What follows belongs to an exercise in optimizing a design on an open flow for small area; a production flow would make more cautious choices.
Where RTL was checked, it was by simulation tests only, not by an equivalence proof against the original.
Some runs may be left out. An edit can pass the tests and still lose a function that they never use.
For runs 2 and 3, only the layout was checked, not whether the RTL still works.
The clock cells of runs 4 to 12 come from the design's own scripts or RTL, not from TritonCTS.
The clock input has no modelled driver; a real chip could not lean on it and would need a root buffer or a full tree.
Power is estimated from default activity; no workload was simulated.

==> flow/design.v <==
`timescale 1ns / 1ps
module top(
    input wire clk,
    input wire rstn,
    input wire uart_rx,
    output wire uart_tx,
    input wire [3:0] switches,
    output wire spi_cs,
    output wire spi_dq0,
    input wire spi_dq1,
    output wire spi_dq2,
    output wire spi_dq3,
    output wire spi_sck,
    output wire speaker_mute,
    output wire mclk,
    input wire i2c_scl_i,
    output wire i2c_scl_o,
    output wire i2c_scl_t,
    input wire i2c_sda_i,
    output wire i2c_sda_o,
    output wire i2c_sda_t,
    output wire i2s_lrclk,
    output wire i2s_dacdat,
    input wire i2s_adcdat,
    output wire i2s_bclk,
    output wire [31:0] bram_addra,
    input wire [31:0] bram_douta,
    output wire bram_ena,
    output wire bram_rsta
    );
    wire rst = ~rstn;
    assign speaker_mute = 1'b0;
    assign spi_cs = 1'b1;
    assign spi_dq0 = 1'b0;
    assign spi_dq2 = 1'b0;
    assign spi_dq3 = 1'b0;
    assign spi_sck = 1'b0;
    assign bram_rsta = 1'b0;
    assign bram_ena = 1'b1;
    assign i2c_scl_t = 1'b0;
    assign uart_tx = uart_rx;
    reg [2:0] mj;
    always @(posedge clk) begin
        if (rst) mj <= 3'b000;
        else mj <= {mj[1:0], ~mj[2]};
    end
    assign mclk = mj[2];
    reg [4:0] b;
    reg [1:0] v;
    reg [3:0] u;
    wire b_end = &b;
    wire step = b_end & v[1];            
    wire load = step & (&u[2:0]);        
    wire rise = load & ~u[3];
    always @(posedge clk) begin
        if (rst) begin
            b <= 5'd0;
            v <= 2'd0;
            u <= 4'd0;
        end else begin
            b <= b ^ {&b[3:0], &b[2:0], &b[1:0], b[0], 1'b1};
            if (b_end) v <= {v[0], ~v[1] & ~v[0]};
            if (step) u <= u ^ {&u[2:0], &u[1:0], u[0], 1'b1};
        end
    end
    assign i2s_bclk = b[4];
    assign i2s_lrclk = u[3];
    reg [11:0] k;
    wire [11:0] kinc;
    genvar gi;
    assign kinc[0] = 1'b1;
    generate for (gi = 1; gi < 12; gi = gi + 1) begin : kc
        assign kinc[gi] = &k[gi-1:0];
    end endgenerate
    always @(posedge clk) begin
        if (rst) k <= 12'd0;
        else if (rise) k <= (&k[11:7] & (&k[4:2])) ? 12'd0 : k ^ kinc;
    end
    assign bram_addra = {20'b0, k[11:2], 2'b0};
    reg [23:0] d;
    always @(posedge clk) begin
        if (load) d <= bram_douta[31:8];
    end
    reg [2:0] grp;
    always @(*) begin
        case (u[2:0])
            3'd0: grp = d[23:21];
            3'd1: grp = d[20:18];
            3'd2: grp = d[17:15];
            3'd3: grp = d[14:12];
            3'd4: grp = d[11:9];
            3'd5: grp = d[8:6];
            3'd6: grp = d[5:3];
            default: grp = d[2:0];
        endcase
    end
    wire dbit = v[1] ? grp[0] : (v[0] ? grp[1] : grp[2]);
    reg [3:0] t;
    reg [1:0] s;
    reg [3:0] n;
    reg h;
    wire i2c_done = t[3] & t[0];
    wire tail = &s;
    wire hold = i2c_done & n[3] & h;
    always @(posedge clk) begin
        if (rst) begin
            t <= 4'd0;
            s <= 2'd3;
            n <= 4'd8;
            h <= 1'b1;
        end else if (step & ~hold) begin
            if (tail & n[3] & n[0]) begin
                h <= 1'b0;
                n <= 4'd0;
                s <= 2'd0;
            end else if (h) begin
                h <= 1'b0;
                if (n[3] & ~tail) begin
                    n <= 4'd0;
                    s <= {s[1] ^ s[0], ~s[0]};
                    if (s[1]) t <= t ^ {&t[2:0], &t[1:0], t[0], 1'b1};
                end else begin
                    n <= n ^ {&n[2:0], &n[1:0], n[0], 1'b1};
                end
            end else begin
                h <= 1'b1;
            end
        end
    end
    reg [7:0] byte1, byte2;
    always @(*) begin
        case (t)
            4'd0: begin byte1 = 8'b0001111_0; byte2 = 8'b0000_0000; end
            4'd1: begin byte1 = 8'b0000110_0; byte2 = 8'b0111_0000; end
            4'd2: begin byte1 = 8'b0000100_0; byte2 = 8'b0001_0101; end
            4'd3: begin byte1 = 8'b0000001_1; byte2 = 8'b0001_0111; end
            4'd4: begin byte1 = 8'b0000101_0; byte2 = 8'b0000_0000; end
            4'd5: begin byte1 = 8'b0000111_0; byte2 = 8'b0000_1001; end
            4'd6: begin byte1 = 8'b0000010_1; byte2 = 8'b1110_0101; end
            4'd7: begin byte1 = 8'b0001001_0; byte2 = 8'b0000_0001; end
            default: begin byte1 = 8'b0000110_0; byte2 = 8'b0110_0000; end
        endcase
    end
    reg [7:0] cur;
    always @(*) begin
        case (s)
            2'd0: cur = 8'b00110100;
            2'd1: cur = byte1;
            default: cur = byte2;
        endcase
    end
    wire tbit = cur[~n[2:0]];
    wire n_zero = ~|n;
    wire scl_w = h | (tail & ~n_zero);
    wire sdat_w = ~tail & n[3];
    wire sda_w = tail ? (~n_zero & ~(n[3] & n[0])) : (~n[3] & tbit);
    reg sda_dly;
    always @(posedge clk) sda_dly <= sda_w;
    assign i2c_scl_o = scl_w;
    assign i2c_sda_t = sdat_w;
    assign i2c_sda_o = sda_dly;
    wire valid = (|k) | i2c_done;
    assign i2s_dacdat = switches[0] ? i2s_adcdat : (valid & dbit);
endmodule
==> flow/flow/run.sh <==
#!/bin/bash
set -euo pipefail
export SKIP_REPAIR_TIE_FANOUT=1
export BUFFER_PORTS_ARGS="-buffer_cell sky130_fd_sc_hd__buf_1"
export CTS_ARGS="-sink_clustering_enable -repair_clock_nets -dont_use_dummy_load -buf_list {sky130_fd_sc_hd__clkbuf_4 sky130_fd_sc_hd__clkbuf_8}"
bash standard.sh > standard.log 2>&1
==> flow/standard.sh <==
#!/bin/bash
# synth_recipe.tcl (not shown) runs the flow's synth.tcl, then flattens the netlist and writes it again
# the make line also repeats each setting of config.mk as NAME=value (left out here)
make -C /OpenROAD-flow-scripts/flow DESIGN_CONFIG=/design/flow/config.mk WORK_HOME=/design/flow/orfs CLKGATE_MAP_FILE= SYNTH_SCRIPT=/design/flow/synth_recipe.tcl "${@:-finish}"
==> flow/config.mk <==
export PLATFORM = sky130hd
export DESIGN_NAME = top
export DESIGN_NICKNAME = top
export VERILOG_FILES = /design/flow/design.v
export SDC_FILE = /design/flow/constraint.sdc
export NUM_CORES = 4
export LEC_CHECK = 0
export CAP_MARGIN = 20
export CORE_MARGIN = 2
export CORE_UTILIZATION = 40
export SLEW_MARGIN = 20
==> flow/constraint.sdc <==
create_clock -name core_clock -period 13.5 [get_ports {clk}]
set_input_delay 2.7000 -clock core_clock [delete_from_list [all_inputs] [get_ports {clk}]]
set_output_delay 2.7000 -clock core_clock [all_outputs]
set_load 0.01 [all_outputs]
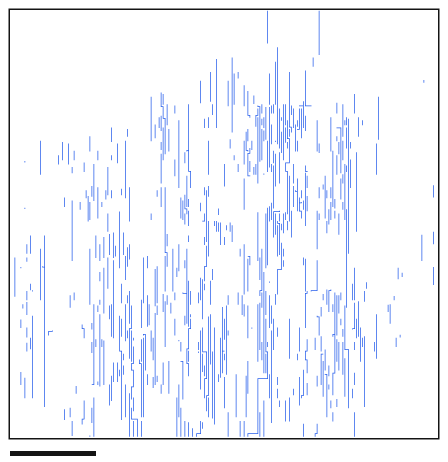
run_1/met2.png
Scale bar: 20 um.
The longest straight run is 39.8 um. The layer carries 2790 um of wire. The wires run mostly vertical.
Post-Route WL: 6.23 mm
number of vias in the routed layout: 2348
met2 GRT Util: 21.5%

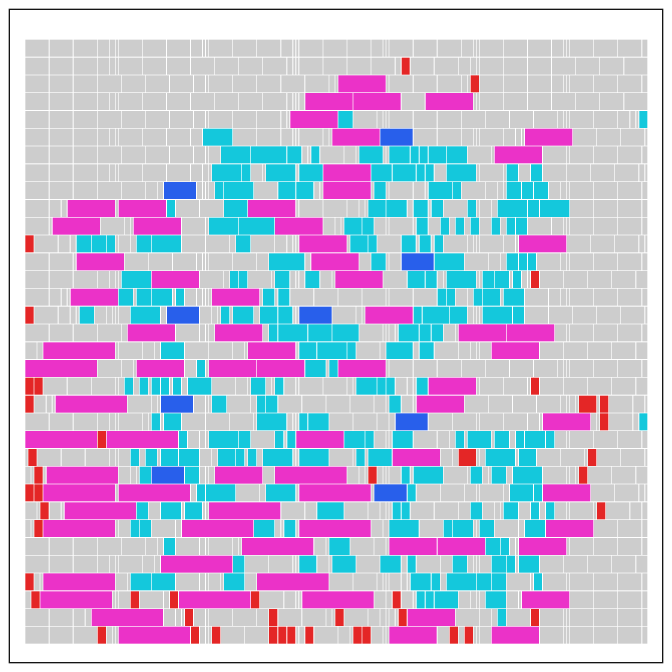
run_1/cell_classes.png
Fill, decap, tap and diode cells in gray.
other buffers and delay cells: in red, cells 46. cells driving clock nets: in blue, cells 9. flops: in magenta, cells 74. all other logic: in cyan, cells 229.

==> impl_metrics.ini, run 1 <==
[cells_and_area]
areaGrowthSynthToFinish_pct = 1.78
drive_gt1_share_pct = 6.15
final_cells = 466
fin_nets = 431
diodes = 0

[synthesis]
synth_top_area_cell = dfxtp_1
ys_seq_area_share_pct = 47.0
synth_area_leaders = dfxtp_1, edfxtp_1, ha_1
avgSynthCellArea_um2 = 10.3
synth_ff_type = dfxtp_1
ys_types = 57
synth_edf_count = 24
yosysMostFrequentCell = dfxtp_1
yosys_register_bits = 74
synth_area_um2 = 3660
syn_inst = 356
syn_nets = 427
yosys.area.top_type_share_pct = 27.3
synth_common_cells = dfxtp_1, buf_4, nor2_1

[global_route]
grt_pass1_vias = 2325
antenna_found_initial = 0
grt_pass1_wl_mm = 10.9
overflow = 0
grt_usage_pct = 13.6
grt_max_degree = 30

[run]
maxCapViolCount = 0

[die]
die_h_um = 99.7
fp.dieW_um = 99.7
die_area_um2 = 9940
boundaryPins = 92

[worst_setup_path]
critPathKind = input port to output port
crit_required_ps = 10800
critical_path.max_fanout = 2
critPathArrivalTime_ps = 3290
cpMaxStageDelayCell = a32o_1
crit_chain = buf_1 -> a41oi_1 -> a32o_1 -> buf_1
crit_top_cell = buf_1
critPathCaptureType = output port
start_kind = input port
cp_slowest_stage_delay_ps = 190

[drt]
drtIter0Drc = 60
post_drt_via_cell_ratio = 5.04
wl_per_cell_um = 13.4
firstDrtPassIters = 4
drtAntennaViolNets = 0

[power]
pwr-share-clk_pct = 34.7
switching_power_mw = 0.0772
combPwrFrac_pct = 2.9
intPower_mw = 0.293
peakVddDrop_uv = 61.9
p_sw_share_pct = 20.8
powerDensity_nw_per_um2 = 99.4
pwr-share-seq_pct = 62.4
p_leak_nw = 1.44

[cts]
clock_latency_ps = 350
cts_max_level = 3
post_cts_buffers = 0
clock-sinks = 74
cts_resized = 0
clk_path_buf_depth = 2
clk_pin_slew_ps = 50
clockRootBuffer = clkbuf_8
cts_made_buffers = 9
hold_buffers = 0

[placement]
io_buffers = 44
place_hpwl_mm = 4.45
dpl.cell_count = 457
dp_slack_ps = 7500

[timing]
setup_viol = 0
fin_crit_sh_pct = 44.4
worstMarginPinSlew_ps = 911
clock_skew_ps = 39.0
hold_slack_ps = 414
slew_viol_final = 0
tns_ps = 0
hold_violations = 0
fmax_ghz = 0.167
min_period_ps = 5990
finalWorstSetupSlack_ps = 7510
rsz0062_at_grt = false

[status]
status = timing/DRC/antenna clean

[hold_path]
hold_path_class = flop to flop
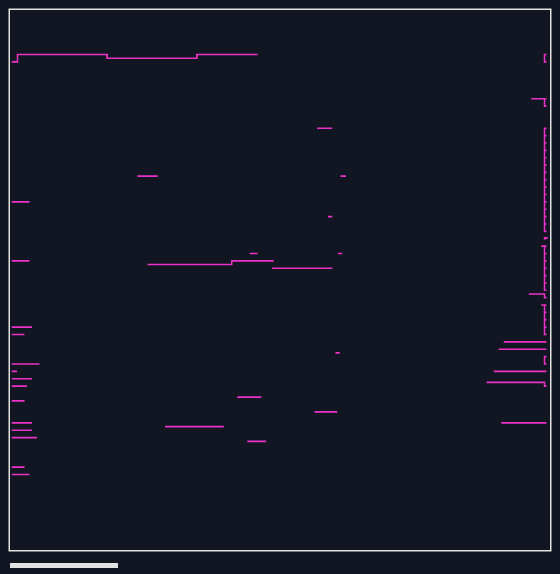
run_1/met3.png
Scale bar: 20 um.
The layer holds 4.0% of the routed length. 30 nets have wire on it. The wires run mostly horizontal.

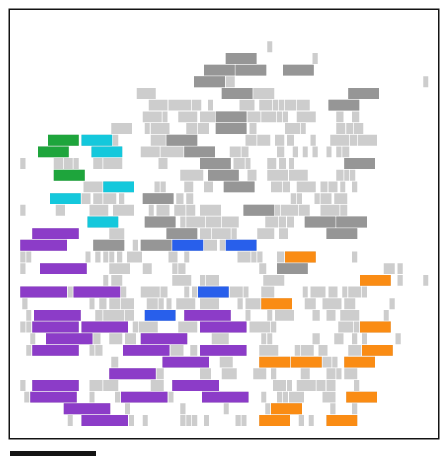
run_1/registers.png
Scale bar: 20 um.
u: in blue, placed flops 4, where center. d: in purple, placed flops 24. b: in cyan, placed flops 5, where west. mj: in green, placed flops 3. k: in orange, placed flops 12, where south-east.
Another 26 sequential cells are not colored.
Seq power: 0.231 mW
fraction of area in registers: 46.2%
register area: 1720 um^2
post-layout util: 42.3%

## run 1: area by class of cell
type	count	area, um^2
clock buffers	9	124
fillers	840	5080
inverters	17	63.8
multi-input cells	212	1500
flip-flops and latches	74	1720
well taps	108	135
repair buffers	46	180
## run 1: critical path: cells and delay by family
kind | cells | cell delay [ps]
compound gates | 2 | 360
buf+inv | 2 | 240
## run 1: per-layer routing
metal  GRT usage, %  routed length, um  vias up
met5              0                  0        -
met4           6.74                120        0
met2           21.5               2790       45
met1           18.1               3080     1098
li1               -                  -     1194
met3           2.46                250       11
## run 1: cell usage in the layout (no fill, tap or decap), types with 9 or more instances in the layout
| master | Yosys | layout |
|---|---|---|
| nor2_1 | 35 | 35 |
| inv_1 | 16 | 16 |
| edfxtp_1 | 24 | 24 |
| dfxtp_1 | 50 | 50 |
| ha_1 | 28 | 28 |
| a21oi_1 | 9 | 9 |
| buf_1 | 0 | 44 |
| clkbuf_8 | 0 | 9 |
| nand2_1 | 21 | 21 |
| o21ai_0 | 12 | 12 |
| mux2i_1 | 9 | 9 |
## run 1: power groups by stage
stage          logic (mW)  registers, mW  clock network (mW)
2_1_floorplan      0.0134          0.236                   0
3_3_place_gp       0.0107          0.236                   0
3_5_place_dp       0.0109          0.236                   0
4_1_cts            0.0109          0.231               0.134
5_1_grt            0.0126          0.231               0.142
6_report           0.0108          0.231               0.129
## run 1: logic make-up after synthesis
logic type	synth area share [%]
multiplexers	4.30
AO/OA/AOI/OAI	9.70
XOR/XNOR	3.11
other	0.205
AND/OR/NAND/NOR	14.1
adder cells (fa/ha/maj)	9.57
flip-flops	47.0
buffers and inverters	12.0
## run 1: final timing paths
| path | endpoint | cells after the start | slack [ps] | from |
|---|---|---|---|---|
| worst min register to register | b[0] | 1 | 410 | b[0] |
| worst max-delay path | i2s_dacdat | 4 | 7510 | switches[0] |
| worst min-delay path | b[0] | 1 | 410 | b[0] |
| worst max register to register | k[3] | 9 | 10660 | b[0] |
## run 1: through the flow
step	power (mW)	cell area, um^2
floorplan	0.249	3660
global placement	0.247	3600
detailed placement	0.247	3600
CTS	0.376	3730
global route	0.386	3730
finish	0.370	3730
run_1/final_worst_path.png
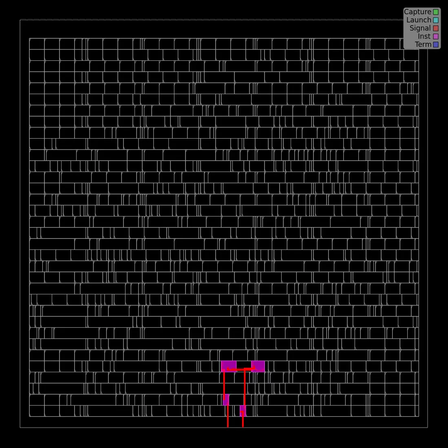

==> run 2, diff against run 1 <==
--- a/flow/design.v
+++ b/flow/design.v
@@ -127,28 +127,17 @@
             end
         end
     end
-    reg [7:0] byte1, byte2;
-    always @(*) begin
-        case (t)
-            4'd0: begin byte1 = 8'b0001111_0; byte2 = 8'b0000_0000; end
-            4'd1: begin byte1 = 8'b0000110_0; byte2 = 8'b0111_0000; end
-            4'd2: begin byte1 = 8'b0000100_0; byte2 = 8'b0001_0101; end
-            4'd3: begin byte1 = 8'b0000001_1; byte2 = 8'b0001_0111; end
-            4'd4: begin byte1 = 8'b0000101_0; byte2 = 8'b0000_0000; end
-            4'd5: begin byte1 = 8'b0000111_0; byte2 = 8'b0000_1001; end
-            4'd6: begin byte1 = 8'b0000010_1; byte2 = 8'b1110_0101; end
-            4'd7: begin byte1 = 8'b0001001_0; byte2 = 8'b0000_0001; end
-            default: begin byte1 = 8'b0000110_0; byte2 = 8'b0110_0000; end
-        endcase
-    end
-    reg [7:0] cur;
-    always @(*) begin
-        case (s)
-            2'd0: cur = 8'b00110100;
-            2'd1: cur = byte1;
-            default: cur = byte2;
-        endcase
-    end
+    wire [15:0] w =
+        (t == 4'd0) ? {7'b0001111, 9'b0_0000_0000} :
+        (t == 4'd1) ? {7'b0000110, 9'b0_0111_0000} :
+        (t == 4'd2) ? {7'b0000100, 9'b0_0001_0101} :
+        (t == 4'd3) ? {7'b0000001, 9'b1_0001_0111} :
+        (t == 4'd4) ? {7'b0000101, 9'b0_0000_0000} :
+        (t == 4'd5) ? {7'b0000111, 9'b0_0000_1001} :
+        (t == 4'd6) ? {7'b0000010, 9'b1_1110_0101} :
+        (t == 4'd7) ? {7'b0001001, 9'b0_0000_0001} :
+                      {7'b0000110, 9'b0_0110_0000};
+    wire [7:0] cur = s[1] ? w[7:0] : (s[0] ? w[15:8] : 8'b00110100);
     wire tbit = cur[~n[2:0]];
     wire n_zero = ~|n;
     wire scl_w = h | (tail & ~n_zero);
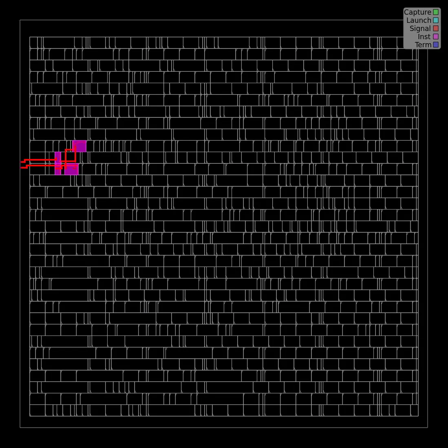
run_2/final_worst_path.png
Sum Neg Setup Slack: 0 ps
Final WS setup: 7550 ps

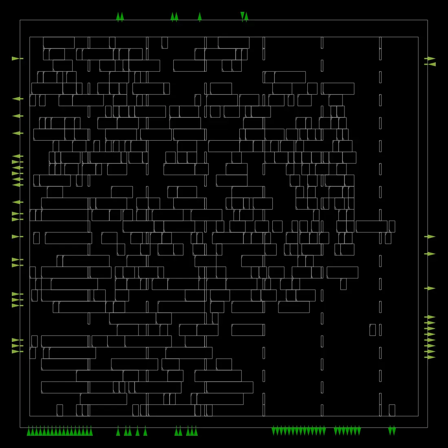
run_2/final_placement.png
fraction of area in registers: 42.8%
Layout Cells excl Fill: 445
Filler cells: 815

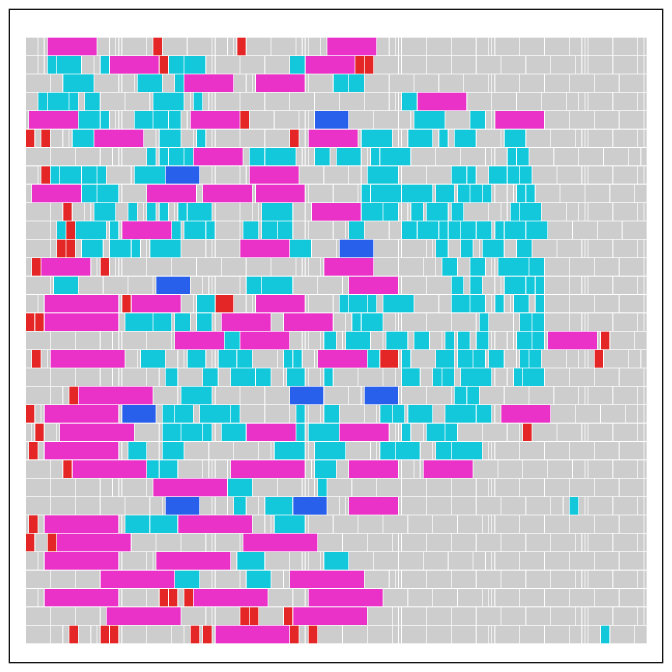
run_2/cell_classes.png
Fill, decap, tap and diode cells in gray.
all other logic: in cyan, cells 223. flops: in magenta, cells 62. cells driving clock nets: in blue, cells 9. other buffers and delay cells: in red, cells 46.

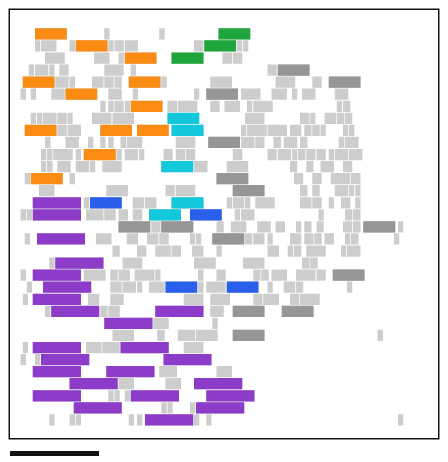
run_2/registers.png
Scale bar: 20 um.
d: in purple, placed flops 24, where south-west. u: in blue, placed flops 4, where center. b: in cyan, placed flops 5. mj: in green, placed flops 3. k: in orange, placed flops 12, where north-west.
Another 14 sequential cells are not colored.

==> run 2 against run 1 <==
- sequential share of layout area decreased by 3.4 points
- largest power group unchanged
- clock skew is 24 ps lower
- power is 12% lower
==> impl_metrics.ini, run 2 <==
[status]
status = timing/DRC/antenna clean

[worst_setup_path]
crit_top_cell = buf_1
critPathKind = input port to output port
critPathArrivalTime_ps = 3250
ff2ff_setup_slack_ps = 10580
critPathCaptureType = output port
ff2ff_path_depth = 9
crit_required_ps = 10800
cpMaxStageDelayCell = a41oi_1
reg2reg_from = b[0]

[synthesis]
yosysMostFrequentCell = buf_4
synth_common_cells = buf_4, dfxtp_1, edfxtp_1, ha_1, nor2_1
synth_area_leaders = dfxtp_1, edfxtp_1, buf_4
yosys.area.top_type_share_pct = 22.2
synth_area_um2 = 3420
synth_edf_count = 24
yosys_register_bits = 62
ys_types = 58
avgSynthCellArea_um2 = 10.0
syn_inst = 342

[timing]
rsz0062_at_grt = false
worstMarginPinSlew_ps = 927
fmax_ghz = 0.168
clock_skew_ps = 14.6
fin_crit_sh_pct = 44.1
hold_violations = 0
min_period_ps = 5950

[cells_and_area]
areaGrowthSynthToFinish_pct = 1.10
multi_input_area_um2 = 1500
diodes = 0
fin_nets = 409
regArea_um2 = 1480
drive_gt1_share_pct = 5.29

[power]
p_leak_nw = 1.27
powerDensity_nw_per_um2 = 94.5
peakVddDrop_uv = 68.3
finalPower_mw = 0.327

[cts]
clk_path_buf_depth = 2
clk_pin_slew_ps = 60
clock-sinks = 62
cts_made_buffers = 9
post_cts_buffers = 0
clockRootBuffer = clkbuf_8

[placement]
place_hpwl_mm = 4.15

[drt]
firstDrtPassIters = 4
post_drt_via_cell_ratio = 5.09
drtAntennaViolNets = 0
wl_per_cell_um = 13.4
vias = 2264

[global_route]
grt_pass1_vias = 2109
antenna_found_initial = 0
grt_max_degree = 30

[die]
die_area_um2 = 9310
fp.dieW_um = 96.5
die_h_um = 96.5
boundaryPins = 92

[hold_path]
hold_path_class = flop to flop
==> run 2: how the worst max path moves through the flow <==
stage	startpoint	endpoint	depth (start not counted)
after floorplan	switches[0]	i2s_dacdat	2
final	switches[0]	i2s_dacdat	4
after detailed placement	switches[0]	i2s_dacdat	4
after CTS	switches[0]	i2s_dacdat	4
after global routing	switches[0]	i2s_dacdat	4
after global placement	switches[0]	i2s_dacdat	4
==> run 2: worst max-delay path, delay by kind of cell <==
family | cells | cell delay, ps
buf+inv | 2 | 240
compound gates | 2 | 310
==> run 2: cells by family after synthesis <==
family	after synthesis	share of synthesized area (%)
XOR/XNOR	11	2.81
other	2	0.219
flip-flops	62	43.3
multiplexers	13	3.95
AND/OR/NAND/NOR	105	16.3
AO/OA/AOI/OAI	56	11.7
adder cells (fa/ha/maj)	24	8.77
buffers and inverters	69	12.9
==> run 2: where the power goes <==
| group | internal [mW] | switching [mW] | leakage [nW] | total [mW] |
|---|---|---|---|---|
| registers | 0.195 | 0.000430 | 0.523 | 0.196 |
| clock network | 0.0593 | 0.0620 | 0.0647 | 0.121 |
| logic | 0.00310 | 0.00700 | 0.685 | 0.0101 |
| total | 0.258 | 0.0694 | 1.27 | 0.327 |
==> run 2: metal layers <==
metal / global-route usage [%] / vias to the layer above / part of all wire [%]
li1: - / 1162 / -
met1: 17.2 / 1035 / 47
met2: 21.6 / 59 / 46
met4: 6.34 / 0 / 1.5
met5: 0 / - / 0
met3: 4.42 / 8 / 6.3
==> run 2: area by class of cell <==
class                   instances  area share [%]
clock buffers                   9            3.58
inverters                      12            1.30
multi-input cells             211            43.3
flip-flops and latches         62            42.8
well taps                     105            3.80
repair buffers                 46            5.21
==> run 2: through the flow <==
step / instance area (um^2) / util [%] / worst slack, ps / hold WS (ps)
2_1_floorplan: 3420 / - / 7770 / 398
6_report: 3460 / 41.9 / 7550 / 419
3_3_place_gp: 3340 / 40.4 / 7540 / 409
5_1_grt: 3460 / 41.9 / 7490 / 433
4_1_cts: 3460 / 41.9 / 7540 / 425
3_5_place_dp: 3340 / 40.4 / 7560 / 414
run_2/met2.png
Scale bar: 20 um.
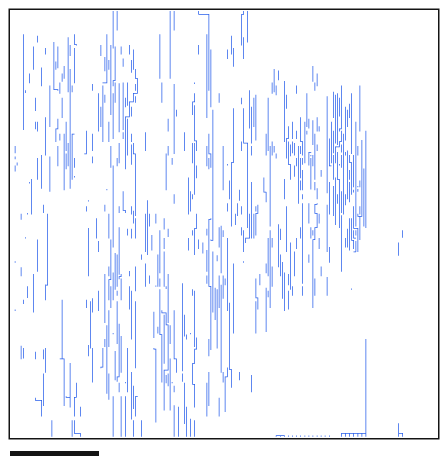

==> run 3, diff against run 2 <==
==> flow/flow/run.sh (replaced) <==
#!/bin/bash
set -euo pipefail
export SKIP_REPAIR_TIE_FANOUT=1
export BUFFER_PORTS_ARGS="-buffer_cell sky130_fd_sc_hd__buf_1"
export CTS_ARGS="-sink_clustering_enable -repair_clock_nets -dont_use_dummy_load -buf_list {sky130_fd_sc_hd__clkbuf_16} -sink_clustering_size 100 -sink_clustering_max_diameter 500"
bash standard.sh > standard.log 2>&1
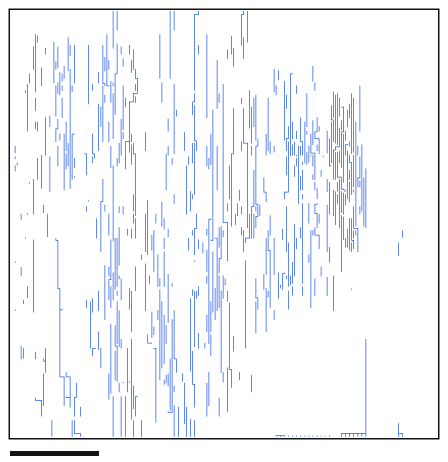
run_3/met2.png
Scale bar: 20 um.
The layer holds 47% of the routed length. The layer carries 2800 um of wire.
Post-Route WL: 5.94 mm
number of vias in the routed layout: 2265
met2 GRT Util: 21.8%

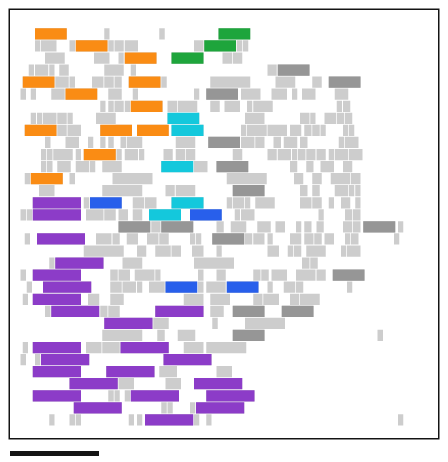
run_3/registers.png
Scale bar: 20 um.
k: in orange, placed flops 12, where north-west. u: in blue, placed flops 4, where center. d: in purple, placed flops 24, where south-west. mj: in green, placed flops 3. b: in cyan, placed flops 5.
Another 14 sequential cells are not colored.

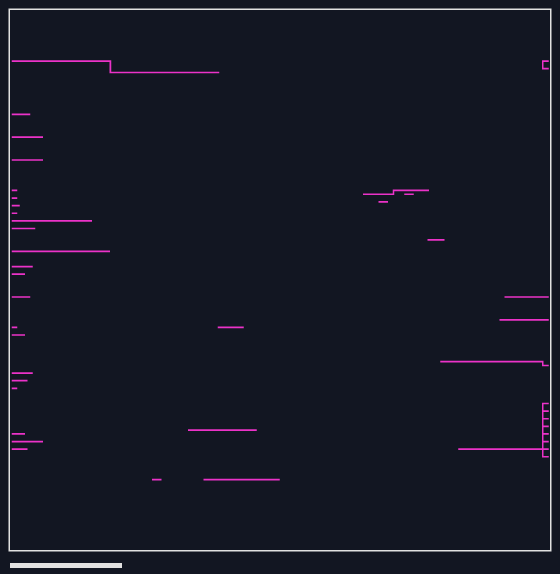
run_3/met3.png
Scale bar: 20 um.
The layer carries 238 um of wire. The longest straight run is 19.3 um.
met3 Use GR: 3.96%

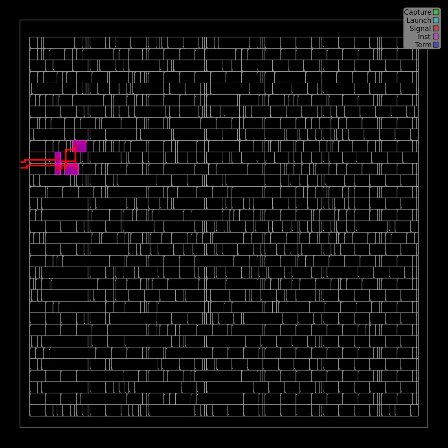
run_3/final_worst_path.png
post-layout util: 43.1%
Final WS setup: 7550 ps
Min Clock Period, post-route: 5950 ps

==> run 3 against run 2 <==
- still clean on timing, DRC and antenna
- die area stayed put
- power is 19% higher
- highest routed layer unchanged
- non-clock buffer count stayed put
- critical path type unchanged
- fmax hardly changed
- via count hardly changed
- final cell count stayed put
- routed wire length is 0.77% lower
- critical path depth stayed put
- global-route usage is 0.082 points lower
- sequential power hardly changed
==> impl_metrics.ini, run 3 <==
[global_route]
grt_pass1_wl_mm = 9.66
antenna_found_initial = 0
grt_usage_pct = 13.6
overflow = 0
grt_max_degree = 30
grt_pass1_vias = 2115

[worst_setup_path]
crit_top_cell = buf_1
start_kind = input port
critPathCaptureType = output port
crit_chain = buf_1 -> a41oi_1 -> a22o_1 -> buf_1
crit_required_ps = 10800
critPathArrivalTime_ps = 3250
cp_slowest_stage_delay_ps = 160
critPathKind = input port to output port
ff2ff_path_depth = 9
critical_path.max_fanout = 2
cpMaxStageDelayCell = a41oi_1

[synthesis]
ys_warn_count = 1
synth_top_family_by_area = simple AND/OR/NAND/NOR gates
synth_ff_type = dfxtp_1
synthArstFlopShare_pct = 0
synth_area_um2 = 3420
synth-xor-area-share_pct = 2.81
avgSynthCellArea_um2 = 10.0
muxShareOfSynthArea_pct = 3.95
yosysMostFrequentCell = buf_4
synth_area_leaders = dfxtp_1, edfxtp_1, buf_4
synth_edf_count = 24
ys_types = 58
yosys.area.top_type_share_pct = 22.2
synth-compound-area-share_pct = 11.7
ys_seq_area_share_pct = 43.3
synth_common_cells = buf_4, dfxtp_1, edfxtp_1, ha_1, nor2_1
synth-simple-area-share_pct = 16.3
yosys_register_bits = 62
synth_adder_area_share_pct = 8.77
syn_inst = 342
synth_top_area_cell = dfxtp_1
syn_nets = 409

[cells_and_area]
final_cell_mix = buf_1, dfxtp_1, nor2_1, ha_1, edfxtp_1
reg.largest.list = d x24, k x12, b x5
drive_gt1_share_pct = 5.29
largest_register_ffs = 24
final_common_cell = buf_1
diodes = 0
fin_nets = 409
areaGrowthSynthToFinish_pct = 4.06
fin_area_um2 = 3560
regMostFlops = d

[power]
p_leak_nw = 1.32
finalPower_mw = 0.390
powerDensity_nw_per_um2 = 109
peakVddDrop_uv = 56.3

[timing]
relSlewSlack_pct = 37.9
fin_crit_sh_pct = 44.1
slew_viol_final = 0
rsz0062_at_grt = false
fmax_ghz = 0.168
clock_skew_ps = 16.1
hold_violations = 0
tns_ps = 0
worstMarginPinSlew_ps = 931

[cts]
post_cts_buffers = 0
clock-sinks = 62
cts_made_buffers = 9
clk_path_buf_depth = 2
clockRootBuffer = clkbuf_16
clk_pin_slew_ps = 50
cts_resized = 0

[die]
initial_core_util_pct = 41.5
die_h_um = 96.5
fp-row-count = 33
boundaryPins = 92
core_area_um2 = 8260
fp.dieW_um = 96.5
die_area_um2 = 9310

[placement]
io_buffers = 44
dpl_cell_area_um2 = 3340
gp_congestion = 0.766
place_hpwl_mm = 4.15

[status]
status = timing/DRC/antenna clean

[run]
maxCapViolCount = 0

[drt]
drtAntennaViolNets = 0
wl_per_cell_um = 13.3
post_drt_via_cell_ratio = 5.09
firstDrtPassIters = 9

[hold_path]
hold_path_class = flop to flop
==> run 3: cell counts after synthesis <==
No cell type changed its count.
==> run 3: cells by family after synthesis <==
kind of cell    after synthesis
xor+xnor                     11
simple gates                105
buf+inv                      69
flops                        62
mux                          13
fa+ha+maj                    24
other cells                   2
compound gates               56
==> run 3: final timing paths <==
path	to	from	slack (ps)
max	i2s_dacdat	switches[0]	7550
min	mj[0]	mj[2]	420
max reg2reg	k[8]	b[0]	10580
min reg2reg	mj[0]	mj[2]	420
==> run 3: layout make-up <==
type                    instances  area [um^2]
clock buffers                   9          225
fillers                       803         4700
inverters                      12         45.0
multi-input cells             211         1500
flip-flops and latches         62         1480
well taps                     105          131
repair buffers                 46          180
==> run 3: critical path, delay by kind of cell <==
kind / cells / cell delay (ps)
compound gates: 2 / 310
buf+inv: 2 / 240
==> run 3: power by group <==
part           switching (mW)  internal, mW  total (mW)
registers            0.000428         0.196       0.196
logic                 0.00701       0.00310      0.0101
clock network          0.0672         0.116       0.183
total                  0.0746         0.315       0.390
==> run 3: routing by layer <==
metal,up-vias,wire [um],track usage [%]
met5,-,0,0
met4,0,45,6.34
met3,2,238,3.96
met2,43,2800,21.8
met1,1056,2860,17.1
li1,1164,-,-
==> run 3: per-stage QoR <==
step | hold slack [ps] | worst slack, ps | cells | utilization, %
after global placement | 409 | 7540 | 436 | 40.4
after global routing | 430 | 7490 | 445 | 43.1
after detailed placement | 414 | 7560 | 436 | 40.4
after CTS | 422 | 7540 | 445 | 43.1
after floorplan | 398 | 7770 | 342 | -
final | 417 | 7550 | 445 | 43.1
==> run 4, diff against run 3 <==
--- a/flow/design.v
+++ b/flow/design.v
@@ -98,23 +98,20 @@
     reg [3:0] t;
     reg [1:0] s;
     reg [3:0] n;
-    reg h;
+    wire tail = &s;
+    wire h = u[0] ^ t[0] ^ tail;
     wire i2c_done = t[3] & t[0];
-    wire tail = &s;
-    wire hold = i2c_done & n[3] & h;
+    wire hold = i2c_done & n[3];
     always @(posedge clk) begin
         if (rst) begin
             t <= 4'd0;
             s <= 2'd3;
             n <= 4'd8;
-            h <= 1'b1;
         end else if (step & ~hold) begin
             if (tail & n[3] & n[0]) begin
-                h <= 1'b0;
                 n <= 4'd0;
                 s <= 2'd0;
             end else if (h) begin
-                h <= 1'b0;
                 if (n[3] & ~tail) begin
                     n <= 4'd0;
                     s <= {s[1] ^ s[0], ~s[0]};
@@ -122,21 +119,26 @@
                 end else begin
                     n <= n ^ {&n[2:0], &n[1:0], n[0], 1'b1};
                 end
-            end else begin
-                h <= 1'b1;
             end
         end
     end
-    wire [15:0] w =
-        (t == 4'd0) ? {7'b0001111, 9'b0_0000_0000} :
-        (t == 4'd1) ? {7'b0000110, 9'b0_0111_0000} :
-        (t == 4'd2) ? {7'b0000100, 9'b0_0001_0101} :
-        (t == 4'd3) ? {7'b0000001, 9'b1_0001_0111} :
-        (t == 4'd4) ? {7'b0000101, 9'b0_0000_0000} :
-        (t == 4'd5) ? {7'b0000111, 9'b0_0000_1001} :
-        (t == 4'd6) ? {7'b0000010, 9'b1_1110_0101} :
-        (t == 4'd7) ? {7'b0001001, 9'b0_0000_0001} :
-                      {7'b0000110, 9'b0_0110_0000};
+    wire [15:0] w;
+    assign w[0] = (t[0] & t[2]) | (t[1]);
+    assign w[1] = (t[0] & t[1] & ~t[2]);
+    assign w[2] = (~t[0] & t[1]) | (t[1] & ~t[2]);
+    assign w[3] = (t[0] & ~t[1] & t[2]);
+    assign w[4] = (t[0] & ~t[2]) | (t[1] & ~t[2]);
+    assign w[5] = (~t[0] & t[1] & t[2]) | (t[0] & ~t[1] & ~t[2]) | (t[3]);
+    assign w[6] = (~t[0] & t[1] & t[2]) | (t[0] & ~t[1] & ~t[2]) | (t[3]);
+    assign w[7] = (~t[0] & t[1] & t[2]);
+    assign w[8] = (~t[0] & t[1] & t[2]) | (t[0] & t[1] & ~t[2]);
+    assign w[9] = (~t[0] & ~t[1] & ~t[3]) | (t[0] & t[1]) | (t[0] & t[2]);
+    assign w[10] = (~t[0] & t[1] & t[2]) | (t[0] & ~t[1]) | (~t[1] & ~t[2]);
+    assign w[11] = (~t[0] & ~t[2]) | (~t[1]);
+    assign w[12] = (~t[0] & ~t[1] & ~t[2] & ~t[3]) | (t[0] & t[1] & t[2]);
+    assign w[13] = 1'b0;
+    assign w[14] = 1'b0;
+    assign w[15] = 1'b0;
     wire [7:0] cur = s[1] ? w[7:0] : (s[0] ? w[15:8] : 8'b00110100);
     wire tbit = cur[~n[2:0]];
     wire n_zero = ~|n;
==> flow/flow/run.sh (replaced) <==
#!/bin/bash
set -euo pipefail
export SKIP_REPAIR_TIE_FANOUT=1
export BUFFER_PORTS_ARGS="-buffer_cell sky130_fd_sc_hd__buf_1"
export CLOCK_LEAF_CELL=sky130_fd_sc_hd__clkbuf_8
export CLOCK_LEAVES=3
export PRE_CTS_TCL=$PWD/flow/cts_pre.tcl
bash standard.sh > standard.log 2>&1
==> flow/flow/cts_pre.tcl (new file) <==
set block [ord::get_db_block]
set db [ord::get_db]
set master [$db findMaster $::env(CLOCK_LEAF_CELL)]
set k $::env(CLOCK_LEAVES)
set clknet [$block findNet clk]
set sinks {}
set xs {}
set ys {}
foreach it [$clknet getITerms] {
  set loc [[$it getInst] getLocation]
  lappend sinks $it
  lappend xs [lindex $loc 0]
  lappend ys [lindex $loc 1]
}
set n [llength $sinks]
# start from sinks spread along the sorted x+y order
set order [lsort -integer -indices [lmap x $xs y $ys {expr {$x + $y}}]]
set cx {}
set cy {}
for {set c 0} {$c < $k} {incr c} {
  set i [lindex $order [expr {int(($c + 0.5) * $n / $k)}]]
  lappend cx [lindex $xs $i]
  lappend cy [lindex $ys $i]
}
set cap [expr {int(ceil(double($n) / $k)) + 1}]
for {set iter 0} {$iter < 30} {incr iter} {
  # balanced assignment: nearest centre with room left, sinks farthest from
  # their best centre first
  set cnt [lrepeat $k 0]
  set asg [lrepeat $n -1]
  set pref {}
  for {set i 0} {$i < $n} {incr i} {
    set best 1e18
    for {set c 0} {$c < $k} {incr c} {
      set d [expr {abs([lindex $xs $i] - [lindex $cx $c]) + abs([lindex $ys $i] - [lindex $cy $c])}]
      if {$d < $best} { set best $d }
    }
    lappend pref [list $i $best]
  }
  foreach p [lsort -real -decreasing -index 1 $pref] {
    set i [lindex $p 0]
    set best 1e18
    set bc -1
    for {set c 0} {$c < $k} {incr c} {
      if {[lindex $cnt $c] >= $cap} continue
      set d [expr {abs([lindex $xs $i] - [lindex $cx $c]) + abs([lindex $ys $i] - [lindex $cy $c])}]
      if {$d < $best} { set best $d; set bc $c }
    }
    lset asg $i $bc
    lset cnt $bc [expr {[lindex $cnt $bc] + 1}]
  }
  set sx [lrepeat $k 0]
  set sy [lrepeat $k 0]
  for {set i 0} {$i < $n} {incr i} {
    set c [lindex $asg $i]
    lset sx $c [expr {[lindex $sx $c] + [lindex $xs $i]}]
    lset sy $c [expr {[lindex $sy $c] + [lindex $ys $i]}]
  }
  for {set c 0} {$c < $k} {incr c} {
    if {[lindex $cnt $c] > 0} {
      lset cx $c [expr {[lindex $sx $c] / [lindex $cnt $c]}]
      lset cy $c [expr {[lindex $sy $c] / [lindex $cnt $c]}]
    }
  }
}
for {set c 0} {$c < $k} {incr c} {
  set buf [odb::dbInst_create $block $master clkbuf_leaf_$c]
  set net [odb::dbNet_create $block clknet_leaf_$c]
  $net setSigType CLOCK
  [$buf findITerm A] connect $clknet
  [$buf findITerm X] connect $net
  $buf setLocation [expr {int([lindex $cx $c])}] [expr {int([lindex $cy $c])}]
  $buf setPlacementStatus PLACED
  set nets($c) $net
}
for {set i 0} {$i < $n} {incr i} {
  set it [lindex $sinks $i]
  $it disconnect
  $it connect $nets([lindex $asg $i])
}
puts "clock: $k x [$master getName] drive $n clock pins, groups of [lsort -integer $cnt]"
proc clock_tree_synthesis {args} {
  puts "clock_tree_synthesis skipped: clock buffered by cts_pre.tcl"
}
==> run 4 against run 3 <==
- final cell count down 2.2%
- via count fell by 5.3%
- worst setup slack got worse by 72 ps
- clock power fell by 64%
- global-route usage decreased by 1.4 points
- critical endpoint unchanged
- sequential share of layout area is 3.2 points higher
- flip-flop and latch count is 1 lower
- clock skew down 5.3 ps
- combinational power about the same
- cell area down 8.4%
- die area fell by 3.6%
- power shrank 31%
- still clean
==> impl_metrics.ini, run 4 <==
[status]
status = timing/DRC/antenna clean

[worst_setup_path]
ff2ff_path_depth = 8
crit_required_ps = 10800
critPathCaptureType = output port
ff2ff_setup_slack_ps = 10770
critPathLaunch = switches[0]
worstSetupEndpoint = i2s_dacdat
critPathKind = input port to output port
critical_path.max_fanout = 2

[placement]
dp_slack_ps = 7490
dpl_cell_area_um2 = 3220
place_hpwl_mm = 4.07
gp_congestion = 0.800
dpl.cell_count = 432

[synthesis]
synth-xor-area-share_pct = 3.42
synth-compound-area-share_pct = 12.5
ys_warn_count = 1
synth_top_family_by_area = simple AND/OR/NAND/NOR gates
syn_nets = 403
ys_seq_area_share_pct = 44.3
synth_edf_count = 24
yosys_register_bits = 61
yosys.area.top_type_share_pct = 22.5
yosysMostFrequentCell = buf_4
synth_adder_area_share_pct = 9.11
synth-simple-area-share_pct = 15.7
avgSynthCellArea_um2 = 9.81

[run]
maxCapViolCount = 0

[timing]
clock_skew_ps = 10.8
relSlewSlack_pct = 41.0
finalWorstSetupSlack_ps = 7480
slew_viol_final = 0
fin_crit_sh_pct = 44.6

[global_route]
grt_pass1_vias = 2055
grt_max_degree = 30
overflow = 0
grt_usage_pct = 12.3
antenna_found_initial = 0

[cts]
post_cts_buffers = 0
clk_pin_slew_ps = 110

[power]
peakVddDrop_uv = 82.1
p_leak_nw = 1.23

[die]
die_area_um2 = 8980
initial_core_util_pct = 40.7
die_h_um = 94.8
boundaryPins = 92

[drt]
vias = 2146
drt_wl_total_mm = 5.57
post_drt_via_cell_ratio = 4.93
wl_per_cell_um = 12.8

[cells_and_area]
final_common_cell = buf_1
diodes = 0
reg.largest.list = d x24, k x12, b x5
final_cell_mix = buf_1, nand2_1, dfxtp_1
fin_area_um2 = 3260
areaGrowthSynthToFinish_pct = -0.987
fin_nets = 399

[hold_path]
hp-start = mj[2]
hold_path_class = flop to flop
==> run 4: cell types whose count changed after synthesis, moves of 4 or more <==
cell	delta
mux2i_1	-5
nand3_1	+6
nand2_1	+18
nand2b_1	-4
inv_1	+5
nor2_1	-10
and4_1	-4
==> run 4: layout make-up <==
type	instances	area, um^2
Buffer	3	41.3
Fill cell	875	4830
Inverter	17	63.8
Multi-Input combinational cell	205	1400
Sequential cell	61	1460
Tap cell	105	131
Timing Repair Buffer	44	165
==> run 4: worst min path at each step <==
stage	slack, ps	endpoint	cells past startpoint
2_1_floorplan	400	b[0]	1
3_3_place_gp	410	b[0]	1
3_5_place_dp	410	mj[0]	1
4_1_cts	410	mj[0]	1
5_1_grt	450	mj[0]	1
6_report	420	mj[0]	1
==> run 4: cells by family after synthesis <==
logic type / after synthesis
buffers and inverters: 70
other: 2
DFF: 61
muxes: 5
and+or+nand+nor: 103
xor gates and xnor gates: 12
adders and majority gates: 24
AOI/OAI and AO/OA: 59
==> run 4: metal layers <==
layer	track usage, %	wire, um	vias up
li1	-	-	1112
met1	16.8	2650	1000
met2	21.7	2640	30
met3	1.44	234	4
met4	0.966	47	0
met5	0	0	-
==> run 4: critical path, stage by stage <==
cell     delay (ps)
buf_1            90
o41ai_1         350
buf_1           190
==> run 4: report_power, final <==
| part | total, mW | internal [mW] | switching (mW) | leakage (nW) |
|---|---|---|---|---|
| clock | 0.0655 | 0.0209 | 0.0446 | 0.0216 |
| combinational | 0.0101 | 0.00309 | 0.00702 | 0.692 |
| sequential | 0.193 | 0.192 | 0.000403 | 0.515 |
| total | 0.268 | 0.216 | 0.0521 | 1.23 |
==> run 4: through the flow <==
stage | hold WS (ps) | util (%)
floorplan | 398 | -
global placement | 408 | 39.8
detailed placement | 411 | 39.8
CTS | 412 | 40.3
global route | 454 | 40.3
finish | 422 | 40.3
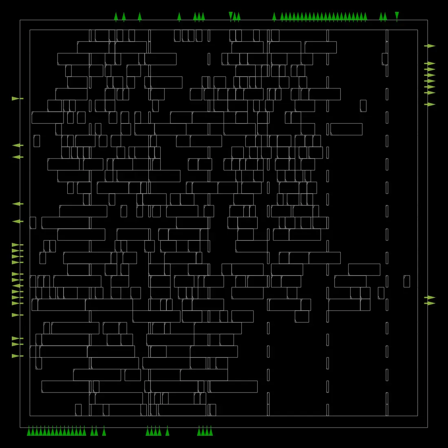
run_4/final_placement.png
Filler cells: 875
FP Rows: 33
fraction of area in registers: 44.8%
post-layout util: 40.3%
FFs & Latches: 61

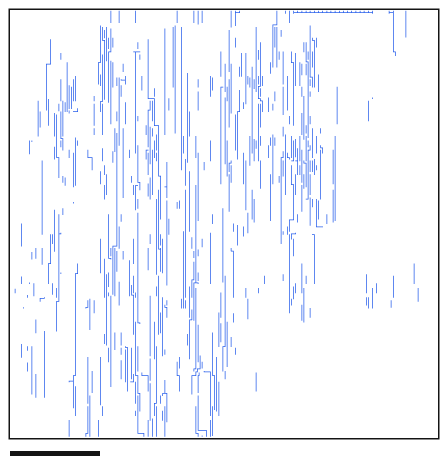
run_4/met2.png
Scale bar: 20 um.
The longest straight run is 31.6 um. The wires run mostly vertical. The layer holds 47% of the routed length. 298 nets have wire on it.

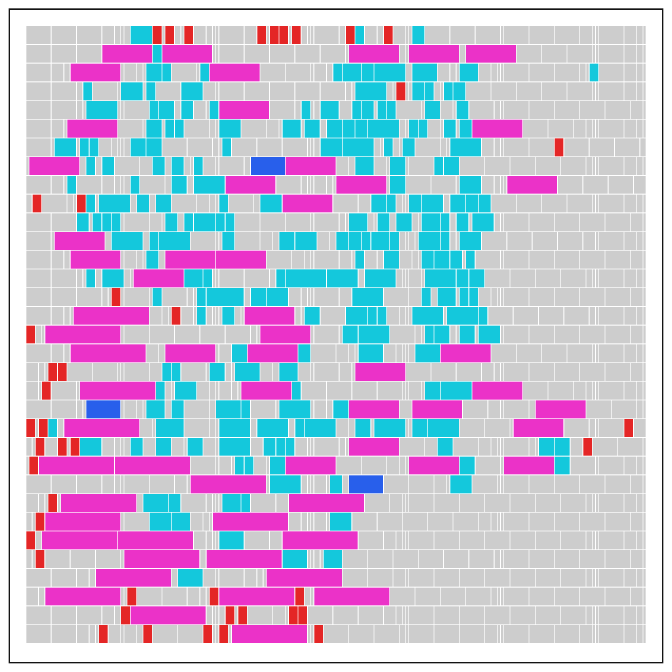
run_4/cell_classes.png
Fill, decap, tap and diode cells in gray.
other buffers and delay cells: in red, cells 44. flops: in magenta, cells 61. cells driving clock nets: in blue, cells 3. all other logic: in cyan, cells 222.

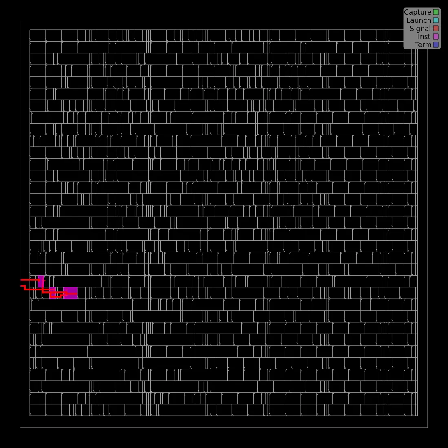
run_4/final_worst_path.png
Layout Cells excl Fill: 435
Min Clock Period, post-route: 6020 ps

run_4/registers.png
Scale bar: 20 um.
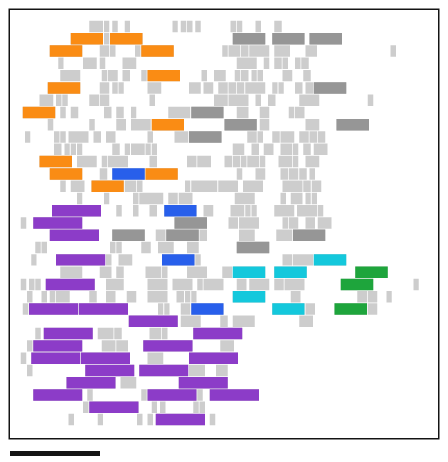

==> run 5, diff against run 4 <==
==> flow/flow/run.sh (replaced) <==
#!/bin/bash
set -euo pipefail
export SKIP_REPAIR_TIE_FANOUT=1
export BUFFER_PORTS_ARGS="-buffer_cell sky130_fd_sc_hd__buf_1"
export CLOCK_LEAF_CELL=sky130_fd_sc_hd__clkbuf_8
export CLOCK_LEAVES=4
export PRE_CTS_TCL=$PWD/flow/cts_pre.tcl
bash standard.sh > standard.log 2>&1
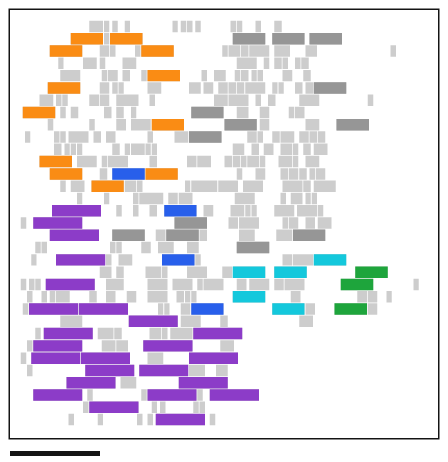
run_5/registers.png
Scale bar: 20 um.
k: in orange, placed flops 12, where north-west. mj: in green, placed flops 3. u: in blue, placed flops 4, where center. b: in cyan, placed flops 5. d: in purple, placed flops 24, where south-west.
Another 13 sequential cells are not colored.

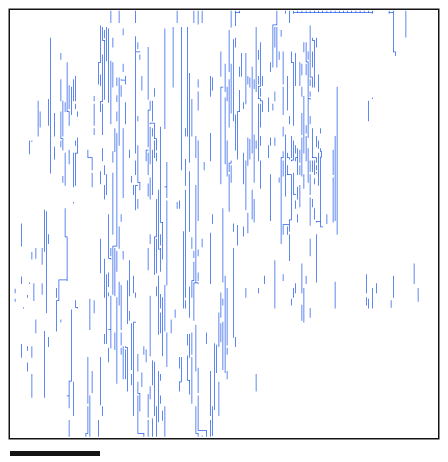
run_5/met2.png
Scale bar: 20 um.
The longest straight run is 32.6 um. The layer carries 2700 um of wire. The wires run mostly vertical.
met2 GRT Util: 22.2%
number of vias in the routed layout: 2151
Post-Route WL: 5.59 mm

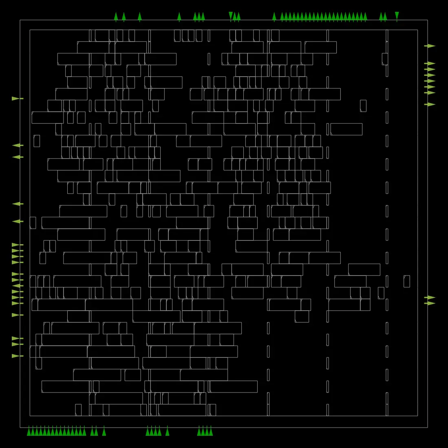
run_5/final_placement.png
tap cells: 105
Layout Cells excl Fill: 436
post-layout util: 40.5%
core footprint: 8090 um^2

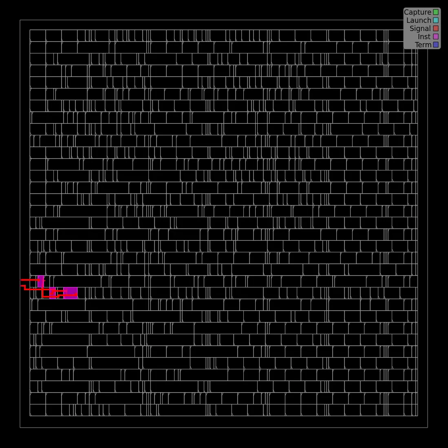
run_5/final_worst_path.png
Min Clock Period, post-route: 6020 ps
Final WS setup: 7480 ps

==> run 5 against run 4 <==
- cell area is 0.42% higher
- clock skew is 18 ps higher
- flip-flop and latch count stayed put
- first-iteration DRC count is 8.3% lower
- utilization is 0.17 points higher
- worst hold slack worse by 5.9 ps
- global-route usage is 0.22 points higher
- power is 2.5% higher
- fmax hardly changed
- critical endpoint unchanged
- largest cell class unchanged
- largest power group unchanged
==> impl_metrics.ini, run 5 <==
[synthesis]
yosys.area.top_type_share_pct = 22.5
ys_seq_area_share_pct = 44.3
ys_warn_count = 1
ys_types = 53
synth_top_area_cell = dfxtp_1
yosysMostFrequentCell = buf_4
synth_common_cells = buf_4, dfxtp_1, nand2_1
yosys_register_bits = 61
syn_inst = 336
syn_nets = 403
synth_area_leaders = dfxtp_1, edfxtp_1, buf_4
synthArstFlopShare_pct = 0
synth_edf_count = 24
synth_area_um2 = 3300
avgSynthCellArea_um2 = 9.81
synth_ff_type = dfxtp_1

[placement]
place_hpwl_mm = 4.07
gp_congestion = 0.800
dpl.cell_count = 432
io_buffers = 44
dp_slack_ps = 7490

[run]
maxCapViolCount = 0

[power]
peakVddDrop_uv = 78.2
finalPower_mw = 0.275
p_leak_nw = 1.24
powerDensity_nw_per_um2 = 83.9

[timing]
fmax_ghz = 0.166
hold_violations = 0
slew_viol_final = 0
relSlewSlack_pct = 40.7
fin_crit_sh_pct = 44.6
tns_ps = 0
clock_skew_ps = 29.2
rsz0062_at_grt = false
worstMarginPinSlew_ps = 889
setup_viol = 0

[drt]
drtIter0Drc = 100
drtAntennaViolNets = 0
post_drt_via_cell_ratio = 4.93
wl_per_cell_um = 12.8
firstDrtPassIters = 4
remaining_drc_errors = 0

[worst_setup_path]
critPathCaptureType = output port
critPathKind = input port to output port
critical_path.max_fanout = 2
start_kind = input port
crit_required_ps = 10800
critPathArrivalTime_ps = 3320

[cells_and_area]
largest_register_ffs = 24
diodes = 0
fin_nets = 400
final_cell_mix = buf_1, nand2_1, dfxtp_1
areaGrowthSynthToFinish_pct = -0.570
regMostFlops = d
reg.largest.list = d x24, k x12, b x5
drive_gt1_share_pct = 3.32
final_common_cell = buf_1

[global_route]
grt_pass1_vias = 2051
grt_pass1_wl_mm = 9.42
grt_max_degree = 30
antenna_found_initial = 0
overflow = 0
grt_usage_pct = 12.5

[cts]
hold_buffers = 0
post_cts_buffers = 0
clock_latency_ps = 160
cts_resized = 0
clk_pin_slew_ps = 70

[die]
die_area_um2 = 8980
die_h_um = 94.8
initial_core_util_pct = 40.7
fp.dieW_um = 94.8
boundaryPins = 92
fp-row-count = 33

[hold_path]
hold_path_class = flop to flop

[status]
status = timing/DRC/antenna clean
==> run 5: final cells by class <==
cell class | count | area, um^2
Fill cell | 876 | 4820
Inverter | 17 | 63.8
Sequential cell | 61 | 1460
Timing Repair Buffer | 44 | 165
Multi-Input combinational cell | 205 | 1400
Buffer | 4 | 55.1
Tap cell | 105 | 131
==> run 5: final timing paths <==
| check | from | endpoint | slack [ps] | cells after the start |
|---|---|---|---|---|
| worst max-delay path | switches[0] | i2s_dacdat | 7480 | 3 |
| worst min-delay path | mj[2] | mj[0] | 420 | 1 |
| worst max register to register | b[0] | k[9] | 10770 | 8 |
| worst min register to register | mj[2] | mj[0] | 420 | 1 |
==> run 5: routing by layer <==
metal	global-route usage [%]	vias to the layer above	share of wire [%]
li1	-	1115	-
met1	16.8	1000	46
met2	22.2	32	48
met3	1.60	4	4.7
met4	1.21	0	1.2
met5	0	-	0
==> run 5: worst max-delay path, cell delays in order <==
cell     delay (ps)
buf_1            90
o41ai_1         340
buf_1           190
==> run 5: cell families after synthesis <==
kind of cell / after synthesis / share of synthesized area, %
compound gates: 59 / 12.5
xor+xnor: 12 / 3.42
fa+ha+maj: 24 / 9.11
buf+inv: 70 / 13.2
flops: 61 / 44.3
mux: 5 / 1.56
other cells: 2 / 0.228
simple gates: 103 / 15.7
==> run 5: per-stage QoR <==
step	area [um^2]	hold slack, ps
final	3280	416
after global routing	3280	448
after CTS	3280	412
after detailed placement	3220	411
after global placement	3220	408
after floorplan	3300	398
==> run 5: power by group <==
part | internal (mW) | total (mW) | switching, mW
registers | 0.192 | 0.193 | 0.000401
logic | 0.00309 | 0.0101 | 0.00700
clock network | 0.0274 | 0.0724 | 0.0450
total | 0.223 | 0.275 | 0.0524
==> run 6, diff against run 5 <==
--- a/flow/design.v
+++ b/flow/design.v
@@ -59,8 +59,8 @@
             u <= 4'd0;
         end else begin
             b <= b ^ {&b[3:0], &b[2:0], &b[1:0], b[0], 1'b1};
-            if (b_end) v <= {v[0], ~v[1] & ~v[0]};
-            if (step) u <= u ^ {&u[2:0], &u[1:0], u[0], 1'b1};
+            v <= v ^ {b_end & (v[1] | v[0]), b_end & ~v[1]};
+            u <= u ^ {load, step & u[1] & u[0], step & u[0], step};
         end
     end
     assign i2s_bclk = b[4];
@@ -68,33 +68,24 @@
     reg [11:0] k;
     wire [11:0] kinc;
     genvar gi;
-    assign kinc[0] = 1'b1;
+    assign kinc[0] = rise;
     generate for (gi = 1; gi < 12; gi = gi + 1) begin : kc
-        assign kinc[gi] = &k[gi-1:0];
+        assign kinc[gi] = kinc[gi-1] & k[gi-1];
     end endgenerate
     always @(posedge clk) begin
-        if (rst) k <= 12'd0;
-        else if (rise) k <= (&k[11:7] & (&k[4:2])) ? 12'd0 : k ^ kinc;
+        if (rst | (rise & (&k[11:7]) & (&k[4:2]))) k <= 12'd0;
+        else k <= k ^ kinc;
     end
     assign bram_addra = {20'b0, k[11:2], 2'b0};
     reg [23:0] d;
     always @(posedge clk) begin
         if (load) d <= bram_douta[31:8];
     end
-    reg [2:0] grp;
-    always @(*) begin
-        case (u[2:0])
-            3'd0: grp = d[23:21];
-            3'd1: grp = d[20:18];
-            3'd2: grp = d[17:15];
-            3'd3: grp = d[14:12];
-            3'd4: grp = d[11:9];
-            3'd5: grp = d[8:6];
-            3'd6: grp = d[5:3];
-            default: grp = d[2:0];
-        endcase
-    end
-    wire dbit = v[1] ? grp[0] : (v[0] ? grp[1] : grp[2]);
+    wire [7:0] col0 = {d[2], d[5], d[8], d[11], d[14], d[17], d[20], d[23]};
+    wire [7:0] col1 = {d[1], d[4], d[7], d[10], d[13], d[16], d[19], d[22]};
+    wire [7:0] col2 = {d[0], d[3], d[6], d[9], d[12], d[15], d[18], d[21]};
+    wire [7:0] col = v[1] ? col2 : (v[0] ? col1 : col0);
+    wire dbit = col[u[2:0]];
     reg [3:0] t;
     reg [1:0] s;
     reg [3:0] n;
@@ -102,24 +93,21 @@
     wire h = u[0] ^ t[0] ^ tail;
     wire i2c_done = t[3] & t[0];
     wire hold = i2c_done & n[3];
+    wire adv = step & ~hold;
+    wire wrap_t = adv & tail & n[3] & n[0];          
+    wire end_byte = adv & h & n[3] & ~tail;          
+    wire inc_n = adv & h & ~(n[3] & ~tail);
+    wire inc_t = end_byte & s[1];
     always @(posedge clk) begin
         if (rst) begin
             t <= 4'd0;
             s <= 2'd3;
             n <= 4'd8;
-        end else if (step & ~hold) begin
-            if (tail & n[3] & n[0]) begin
-                n <= 4'd0;
-                s <= 2'd0;
-            end else if (h) begin
-                if (n[3] & ~tail) begin
-                    n <= 4'd0;
-                    s <= {s[1] ^ s[0], ~s[0]};
-                    if (s[1]) t <= t ^ {&t[2:0], &t[1:0], t[0], 1'b1};
-                end else begin
-                    n <= n ^ {&n[2:0], &n[1:0], n[0], 1'b1};
-                end
-            end
+        end else begin
+            n <= n ^ {(inc_n & n[2] & n[1] & n[0]) | end_byte | wrap_t,
+                      inc_n & n[1] & n[0], inc_n & n[0], inc_n | wrap_t};
+            s <= s ^ {(end_byte & s[0]) | wrap_t, end_byte | wrap_t};
+            t <= t ^ {inc_t & t[2] & t[1] & t[0], inc_t & t[1] & t[0], inc_t & t[0], inc_t};
         end
     end
     wire [15:0] w;
--- a/flow/config.mk
+++ b/flow/config.mk
@@ -5,6 +5,7 @@
 export SDC_FILE = /design/flow/constraint.sdc
 export NUM_CORES = 4
 export LEC_CHECK = 0
+export ABC_AREA = 1
 export CAP_MARGIN = 20
 export CORE_MARGIN = 2
 export CORE_UTILIZATION = 40
==> run 6 against run 5 <==
- still clean on timing, DRC and antenna
- combinational power rose by 8%
- synthesized area fell by 5.0%
- via count fell by 0.79%
- flip-flop and latch count did not move
- clock power barely moved
- synthesized cell count rose by 5.4%
- largest power group unchanged
==> impl_metrics.ini, run 6 <==
[timing]
fin_crit_sh_pct = 43.8
clock_skew_ps = 20.5
tns_ps = 0
hold_slack_ps = 421
setup_viol = 0
relSlewSlack_pct = 51.1
fmax_ghz = 0.169

[power]
p_leak_nw = 1.32
powerDensity_nw_per_um2 = 88.3

[cells_and_area]
final_cell_mix = nand2_1, buf_1, dfxtp_1
fin_area_um2 = 3120
final_common_cell = nand2_1
diodes = 0
drive_gt1_share_pct = 6.52
largest_register_ffs = 24
fin_nets = 415

[cts]
hold_buffers = 0

[placement]
io_buffers = 44
gp_congestion = 0.846
place_hpwl_mm = 4.06
dp_slack_ps = 7580

[synthesis]
ys_warn_count = 1
yosys_register_bits = 61
synth_top_area_cell = dfxtp_1
yosys.area.top_type_share_pct = 23.7
avgSynthCellArea_um2 = 8.84
syn_inst = 354
ys_seq_area_share_pct = 46.7
syn_nets = 414
synthArstFlopShare_pct = 0

[die]
fp.dieW_um = 92.5
initial_core_util_pct = 40.9
die_area_um2 = 8550
core_area_um2 = 7650
die_h_um = 92.5

[worst_setup_path]
critPathArrivalTime_ps = 3210
crit_chain = buf_1 -> a41oi_1 -> nand2_1 -> nand2_1 -> buf_1
cp_slowest_stage_delay_ps = 160
cpMaxStageDelayCell = a41oi_1
critPathCaptureType = output port

[hold_path]
hp-start = mj[0]
hold_path_class = flop to flop

[drt]
drtAntennaViolNets = 0
firstDrtPassIters = 4
post_drt_via_cell_ratio = 4.69

[status]
status = timing/DRC/antenna clean

[global_route]
grt_pass1_vias = 2065
grt_usage_pct = 12.7
antenna_found_initial = 0
run 6: cell types whose count changed after synthesis, sizes merged, moves of 4 or more:
cell	delta
nor2b	-10
inv	+24
and2	-10
ha	-7
xor2	-6
nand2	+30
mux2i	-4
o211ai	+7
nor2	+17
a21oi	-6
a21boi	-7
nand3	+25
run 6: how the worst max path moves through the flow:
stage,startpoint,end,slack (ps),depth (start not counted)
final,switches[0],i2s_dacdat,7590,5
after global routing,switches[0],i2s_dacdat,7500,5
after CTS,switches[0],i2s_dacdat,7580,5
after detailed placement,switches[0],i2s_dacdat,7580,5
after global placement,switches[0],i2s_dacdat,7590,5
after floorplan,switches[0],i2s_dacdat,7800,3
run 6: cell type report:
cell class,instances,area [um^2],area share (%)
inverter,42,165,5.29
sequential,61,1460,46.8
tap,102,128,4.09
buffer,4,55.1,1.76
timing repair buffer,46,180,5.77
multi-input combinational,200,1130,36.3
run 6: logic make-up after synthesis:
| kind of cell | count (synthesis) | share of synthesized area (%) |
|---|---|---|
| compound gates | 31 | 6.28 |
| xor+xnor | 4 | 1.12 |
| fa+ha+maj | 17 | 6.80 |
| buf+inv | 93 | 17.3 |
| flops | 61 | 46.7 |
| other cells | 2 | 0.240 |
| simple gates | 146 | 21.6 |
run 6: where the power goes:
part / internal, mW / switching, mW
Combinational: 0.00298 / 0.00790
Clock: 0.0274 / 0.0448
Sequential: 0.192 / 0.000475
run 6: per-layer routing:
metal / GRT usage, % / vias up / wire length, um
li1: - / 1118 / -
met1: 17.4 / 964 / 2570
met2: 22.3 / 43 / 2530
met3: 1.22 / 9 / 237
met4: 1.99 / 0 / 104
met5: 0 / - / 0
run 6: per-stage QoR:
step / utilization (%) / cells
final: 40.8 / 455
after global routing: 40.8 / 455
after CTS: 40.8 / 455
after detailed placement: 40.1 / 451
after global placement: 40.1 / 451
after floorplan: - / 354
run 6: critical path: cells and delay by family:
kind / cells / cell delay [ps]
and+or+nand+nor: 2 / 130
buffers and inverters: 2 / 230
AOI/OAI and AO/OA: 1 / 160
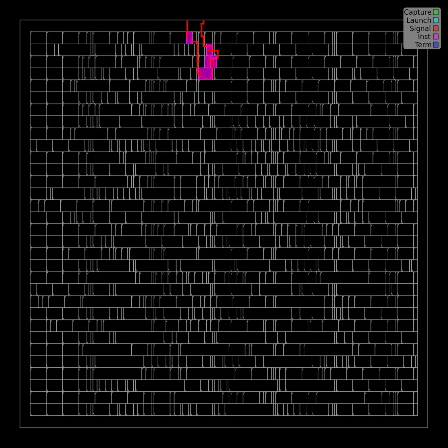
run_6/final_worst_path.png
Min Clock Period, post-route: 5910 ps
Layout Cells excl Fill: 455
Final WS setup: 7590 ps

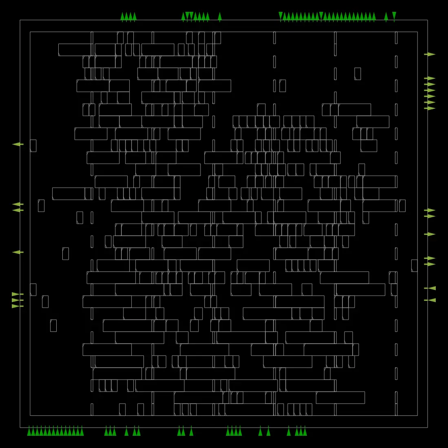
run_6/final_placement.png
Filler cells: 780
FP Rows: 32
fraction of area in registers: 46.8%
tap cells: 102
post-layout util: 40.8%

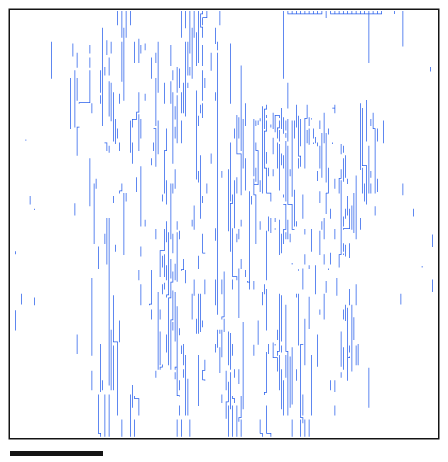
run_6/met2.png
Scale bar: 20 um.
The layer carries 2530 um of wire. The wires run mostly vertical. The longest straight run is 56.4 um. The layer holds 46% of the routed length. 313 nets have wire on it.
Post-Route WL: 5.44 mm
number of vias in the routed layout: 2134
met2 GRT Util: 22.3%

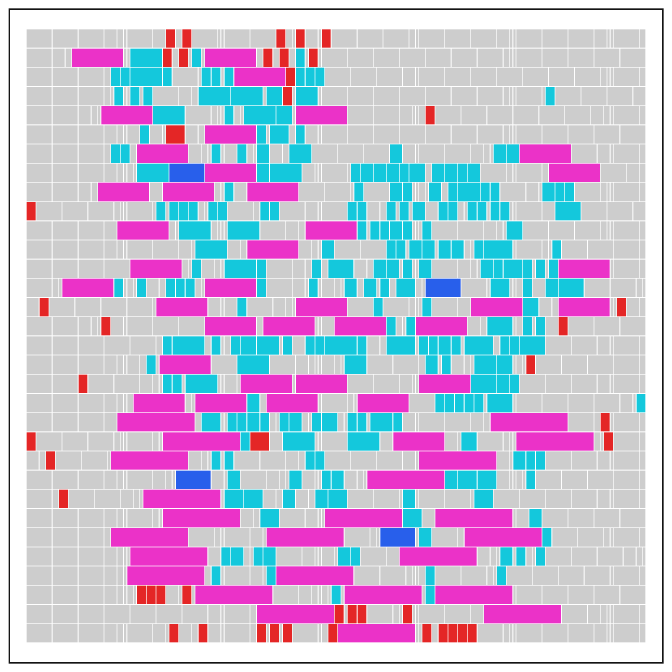
run_6/cell_classes.png
Fill, decap, tap and diode cells in gray.
other buffers and delay cells: in red, cells 46. flops: in magenta, cells 61. all other logic: in cyan, cells 242. cells driving clock nets: in blue, cells 4.

==> run 7, diff against run 6 <==
--- a/flow/config.mk
+++ b/flow/config.mk
@@ -5,7 +5,6 @@
 export SDC_FILE = /design/flow/constraint.sdc
 export NUM_CORES = 4
 export LEC_CHECK = 0
-export ABC_AREA = 1
 export CAP_MARGIN = 20
 export CORE_MARGIN = 2
 export CORE_UTILIZATION = 40
==> run 7 against run 6 <==
- critical path type unchanged
- critical endpoint unchanged
- combinational power is 9.6% lower
- still clean on timing, DRC and antenna
- routed wire length shrank 9.6%
- critical path depth fell by 1
- final cell count fell by 12%
==> impl_metrics.ini, run 7 <==
[status]
status = timing/DRC/antenna clean

[global_route]
grt_pass1_vias = 1813
antenna_found_initial = 0

[synthesis]
syn_nets = 369
avgSynthCellArea_um2 = 10.4
synth-compound-area-share_pct = 8.83
synth_adder_area_share_pct = 6.61
ys_warn_count = 1
muxShareOfSynthArea_pct = 4.98
yosys.area.top_type_share_pct = 23.0
yosys_register_bits = 61
ys_seq_area_share_pct = 45.4
syn_inst = 309
synthArstFlopShare_pct = 0
synth_top_area_cell = dfxtp_1

[placement]
dp_slack_ps = 7470
place_hpwl_mm = 3.53
io_buffers = 44
gp_congestion = 0.775
dpl.cell_count = 395

[die]
fp.dieW_um = 93.7
die_h_um = 93.7
die_area_um2 = 8770
initial_core_util_pct = 41.4
fp-row-count = 32
core_area_um2 = 7770

[cells_and_area]
largest_register_ffs = 24
fin_area_um2 = 3160
final_cell_mix = buf_1, dfxtp_1, and2_1
final_common_cell = buf_1
fin_nets = 359
diodes = 0
multi_input_area_um2 = 1330

[worst_setup_path]
cp_slowest_stage_delay_ps = 210
crit_family = compound AO/OA/AOI/OAI gates
critPathArrivalTime_ps = 3320
critPathCaptureType = output port
cpMaxStageDelayCell = a32o_1
worst-path-buf-inv = 2
crit_chain = buf_1 -> a41oi_1 -> a32o_1 -> buf_1
crit_top_cell = buf_1

[power]
p_leak_nw = 1.17
powerDensity_nw_per_um2 = 86.8

[timing]
finalWorstSetupSlack_ps = 7480
fmax_ghz = 0.166
clock_skew_ps = 10.4
relSlewSlack_pct = 40.5
tns_ps = 0
min_period_ps = 6020
setup_viol = 0
fin_crit_sh_pct = 44.6

[drt]
remaining_drc_errors = 0
firstDrtPassIters = 4
drtAntennaViolNets = 0

[cts]
hold_buffers = 0

[run]
maxCapViolCount = 0
run 7: cell count changes after synthesis, moves of 10 or more:
cell	change
and2_1	+30
nor2_1	-19
nand2_1	-55
mux2i_1	+10
inv_1	-30
nand3_1	-21
run 7: layout make-up:
cell class                      count  share of cell area [%]
Sequential cell                    61                    46.2
Multi-Input combinational cell    182                    42.0
Timing Repair Buffer               44                    5.23
Buffer                              4                    1.74
Tap cell                          102                    4.04
Inverter                            6                   0.713
run 7: final timing paths:
path	from	to	cells past startpoint
setup / recovery	switches[0]	i2s_dacdat	4
hold / removal	mj[2]	mj[0]	1
setup reg to reg	b[0]	k[11]	20
hold reg to reg	mj[2]	mj[0]	1
run 7: through the flow:
| step | hold slack [ps] | util (%) |
|---|---|---|
| final | 427 | 40.7 |
| after global routing | 441 | 40.7 |
| after CTS | 416 | 40.7 |
| after detailed placement | 402 | 40.0 |
| after global placement | 408 | 39.9 |
| after floorplan | 398 | - |
run 7: logic make-up (layout without fill, tap and decap cells):
kind of cell | Yosys count | after routing
xor gates and xnor gates | 12 | 12
buffers and inverters | 66 | 54
muxes | 14 | 14
and+or+nand+nor | 97 | 97
DFF | 61 | 61
adders and majority gates | 17 | 17
other | 2 | 2
AOI/OAI and AO/OA | 40 | 40
run 7: worst reg2reg max path, cell delays in order (launching register included):
cell and delay, ps:
dfxtp_1 350, ha_1 180, and3_1 170, ha_1 210
and2_1 250, nand3_1 180, nor2_4 580, ha_1 310
ha_1 160, ha_1 140, ha_1 140, ha_1 160
ha_1 160, ha_1 150, ha_1 140, ha_1 140
ha_1 130, ha_1 140, ha_1 150, xor2_1 140
and2_1 130
run 7: power breakdown:
part	switching, mW	leakage, nW	internal (mW)	total (mW)
clock	0.0444	0.0288	0.0274	0.0718
sequential	0.000459	0.515	0.192	0.193
combinational	0.00686	0.626	0.00299	0.00985
total	0.0517	1.17	0.222	0.274
run 7: per-layer routing:
layer / global-route usage (%) / vias to the layer above / wire length (um) / part of all wire [%]
met5: 0 / - / 0 / 0
met4: 2.05 / 0 / 109 / 2.2
met3: 0.883 / 6 / 220 / 4.5
met2: 18.8 / 40 / 2220 / 45
met1: 16.0 / 898 / 2370 / 48
li1: - / 1015 / - / -
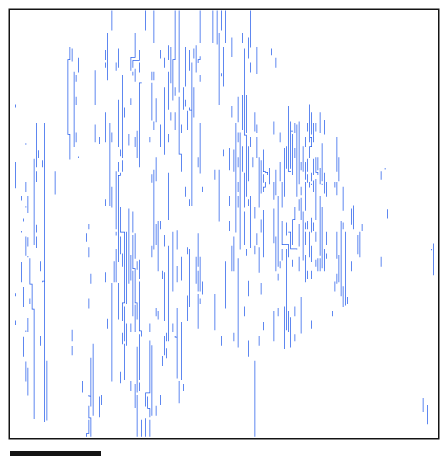
run_7/met2.png
Scale bar: 20 um.
The longest straight run is 65.3 um. The layer carries 2220 um of wire. The layer holds 45% of the routed length. The wires run mostly vertical. 274 nets have wire on it.
met2 GRT Util: 18.8%
number of vias in the routed layout: 1959
Post-Route WL: 4.92 mm

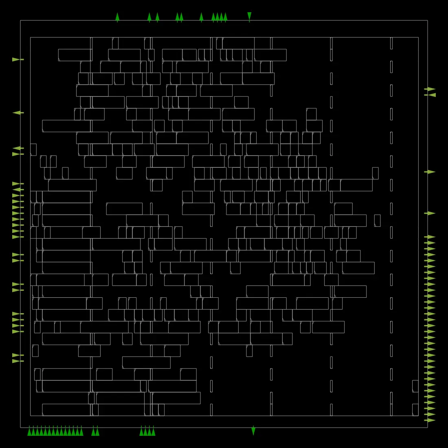
run_7/final_placement.png
Layout Cells excl Fill: 399
Filler cells: 788

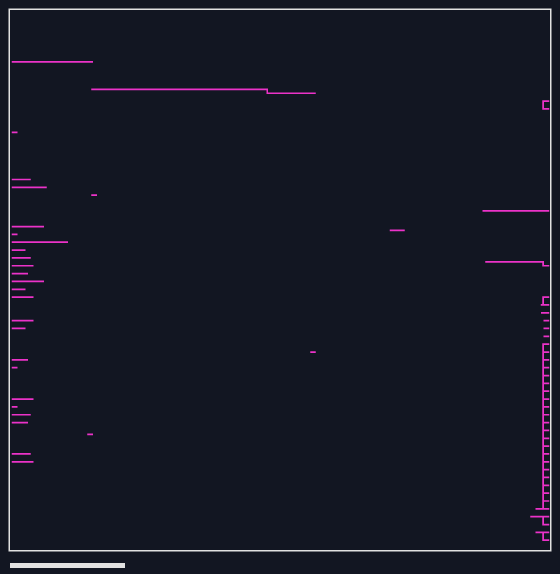
run_7/met3.png
Scale bar: 20 um.
31 nets have wire on it. The layer holds 4.5% of the routed length. The longest straight run is 30.4 um. The wires run mostly horizontal. The layer carries 221 um of wire.
met3 Use GR: 0.883%

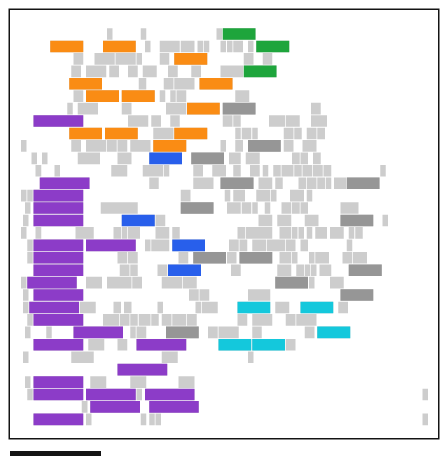
run_7/registers.png
Scale bar: 20 um.
u: in blue, placed flops 4, where center. d: in purple, placed flops 24. b: in cyan, placed flops 5, where south. k: in orange, placed flops 12. mj: in green, placed flops 3.
Another 13 sequential cells are not colored.

run_7/cell_classes.png
Fill, decap, tap and diode cells in gray.
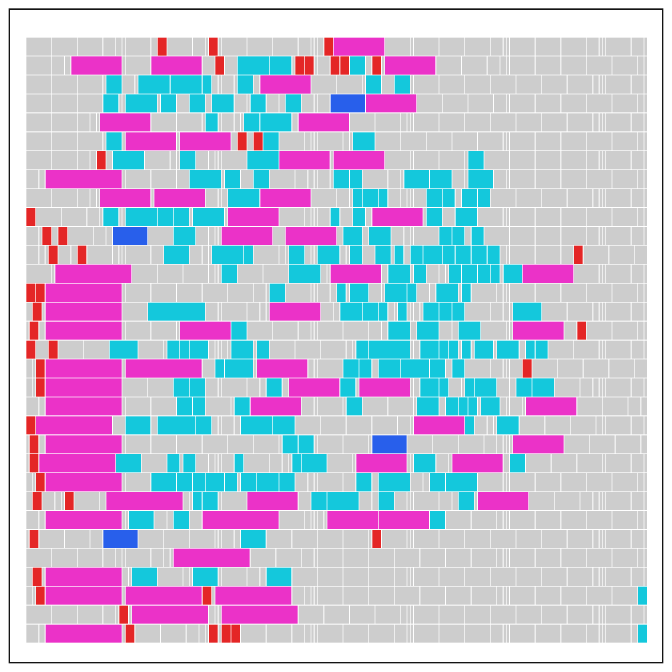

==> run 8, diff against run 7 <==
--- a/flow/design.v
+++ b/flow/design.v
@@ -92,20 +92,20 @@
     wire tail = &s;
     wire h = u[0] ^ t[0] ^ tail;
     wire i2c_done = t[3] & t[0];
-    wire hold = i2c_done & n[3];
+    wire hold = i2c_done & n[2];
     wire adv = step & ~hold;
-    wire wrap_t = adv & tail & n[3] & n[0];          
-    wire end_byte = adv & h & n[3] & ~tail;          
-    wire inc_n = adv & h & ~(n[3] & ~tail);
+    wire wrap_t = adv & tail & n[3];                         
+    wire end_byte = adv & h & ~tail & n[3] & (~s[1] | n[0]);  
+    wire inc_n = adv & h & ~(~tail & n[3] & (~s[1] | n[0]));
     wire inc_t = end_byte & s[1];
     always @(posedge clk) begin
         if (rst) begin
             t <= 4'd0;
             s <= 2'd3;
-            n <= 4'd8;
+            n <= 4'd7;
         end else begin
             n <= n ^ {(inc_n & n[2] & n[1] & n[0]) | end_byte | wrap_t,
-                      inc_n & n[1] & n[0], inc_n & n[0], inc_n | wrap_t};
+                      inc_n & n[1] & n[0], inc_n & n[0], inc_n | (end_byte & n[0])};
             s <= s ^ {(end_byte & s[0]) | wrap_t, end_byte | wrap_t};
             t <= t ^ {inc_t & t[2] & t[1] & t[0], inc_t & t[1] & t[0], inc_t & t[0], inc_t};
         end
@@ -129,10 +129,9 @@
     assign w[15] = 1'b0;
     wire [7:0] cur = s[1] ? w[7:0] : (s[0] ? w[15:8] : 8'b00110100);
     wire tbit = cur[~n[2:0]];
-    wire n_zero = ~|n;
-    wire scl_w = h | (tail & ~n_zero);
-    wire sdat_w = ~tail & n[3];
-    wire sda_w = tail ? (~n_zero & ~(n[3] & n[0])) : (~n[3] & tbit);
+    wire scl_w = h | tail;
+    wire sdat_w = ~tail & n[3] & ~n[0];
+    wire sda_w = ~n[3] & (tail | tbit);
     reg sda_dly;
     always @(posedge clk) sda_dly <= sda_w;
     assign i2c_scl_o = scl_w;
==> flow/flow/run.sh (replaced) <==
#!/bin/bash
set -euo pipefail
export SKIP_REPAIR_TIE_FANOUT=1
export BUFFER_PORTS_ARGS="-buffer_cell sky130_fd_sc_hd__buf_1"
export CLOCK_LEAF_CELL=sky130_fd_sc_hd__clkbuf_8
export CLOCK_LEAVES=3
export PRE_CTS_TCL=$PWD/flow/cts_pre.tcl
bash standard.sh > standard.log 2>&1
--- a/flow/config.mk
+++ b/flow/config.mk
@@ -7,5 +7,6 @@
 export LEC_CHECK = 0
 export CAP_MARGIN = 20
 export CORE_MARGIN = 2
-export CORE_UTILIZATION = 40
+export CORE_UTILIZATION = 65
+export PLACE_DENSITY = 0.75
 export SLEW_MARGIN = 20
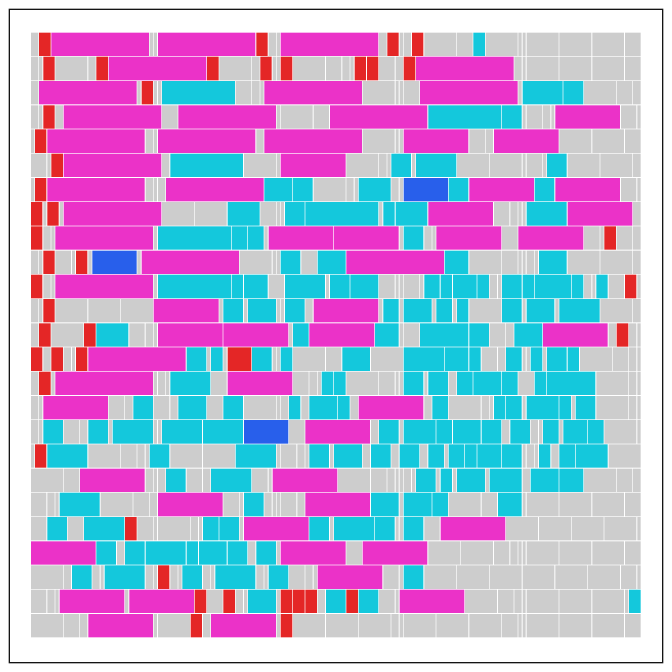
run_8/cell_classes.png
Fill, decap, tap and diode cells in gray.
all other logic: in cyan, cells 162. cells driving clock nets: in blue, cells 3. other buffers and delay cells: in red, cells 45. flops: in magenta, cells 61.
core footprint: 4660 um^2
Finished Cell Area: 3000 um^2

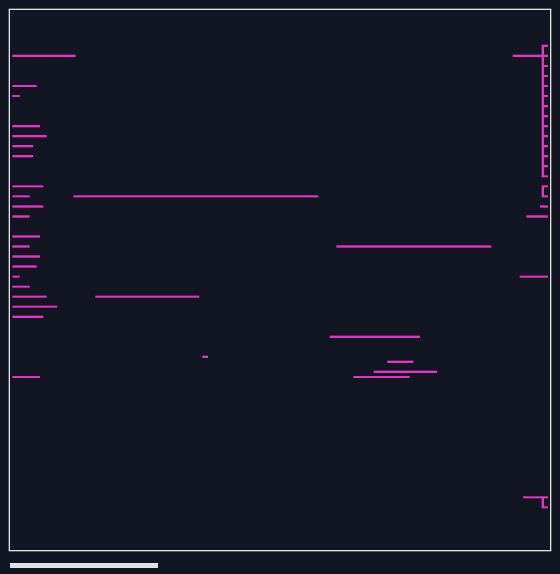
run_8/met3.png
Scale bar: 20 um.
33 nets have wire on it. The wires run mostly horizontal. The longest straight run is 32.9 um. The layer holds 4.7% of the routed length. The layer carries 212 um of wire.

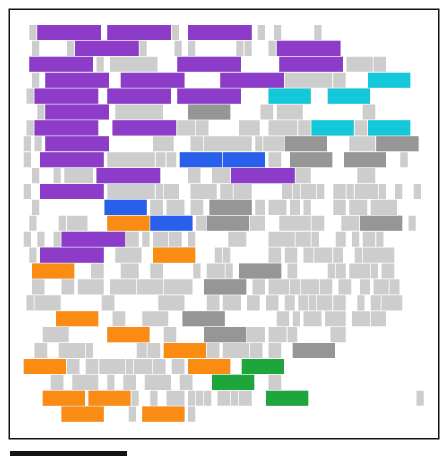
run_8/registers.png
Scale bar: 20 um.
k: in orange, placed flops 12. u: in blue, placed flops 4, where center. mj: in green, placed flops 3. d: in purple, placed flops 24. b: in cyan, placed flops 5, where north-east.

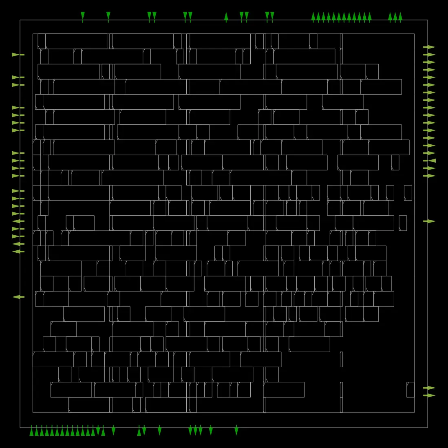
run_8/final_placement.png
tap cells: 54
Filler cells: 380
Layout Cells excl Fill: 325

==> run 8 against run 7 <==
- register-to-register slack gained 180 ps
- combinational power grew 0.7%
- synthesized area shrank 3.2%
- worst setup slack lost 12 ps
- global-route usage grew 6.1 points
- critical endpoint unchanged
- highest routed layer unchanged
==> impl_metrics.ini, run 8 <==
[status]
status = timing/DRC/antenna clean

[cells_and_area]
drive_gt1_share_pct = 5.54
final_cell_mix = buf_1, dfxtp_1, and2_1
areaGrowthSynthToFinish_pct = -3.70
final_common_cell = buf_1
diodes = 0
fin_nets = 334
largest_register_ffs = 24

[power]
finalPower_mw = 0.265
p_leak_nw = 1.15
powerDensity_nw_per_um2 = 88.3

[drt]
drt_wl_total_mm = 4.47
wl_per_cell_um = 13.8
firstDrtPassIters = 4
remaining_drc_errors = 0
drtAntennaViolNets = 0
vias = 1833
post_drt_via_cell_ratio = 5.64

[hold_path]
hold_depth = 1
holdPathEnd = mj[0]
hp-start = mj[2]

[worst_setup_path]
cp_slowest_stage_delay_ps = 200
reg2reg_from = b[0]
r2r-end = k[11]
cpMaxStageDelayCell = a41oi_1
crit_top_cell = buf_1
ff2ff_path_depth = 20
critPathCaptureType = output port
crit_chain = buf_1 -> a41oi_1 -> a32o_1 -> buf_1
start_kind = input port
crit_required_ps = 10800
critPathArrivalTime_ps = 3330

[synthesis]
syn_nets = 342
ys_warn_count = 1
yosys.area.top_type_share_pct = 23.8
synth_top_area_cell = dfxtp_1
yosys_register_bits = 61
syn_inst = 281
synthArstFlopShare_pct = 0
synth_common_cells = buf_4, dfxtp_1, and2_1
ys_seq_area_share_pct = 46.9
yosysMostFrequentCell = buf_4
synth_ff_type = dfxtp_1
avgSynthCellArea_um2 = 11.1

[placement]
place_hpwl_mm = 3.28
gp_congestion = 0.900
io_buffers = 44

[timing]
relSlewSlack_pct = 41.8
fin_crit_sh_pct = 44.7
worstMarginPinSlew_ps = 873
min_period_ps = 6030
tns_ps = 0
clock_skew_ps = 12.5
setup_viol = 0
fmax_ghz = 0.166

[die]
die_area_um2 = 5360
initial_core_util_pct = 66.8
die_h_um = 73.2
fp-row-count = 25
fp.dieW_um = 73.2
boundaryPins = 92

[global_route]
grt_pass1_vias = 1683
overflow = 0
antenna_found_initial = 0

[cts]
hold_buffers = 0

[run]
maxCapViolCount = 0
==> run 8: per-stage QoR <==
step	instances	hold WS, ps	setup slack (ps)	area (um^2)	utilization, %
floorplan	281	398	7730	3110	-
global placement	322	412	7520	2960	63.4
detailed placement	322	403	7470	2960	63.4
CTS	325	416	7470	3000	64.3
global route	325	462	7430	3000	64.3
finish	325	430	7470	3000	64.3
==> run 8: critical path, delay by kind of cell <==
family | cells | cell delay, ps
buf+inv | 2 | 250
compound gates | 2 | 380
==> run 8: layer usage <==
layer  track usage [%]  vias up  share of wire (%)
li1                  -      927                  -
met1              27.0      859                 48
met2              27.6       43                 46
met3             0.829        4                4.7
met4              2.06        0               0.89
met5                 0        -                  0
==> run 8: area by class of cell <==
cell class	instances	area, um^2
Multi-Input combinational cell	156	1230
Sequential cell	61	1460
Tap cell	54	67.6
Inverter	6	22.5
Timing Repair Buffer	45	173
Fill cell	380	1660
Buffer	3	41.3
==> run 8: worst max path at each step <==
stage / startpoint / to / slack [ps] / cells past startpoint
final: switches[0] / i2s_dacdat / 7470 / 4
after global routing: switches[0] / i2s_dacdat / 7430 / 4
after CTS: switches[0] / i2s_dacdat / 7470 / 4
after detailed placement: switches[0] / i2s_dacdat / 7470 / 4
after global placement: switches[0] / i2s_dacdat / 7520 / 4
after floorplan: switches[0] / i2s_dacdat / 7730 / 2
==> run 8: logic make-up after synthesis <==
family,after synthesis,synth area share [%]
simple gates,80,14.8
buf+inv,64,13.5
flops,61,46.9
compound gates,35,8.48
fa+ha+maj,18,7.23
xor+xnor,11,3.09
mux,10,5.67
other cells,2,0.241
==> run 8: where the power goes <==
group / leakage (nW) / switching [mW] / internal, mW
logic: 0.615 / 0.00689 / 0.00303
clock network: 0.0216 / 0.0414 / 0.0208
registers: 0.515 / 0.000437 / 0.192
total: 1.15 / 0.0487 / 0.216
==> run 9, diff against run 8 <==
==> flow/flow/run.sh (replaced) <==
#!/bin/bash
set -euo pipefail
export SKIP_REPAIR_TIE_FANOUT=1
export BUFFER_PORTS_ARGS="-buffer_cell sky130_fd_sc_hd__buf_1"
export CLOCK_LEAF_CELL=sky130_fd_sc_hd__clkbuf_16
export CLOCK_LEAVES=2
export PRE_CTS_TCL=$PWD/flow/cts_pre.tcl
bash standard.sh > standard.log 2>&1
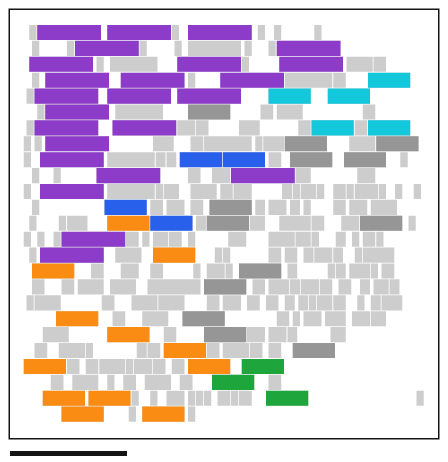
run_9/registers.png
Scale bar: 20 um.
d: in purple, placed flops 24. k: in orange, placed flops 12. u: in blue, placed flops 4, where center. b: in cyan, placed flops 5, where north-east. mj: in green, placed flops 3.
Another 13 sequential cells are not colored.

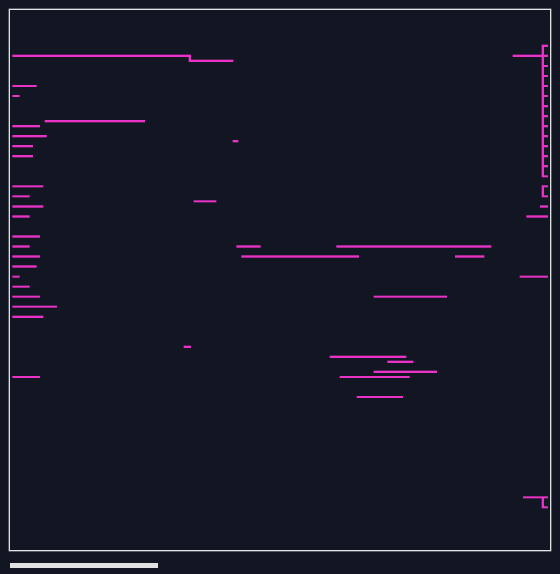
run_9/met3.png
Scale bar: 20 um.
The layer carries 241 um of wire. The longest straight run is 23.9 um.

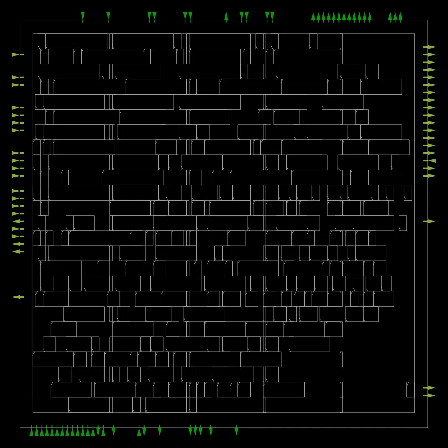
run_9/final_placement.png
FP Rows: 25
Filler cells: 382
Layout Cells excl Fill: 324

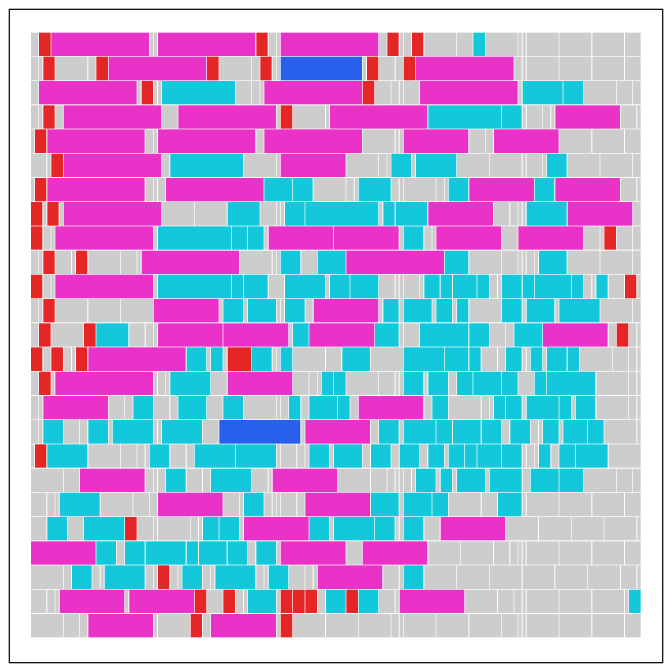
run_9/cell_classes.png
Fill, decap, tap and diode cells in gray.
cells driving clock nets: in blue, cells 2. all other logic: in cyan, cells 162. other buffers and delay cells: in red, cells 45. flops: in magenta, cells 61.

==> run 9 against run 8 <==
- flip-flop and latch count stayed put
- power is 3.5% higher
- final cell count down 0.31%
- register-to-register slack about the same
- die area unchanged
- worst hold slack is essentially flat
- fmax barely moved
- worst setup slack better by 0.79 ps
- combinational power barely moved
- utilization is 0.19 points higher
- via count increased by 0.93%
- first-iteration DRC count fell by 0.70%
==> impl_metrics.ini, run 9 <==
[worst_setup_path]
worst-path-buf-inv = 2
crit_top_cell = buf_1
critPathCaptureType = output port
cpMaxStageDelayCell = a41oi_1
crit_required_ps = 10800
critPathArrivalTime_ps = 3330
start_kind = input port
crit_family = compound AO/OA/AOI/OAI gates
ff2ff_path_depth = 20
crit_chain = buf_1 -> a41oi_1 -> a32o_1 -> buf_1
cp_slowest_stage_delay_ps = 200
r2r-end = k[11]
reg2reg_from = b[0]

[cells_and_area]
areaGrowthSynthToFinish_pct = -3.42
fin_nets = 333
fin_area_um2 = 3010
final_common_cell = buf_1
largest_register_ffs = 24
final_cell_mix = buf_1, dfxtp_1, and2_1
diodes = 0
drive_gt1_share_pct = 5.19

[synthesis]
yosys.area.top_type_share_pct = 23.8
yosysMostFrequentCell = buf_4
synth_common_cells = buf_4, dfxtp_1, and2_1
avgSynthCellArea_um2 = 11.1
synth_area_um2 = 3110
yosys_register_bits = 61
muxShareOfSynthArea_pct = 5.67
synth-compound-area-share_pct = 8.48
syn_inst = 281
syn_nets = 342
synth_adder_area_share_pct = 7.23
synth_top_area_cell = dfxtp_1
ys_seq_area_share_pct = 46.9
synth-simple-area-share_pct = 14.8

[timing]
setup_viol = 0
clock_skew_ps = 2.81
rsz0062_at_grt = false
tns_ps = 0
worstMarginPinSlew_ps = 882
min_period_ps = 6030
relSlewSlack_pct = 41.2
fin_crit_sh_pct = 44.6

[cts]
hold_buffers = 0

[power]
peakVddDrop_uv = 65.4
powerDensity_nw_per_um2 = 91.1
p_leak_nw = 1.16

[drt]
remaining_drc_errors = 0
firstDrtPassIters = 4
drt_wl_total_mm = 4.50
vias = 1850
wl_per_cell_um = 13.9
post_drt_via_cell_ratio = 5.71

[placement]
dpl_cell_area_um2 = 2960
gp_congestion = 0.900
dpl.cell_count = 322
place_hpwl_mm = 3.28

[global_route]
overflow = 0
grt_usage_pct = 17.4
grt_pass1_vias = 1679
antenna_found_initial = 0

[die]
fp.dieW_um = 73.2
core_area_um2 = 4660
boundaryPins = 92
initial_core_util_pct = 66.8

[hold_path]
hp-start = mj[2]
hold_depth = 1

[status]
status = timing/DRC/antenna clean

[run]
maxCapViolCount = 0
[run 9: cell counts after synthesis]
No cell type changed its count.
[run 9: worst register-to-register path: stages (launching register included)]
cell and delay [ps]:
dfxtp_1 330, ha_1 210, and3_1 190, ha_1 260, and2_1 200, nand3_1 130, nor2_2 60, ha_1 210
ha_1 190, ha_1 180, ha_1 170, ha_1 170, ha_1 190, ha_1 180, ha_1 170, ha_1 170
ha_1 180, ha_1 180, ha_1 180, xor2_1 130, and2_1 150
[run 9: layout make-up]
cell class	instances	area, um^2
fill	382	1650
sequential	61	1460
multi-input combinational	156	1230
timing repair buffer	45	173
tap	54	67.6
buffer	2	50.0
inverter	6	22.5
[run 9: per-stage QoR]
step                worst slack [ps]  utilization (%)  hold WS [ps]  total power, mW
global placement                7520             63.4           412            0.206
finish                          7470             64.5           430            0.274
floorplan                       7730                -           398            0.210
CTS                             7470             64.5           416            0.261
detailed placement              7470             63.4           403            0.207
global route                    7430             64.5           460            0.283
[run 9: cell families after synthesis]
group	after synthesis
mux	10
simple gates	80
compound gates	35
xor+xnor	11
buf+inv	64
flops	61
fa+ha+maj	18
other cells	2
[run 9: worst max-delay path by stage]
stage                            end  cells past startpoint         from
after floorplan           i2s_dacdat                      2  switches[0]
after global routing      i2s_dacdat                      4  switches[0]
final                     i2s_dacdat                      4  switches[0]
after global placement    i2s_dacdat                      4  switches[0]
after CTS                 i2s_dacdat                      4  switches[0]
after detailed placement  i2s_dacdat                      4  switches[0]
[run 9: where the power goes]
part | switching [mW] | leakage (nW) | internal, mW
sequential | 0.000436 | 0.515 | 0.192
combinational | 0.00691 | 0.615 | 0.00303
clock | 0.0439 | 0.0246 | 0.0276
[run 9: metal layers]
layer	GRT usage, %	share of wire (%)	up-vias
li1	-	-	929
met1	27.3	47	865
met2	27.8	47	52
met3	0.552	5.4	4
met4	2.47	1.2	0
met5	0	0	-
==> run 10, diff against run 9 <==
==> flow/flow/run.sh (replaced) <==
#!/bin/bash
set -euo pipefail
export SKIP_REPAIR_TIE_FANOUT=1
export BUFFER_PORTS_ARGS="-buffer_cell sky130_fd_sc_hd__buf_1"
export CLOCK_LEAF_CELL=sky130_fd_sc_hd__clkbuf_8
export CLOCK_LEAVES=4
export PRE_CTS_TCL=$PWD/flow/cts_pre.tcl
bash standard.sh > standard.log 2>&1
--- a/flow/config.mk
+++ b/flow/config.mk
@@ -7,6 +7,5 @@
 export LEC_CHECK = 0
 export CAP_MARGIN = 20
 export CORE_MARGIN = 2
-export CORE_UTILIZATION = 65
-export PLACE_DENSITY = 0.75
+export CORE_UTILIZATION = 40
 export SLEW_MARGIN = 20
==> run 10 against run 9 <==
- sequential share of layout area decreased by 0.99 points
- die area grew 59%
- worst hold slack got worse by 0.88 ps
- routed wire length is 8.0% higher
- largest cell class unchanged
- highest routed layer unchanged
==> impl_metrics.ini, run 10 <==
[status]
status = timing/DRC/antenna clean

[synthesis]
yosys.area.top_type_share_pct = 23.8
synth_top_area_cell = dfxtp_1
synth_area_um2 = 3110
yosysMostFrequentCell = buf_4
avgSynthCellArea_um2 = 11.1
yosys_register_bits = 61
synth_common_cells = buf_4, dfxtp_1, and2_1
ys_seq_area_share_pct = 46.9
syn_nets = 342

[worst_setup_path]
r2r-end = k[11]
crit_required_ps = 10800
critPathCaptureType = output port
start_kind = input port
ff2ff_path_depth = 20
reg2reg_from = b[0]

[power]
peakVddDrop_uv = 87.8
powerDensity_nw_per_um2 = 90.0
p_leak_nw = 1.15

[global_route]
antenna_found_initial = 0
overflow = 0

[cells_and_area]
areaGrowthSynthToFinish_pct = -1.41
final_cell_mix = buf_1, dfxtp_1, and2_1
diodes = 0
fin_nets = 334
final_common_cell = buf_1

[hold_path]
hold_depth = 1
hp-start = mj[2]

[drt]
met1_length_mm = 2.45
met2WireLength_mm = 2.13
remaining_drc_errors = 0
wl_per_cell_um = 13.0
post_drt_via_cell_ratio = 4.88
wl_met3_um = 201
firstDrtPassIters = 4

[cts]
hold_buffers = 0

[timing]
rsz0062_at_grt = false
tns_ps = 0
finalWorstSetupSlack_ps = 7500
hold_slack_ps = 429

[run]
maxCapViolCount = 0

[die]
initial_core_util_pct = 40.7

[placement]
gp_congestion = 0.791
==> run 10: changes by cell type in the layout (fill, tap and decap cells not counted) <==
cell	previous run	this run
clkbuf_8	0	4
clkbuf_16	2	0
buf_4	1	0
nor2_2	1	0
nor2_4	0	1
==> run 10: layout make-up <==
class | count | area, um^2
Fill cell | 770 | 4580
Sequential cell | 61 | 1460
Multi-Input combinational cell | 156 | 1240
Timing Repair Buffer | 44 | 165
Tap cell | 102 | 128
Buffer | 4 | 55.1
Inverter | 6 | 22.5
==> run 10: worst max-delay path, cell delays in order <==
cell	delay (ps)
buf_1	90
a41oi_1	180
a32o_1	180
buf_1	150
==> run 10: metrics by stage <==
stage,instances,util (%),instance area [um^2],power (mW)
floorplan,281,-,3110,0.210
global placement,369,39.3,3010,0.207
detailed placement,369,39.4,3010,0.207
CTS,373,40.1,3070,0.261
global route,373,40.1,3070,0.285
finish,373,40.1,3070,0.276
==> run 10: report_power, final <==
part	leakage [nW]	switching, mW	internal (mW)
Sequential	0.515	0.000467	0.192
Clock	0.0288	0.0464	0.0275
Combinational	0.610	0.00690	0.00298
Total	1.15	0.0538	0.223
==> run 10: kinds of logic after synthesis <==
group	Yosys count	share of synthesized area (%)
DFF	61	46.9
AOI/OAI and AO/OA	35	8.48
muxes	10	5.67
adders and majority gates	18	7.23
buffers and inverters	64	13.5
xor gates and xnor gates	11	3.09
other	2	0.241
and+or+nand+nor	80	14.8
==> run 10: per-layer routing <==
metal | GRT usage (%) | up-vias
met2 | 18.3 | 45
met3 | 1.48 | 7
met1 | 17.1 | 846
li1 | - | 921
met5 | 0 | -
met4 | 1.24 | 0
==> run 10: worst max path at each step <==
| stage | from | end | slack [ps] | cells after the start |
|---|---|---|---|---|
| 2_1_floorplan | switches[0] | i2s_dacdat | 7730 | 2 |
| 3_3_place_gp | switches[0] | i2s_dacdat | 7490 | 4 |
| 3_5_place_dp | switches[0] | i2s_dacdat | 7490 | 4 |
| 4_1_cts | switches[0] | i2s_dacdat | 7490 | 4 |
| 5_1_grt | switches[0] | i2s_dacdat | 7410 | 4 |
| 6_report | switches[0] | i2s_dacdat | 7500 | 4 |
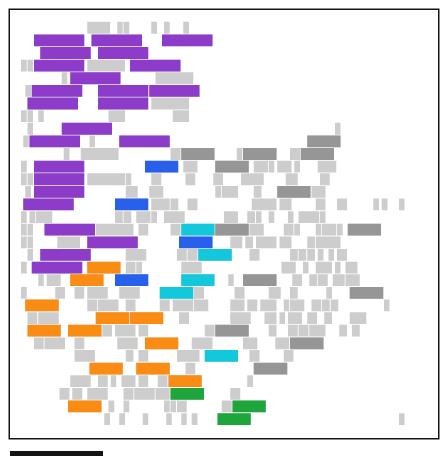
run_10/registers.png
Scale bar: 20 um.
d: in purple, placed flops 24. b: in cyan, placed flops 5. u: in blue, placed flops 4. mj: in green, placed flops 3. k: in orange, placed flops 12, where south-west.
Another 13 sequential cells are not colored.

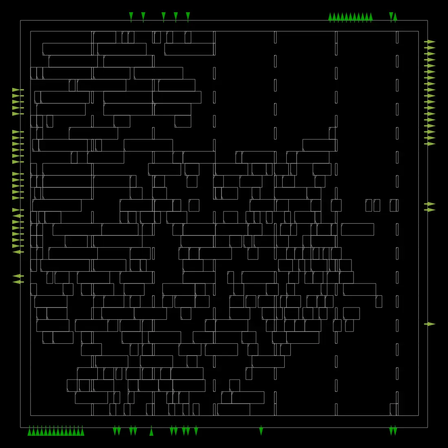
run_10/final_placement.png
fraction of area in registers: 47.6%
post-layout util: 40.1%
core footprint: 7650 um^2
Filler cells: 770

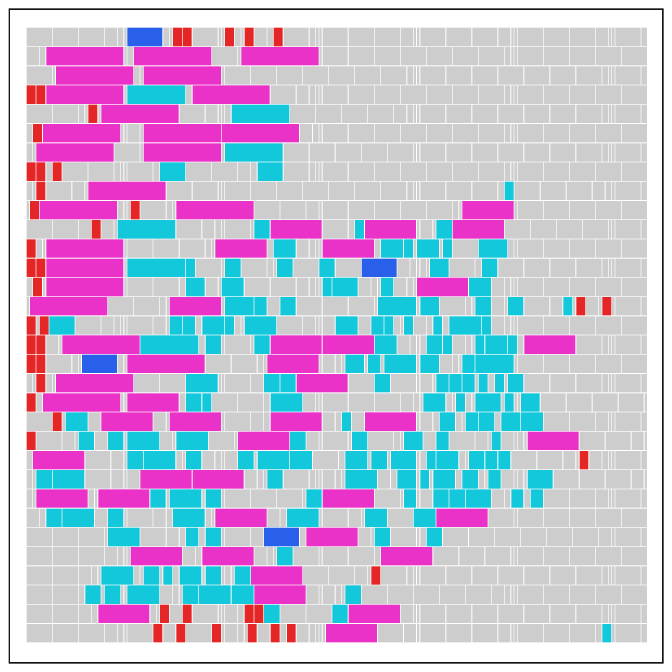
run_10/cell_classes.png
Fill, decap, tap and diode cells in gray.
flops: in magenta, cells 61. other buffers and delay cells: in red, cells 44. cells driving clock nets: in blue, cells 4. all other logic: in cyan, cells 162.
FP Rows: 32
Finished Cell Area: 3070 um^2

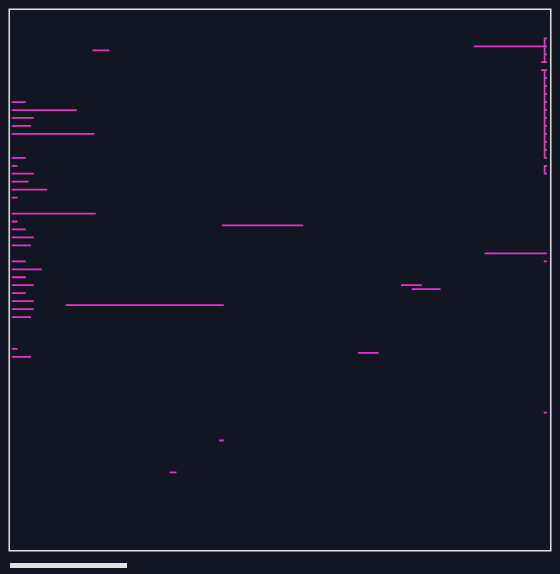
run_10/met3.png
Scale bar: 20 um.
The layer holds 4.2% of the routed length. The longest straight run is 26.7 um. The layer carries 202 um of wire. The wires run mostly horizontal. 34 nets have wire on it.
number of vias in the routed layout: 1819
Post-Route WL: 4.86 mm

==> run 11, diff against run 10 <==
--- a/flow/design.v
+++ b/flow/design.v
@@ -39,12 +39,11 @@
     assign bram_ena = 1'b1;
     assign i2c_scl_t = 1'b0;
     assign uart_tx = uart_rx;
-    reg [2:0] mj;
+    reg [1:0] m3;
     always @(posedge clk) begin
-        if (rst) mj <= 3'b000;
-        else mj <= {mj[1:0], ~mj[2]};
+        if (rst) m3 <= 2'd0;
+        else m3 <= {m3[0], ~m3[1] & ~m3[0]};
     end
-    assign mclk = mj[2];
     reg [4:0] b;
     reg [1:0] v;
     reg [3:0] u;
@@ -64,6 +63,7 @@
         end
     end
     assign i2s_bclk = b[4];
+    assign mclk = b[0] ^ m3[0];
     assign i2s_lrclk = u[3];
     reg [11:0] k;
     wire [11:0] kinc;
==> flow/flow/run.sh (replaced) <==
#!/bin/bash
set -euo pipefail
export SKIP_REPAIR_TIE_FANOUT=1
export BUFFER_PORTS_ARGS="-buffer_cell sky130_fd_sc_hd__buf_1"
export CLOCK_LEAF_CELL=sky130_fd_sc_hd__clkbuf_16
export CLOCK_LEAVES=2
export PRE_CTS_TCL=$PWD/flow/cts_pre.tcl
bash standard.sh > standard.log 2>&1
--- a/flow/config.mk
+++ b/flow/config.mk
@@ -7,5 +7,6 @@
 export LEC_CHECK = 0
 export CAP_MARGIN = 20
 export CORE_MARGIN = 2
-export CORE_UTILIZATION = 40
+export CORE_UTILIZATION = 65
+export PLACE_DENSITY = 0.75
 export SLEW_MARGIN = 20
==> run 11 against run 10 <==
- still clean on timing, DRC and antenna
- worst setup slack improved by 40 ps
- utilization increased by 26 points
- global-route usage increased by 6.6 points
- combinational power increased by 9%
- final cell count decreased by 14%
- synthesized cell count decreased by 0.36%
- clock power decreased by 6.1%
- critical endpoint unchanged
==> impl_metrics.ini, run 11 <==
[drt]
met2WireLength_mm = 2.23
wl_met3_um = 246
post_drt_via_cell_ratio = 5.70
remaining_drc_errors = 0
drt_wl_total_mm = 4.64
firstDrtPassIters = 4
vias = 1836
met1_length_mm = 2.08

[worst_setup_path]
start_kind = input port
ff2ff_path_depth = 20
worstSetupEndpoint = i2s_dacdat
crit_required_ps = 10800
reg2reg_from = b[0]
critPathLaunch = switches[0]
r2r-end = k[11]
critPathCaptureType = output port
critPathArrivalTime_ps = 3260

[power]
peakVddDrop_uv = 110
powerDensity_nw_per_um2 = 91.3
p_leak_nw = 1.18
finalPower_mw = 0.270

[die]
initial_core_util_pct = 68.7

[synthesis]
avgSynthCellArea_um2 = 10.9
yosys.area.top_type_share_pct = 23.6
yosys_register_bits = 60
synth_edf_count = 24
yosysMostFrequentCell = buf_4
synth_area_um2 = 3050
synth_common_cells = buf_4, dfxtp_1, and2_1
ys_seq_area_share_pct = 47.2
synth_top_area_cell = dfxtp_1
syn_nets = 341

[cells_and_area]
fillers = 360
regArea_um2 = 1440
final_common_cell = buf_1
final_cell_mix = buf_1, dfxtp_1, and2_1
fin_nets = 333
reg.largest.list = d x24, k x12, b x5
diodes = 0
multi_input_area_um2 = 1210

[cts]
hold_buffers = 0

[timing]
fmax_ghz = 0.168
rsz0062_at_grt = false
tns_ps = 0
relSlewSlack_pct = 44.1

[placement]
gp_congestion = 0.829
dpl_cell_area_um2 = 2900
io_buffers = 44

[global_route]
antenna_found_initial = 0
grt_pass1_vias = 1773
overflow = 0

[hold_path]
hp-start = m3[1]

[status]
status = timing/DRC/antenna clean

[run]
maxCapViolCount = 0
==> run 11: changes by cell type after synthesis, sizes merged, moves of 3 or more <==
| cell | previous run | this run |
|---|---|---|
| o221ai | 3 | 0 |
| nand2b | 5 | 1 |
| o21ai | 6 | 11 |
| and3b | 0 | 3 |
| nor2b | 3 | 7 |
| clkbuf | 8 | 11 |
| buf | 50 | 45 |
| xor2 | 5 | 8 |
| a2111oi | 4 | 1 |
==> run 11: layout make-up <==
| type | instances | share of cell area, % |
|---|---|---|
| Buffer | 2 | 1.69 |
| Inverter | 8 | 1.01 |
| Timing Repair Buffer | 44 | 5.58 |
| Sequential cell | 60 | 48.7 |
| Multi-Input combinational cell | 156 | 40.8 |
| Tap cell | 52 | 2.20 |
==> run 11: report_power, final <==
| group | switching (mW) | internal (mW) | total [mW] | leakage, nW |
|---|---|---|---|---|
| clock | 0.0419 | 0.0275 | 0.0694 | 0.0246 |
| sequential | 0.000690 | 0.189 | 0.190 | 0.507 |
| combinational | 0.00749 | 0.00331 | 0.0108 | 0.649 |
==> run 11: critical path: stages <==
cell and delay, ps:
buf_1 90, a41oi_1 170, a22o_1 150, buf_1 150
==> run 11: worst min path at each step <==
stage / to / slack (ps) / cells past startpoint
floorplan: m3[0] / 370 / 1
global placement: m3[0] / 380 / 1
detailed placement: m3[0] / 390 / 1
CTS: m3[0] / 390 / 1
global route: m3[0] / 430 / 1
finish: m3[0] / 400 / 1
==> run 11: metrics by stage <==
step / utilization, % / hold WS [ps] / instances
finish: 66.6 / 396 / 322
CTS: 66.5 / 386 / 322
global route: 66.6 / 429 / 322
detailed placement: 65.3 / 386 / 320
floorplan: - / 372 / 280
global placement: 65.3 / 375 / 320
==> run 11: cells by family after synthesis <==
group | Yosys count | share of synthesized area (%)
AO/OA/AOI/OAI | 33 | 7.26
XOR/XNOR | 12 | 3.44
adder cells (fa/ha/maj) | 18 | 7.38
buffers and inverters | 64 | 13.4
flip-flops | 60 | 47.2
multiplexers | 7 | 4.76
other | 2 | 0.246
AND/OR/NAND/NOR | 84 | 16.2
==> run 11: per-layer routing <==
layer	up-vias	track usage, %
met5	-	0
met4	0	3.50
met3	8	1.39
met2	52	32.1
met1	858	24.1
li1	918	-
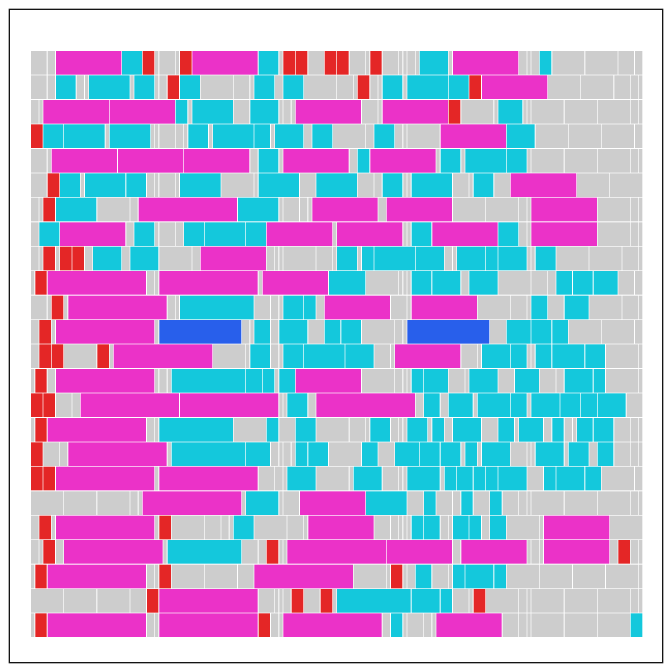
run_11/cell_classes.png
Fill, decap, tap and diode cells in gray.
cells driving clock nets: in blue, cells 2. flops: in magenta, cells 60. all other logic: in cyan, cells 164. other buffers and delay cells: in red, cells 44.
Finished Cell Area: 2960 um^2
fraction of area in registers: 48.7%
FP Rows: 24

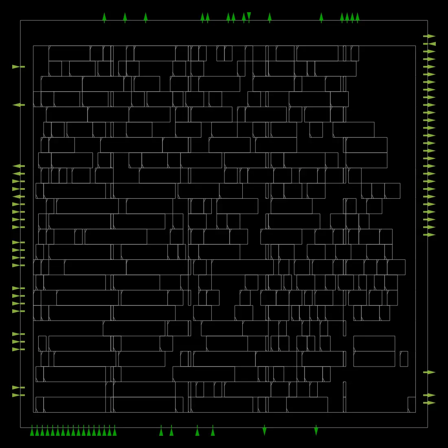
run_11/final_placement.png
post-layout util: 66.6%
core footprint: 4440 um^2

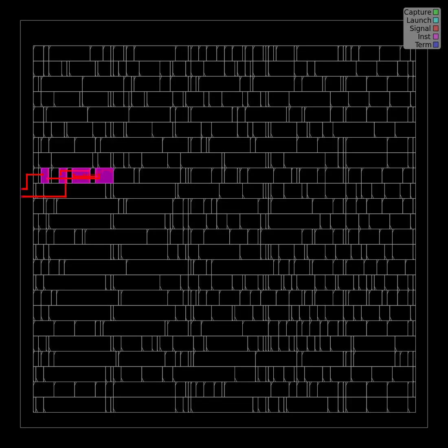
run_11/final_worst_path.png
Final WS setup: 7540 ps
Layout Cells excl Fill: 322

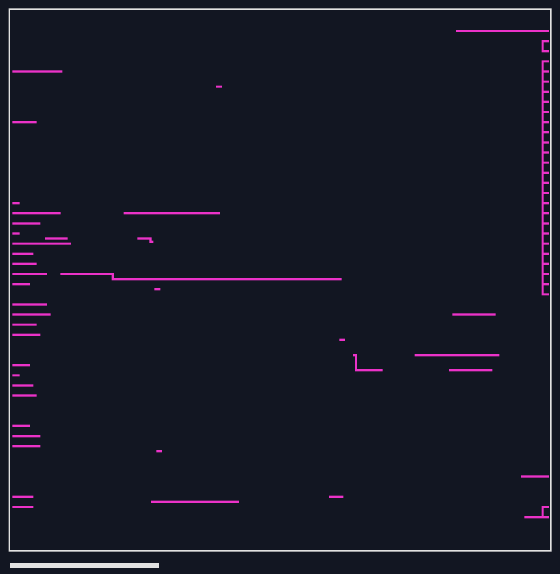
run_11/met3.png
Scale bar: 20 um.
The layer carries 247 um of wire. The wires run mostly horizontal. The layer holds 5.3% of the routed length. 36 nets have wire on it.

==> run 12, diff against run 11 <==
--- a/flow/flow/run.sh
+++ b/flow/flow/run.sh
@@ -5,4 +5,5 @@
 export CLOCK_LEAF_CELL=sky130_fd_sc_hd__clkbuf_16
 export CLOCK_LEAVES=2
 export PRE_CTS_TCL=$PWD/flow/cts_pre.tcl
+export POST_FLOORPLAN_TCL=$PWD/flow/tie_merge.tcl
 bash standard.sh > standard.log 2>&1
==> flow/flow/tie_merge.tcl (new file) <==
# One conb cell has both a HI and a LO output: drive the constant-1 and the
# constant-0 nets from the same cell and remove the other tie cell.
set block [ord::get_db_block]
set ties {}
foreach inst [$block getInsts] {
  if {[[$inst getMaster] getName] eq "sky130_fd_sc_hd__conb_1"} { lappend ties $inst }
}
if {[llength $ties] == 2} {
  set keep [lindex $ties 0]
  set drop [lindex $ties 1]
  foreach pin {HI LO} {
    set dnet [[$drop findITerm $pin] getNet]
    if {$dnet eq "NULL" || $dnet eq ""} continue
    set knet [[$keep findITerm $pin] getNet]
    if {$knet ne "NULL" && $knet ne ""} {
      puts "tie_merge: both cells drive $pin, left as is"
      return
    }
    [$drop findITerm $pin] disconnect
    [$keep findITerm $pin] connect $dnet
  }
  odb::dbInst_destroy $drop
  puts "tie_merge: [$keep getName] drives both constants"
}
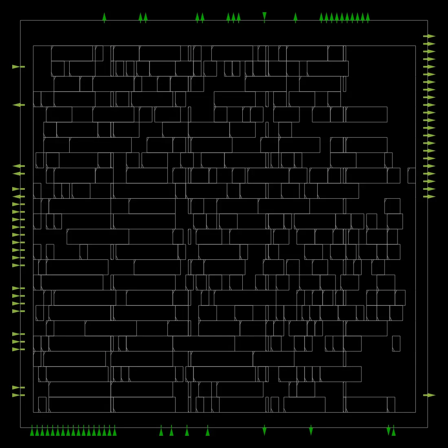
run_12/final_placement.png
Layout Cells excl Fill: 321
post-layout util: 66.5%
Filler cells: 365

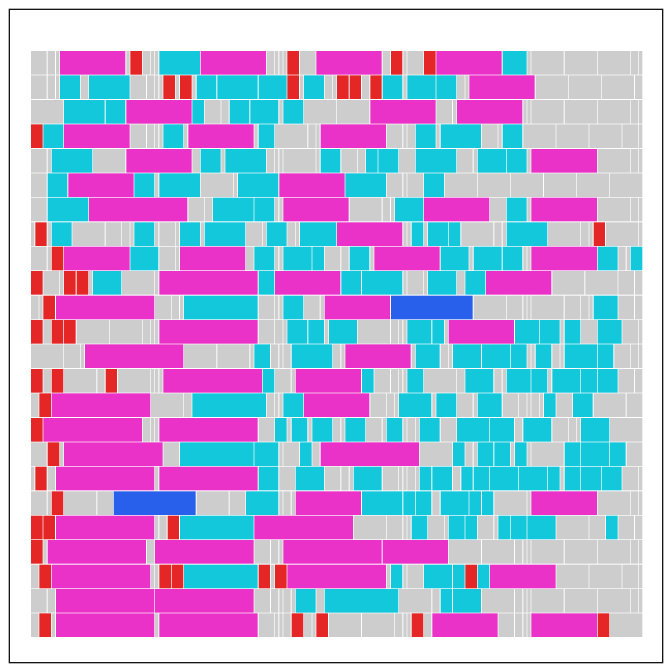
run_12/cell_classes.png
Fill, decap, tap and diode cells in gray.
cells driving clock nets: in blue, cells 2. all other logic: in cyan, cells 163. flops: in magenta, cells 60. other buffers and delay cells: in red, cells 44.
Finished Cell Area: 2960 um^2
fraction of area in registers: 48.8%

==> run 12 against run 11 <==
- critical endpoint unchanged
- critical path type unchanged
- still clean
- cell area decreased by 0.13%
- sequential share of layout area rose by 0.062 points
- utilization decreased by 0.084 points
==> impl_metrics.ini, run 12 <==
[cells_and_area]
largest_register_ffs = 24
regMostFlops = d
fin_nets = 333
final_cell_mix = buf_1, dfxtp_1, and2_1
diodes = 0
final_common_cell = buf_1
reg.largest.list = d x24, k x12, b x5
areaGrowthSynthToFinish_pct = -3.16
drive_gt1_share_pct = 4.09

[drt]
top_layer_used = met4
wl_per_cell_um = 13.8
vias = 1820
wl_met3_um = 204
post_drt_via_cell_ratio = 5.67
remaining_drc_errors = 0
firstDrtPassIters = 4
drt_wl_total_mm = 4.42
met2WireLength_mm = 2.09
met1_length_mm = 2.08

[worst_setup_path]
reg2reg_from = b[0]
start_kind = input port
critPathArrivalTime_ps = 3250
r2r-end = k[11]
ff2ff_setup_slack_ps = 9360
ff2ff_path_depth = 20
crit_required_ps = 10800
critPathCaptureType = output port
critical_path.max_fanout = 2

[cts]
clock_latency_ps = 170
post_cts_buffers = 0
hold_buffers = 0

[synthesis]
syn_inst = 280
ys_seq_area_share_pct = 47.2
ys_warn_count = 1
synth_common_cells = buf_4, dfxtp_1, and2_1
yosys_register_bits = 60
synth_edf_count = 24
syn_nets = 341
synth_top_area_cell = dfxtp_1
avgSynthCellArea_um2 = 10.9
yosysMostFrequentCell = buf_4
synth_area_leaders = dfxtp_1, edfxtp_1, buf_4
synth_area_um2 = 3050
yosys.area.top_type_share_pct = 23.6
ys_types = 49

[timing]
fmax_ghz = 0.168
fin_crit_sh_pct = 44.1
hold_slack_ps = 393
min_period_ps = 5950
tns_ps = 0
hold_violations = 0
relSlewSlack_pct = 43.1
rsz0062_at_grt = false
worstMarginPinSlew_ps = 854

[die]
fp.dieW_um = 72.5
core_area_um2 = 4440
initial_core_util_pct = 68.7
die_h_um = 72.5
fp-row-count = 24
die_area_um2 = 5260
boundaryPins = 92

[power]
powerDensity_nw_per_um2 = 91.3
p_leak_nw = 1.18
peakVddDrop_uv = 118

[global_route]
antenna_found_initial = 0
grt_usage_pct = 17.5
grt_pass1_wl_mm = 7.60
grt_max_degree = 32
overflow = 0
grt_pass1_vias = 1720

[placement]
dpl_cell_area_um2 = 2900
gp_congestion = 0.851
place_hpwl_mm = 3.22
io_buffers = 44

[run]
maxCapViolCount = 0

[hold_path]
holdPathEnd = m3[0]
hold_depth = 1
hp-start = m3[1]

[status]
status = timing/DRC/antenna clean
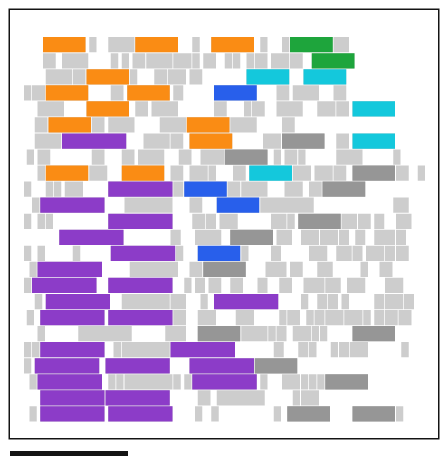
run_12/registers.png
Scale bar: 20 um.
b: in cyan, placed flops 5, where north-east. u: in blue, placed flops 4, where center. m3: in green, placed flops 2. k: in orange, placed flops 12. d: in purple, placed flops 24.
register area: 1440 um^2
Seq power: 0.190 mW

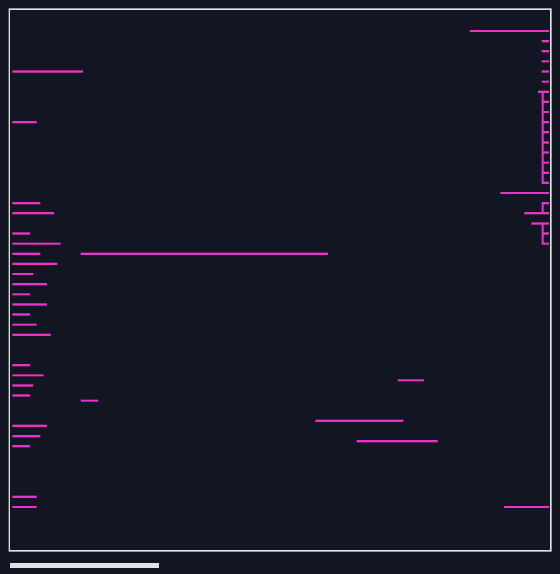
run_12/met3.png
Scale bar: 20 um.
The layer carries 205 um of wire. The wires run mostly horizontal. The layer holds 4.6% of the routed length.

[run 12: cell counts after synthesis]
No cell type changed its count.
[run 12: worst max path at each step]
stage | endpoint | slack [ps] | start | cells after the start
after floorplan | i2s_dacdat | 7770 | switches[0] | 2
after global placement | i2s_dacdat | 7530 | switches[0] | 4
after detailed placement | i2s_dacdat | 7560 | switches[0] | 4
after global routing | i2s_dacdat | 7480 | switches[0] | 4
after CTS | i2s_dacdat | 7540 | switches[0] | 4
final | i2s_dacdat | 7550 | switches[0] | 4
[run 12: cell type report]
class / instances / area, um^2
fill: 365 / 1490
sequential: 60 / 1440
multi-input combinational: 155 / 1200
timing repair buffer: 44 / 165
tap: 52 / 65.1
buffer: 2 / 50.0
inverter: 8 / 30.0
[run 12: where the power goes]
part	leakage, nW	switching, mW	total [mW]	internal (mW)
Combinational	0.646	0.00726	0.0105	0.00328
Clock	0.0246	0.0418	0.0693	0.0275
Sequential	0.507	0.000676	0.190	0.189
Total	1.18	0.0497	0.270	0.220
[run 12: critical path, cell delays in order]
cell     delay [ps]
buf_1            90
a41oi_1         170
a22o_1          150
buf_1           150
[run 12: layer usage]
| metal | GRT usage [%] | up-vias |
|---|---|---|
| met5 | 0 | - |
| met4 | 1.44 | 0 |
| met3 | 1.11 | 3 |
| met2 | 31.1 | 45 |
| met1 | 24.8 | 852 |
| li1 | - | 920 |
[run 12: cell families after synthesis]
| kind of cell | count (synthesis) | synth area share [%] |
|---|---|---|
| other | 2 | 0.246 |
| muxes | 7 | 4.76 |
| DFF | 60 | 47.2 |
| adders and majority gates | 18 | 7.38 |
| and+or+nand+nor | 84 | 16.2 |
| xor gates and xnor gates | 12 | 3.44 |
| buffers and inverters | 64 | 13.4 |
| AOI/OAI and AO/OA | 33 | 7.26 |
[run 12: stage by stage]
stage | util, % | setup slack, ps | instances | power [mW]
2_1_floorplan | - | 7770 | 280 | 0.208
3_3_place_gp | 65.3 | 7530 | 319 | 0.204
3_5_place_dp | 65.3 | 7560 | 319 | 0.205
4_1_cts | 66.4 | 7540 | 321 | 0.258
5_1_grt | 66.5 | 7480 | 321 | 0.279
6_report | 66.5 | 7550 | 321 | 0.270

==> port drivers added, routing unchanged <==
Ports are ideal in the flow. The routed layouts listed here were re-timed in OpenROAD.
Step 1 sets driving cells, clkbuf_16 on the clock port and buf_2 on the other inputs (assumed; they add their load-dependent delay and slew).
Step 2, shift: input delay + t, output delay - t, t = (earliest + latest rising clock arrival at the registers) / 2. This alone moves slack from input paths to output paths.
Slacks: no drivers / after step 1 / after step 2; pairs: no drivers / after step 1.
run	t (ns)	slack for setup (ns)	worst data-port slew with drivers (ns)
run 1	0.361	7.509 / 7.489 / 7.489	0.06
run 2	0.361	7.547 / 7.524 / 7.524	0.06
run 3	0.346	7.547 / 7.524 / 7.524	0.06
run 4	0.216	7.475 / 7.455 / 7.455	0.06
run 5	0.208	7.479 / 7.459 / 7.459	0.06
run 6	0.207	7.587 / 7.568 / 7.568	0.07
run 7	0.212	7.484 / 7.461 / 7.461	0.06
run 8	0.206	7.472 / 7.451 / 7.451	0.06
run 9	0.209	7.473 / 7.451 / 7.451	0.06
run 10	0.208	7.500 / 7.479 / 7.479	0.06
run 11	0.207	7.539 / 7.519 / 7.519	0.06
run 12	0.208	7.545 / 7.526 / 7.526	0.06
After both steps every run listed still meets setup and hold.
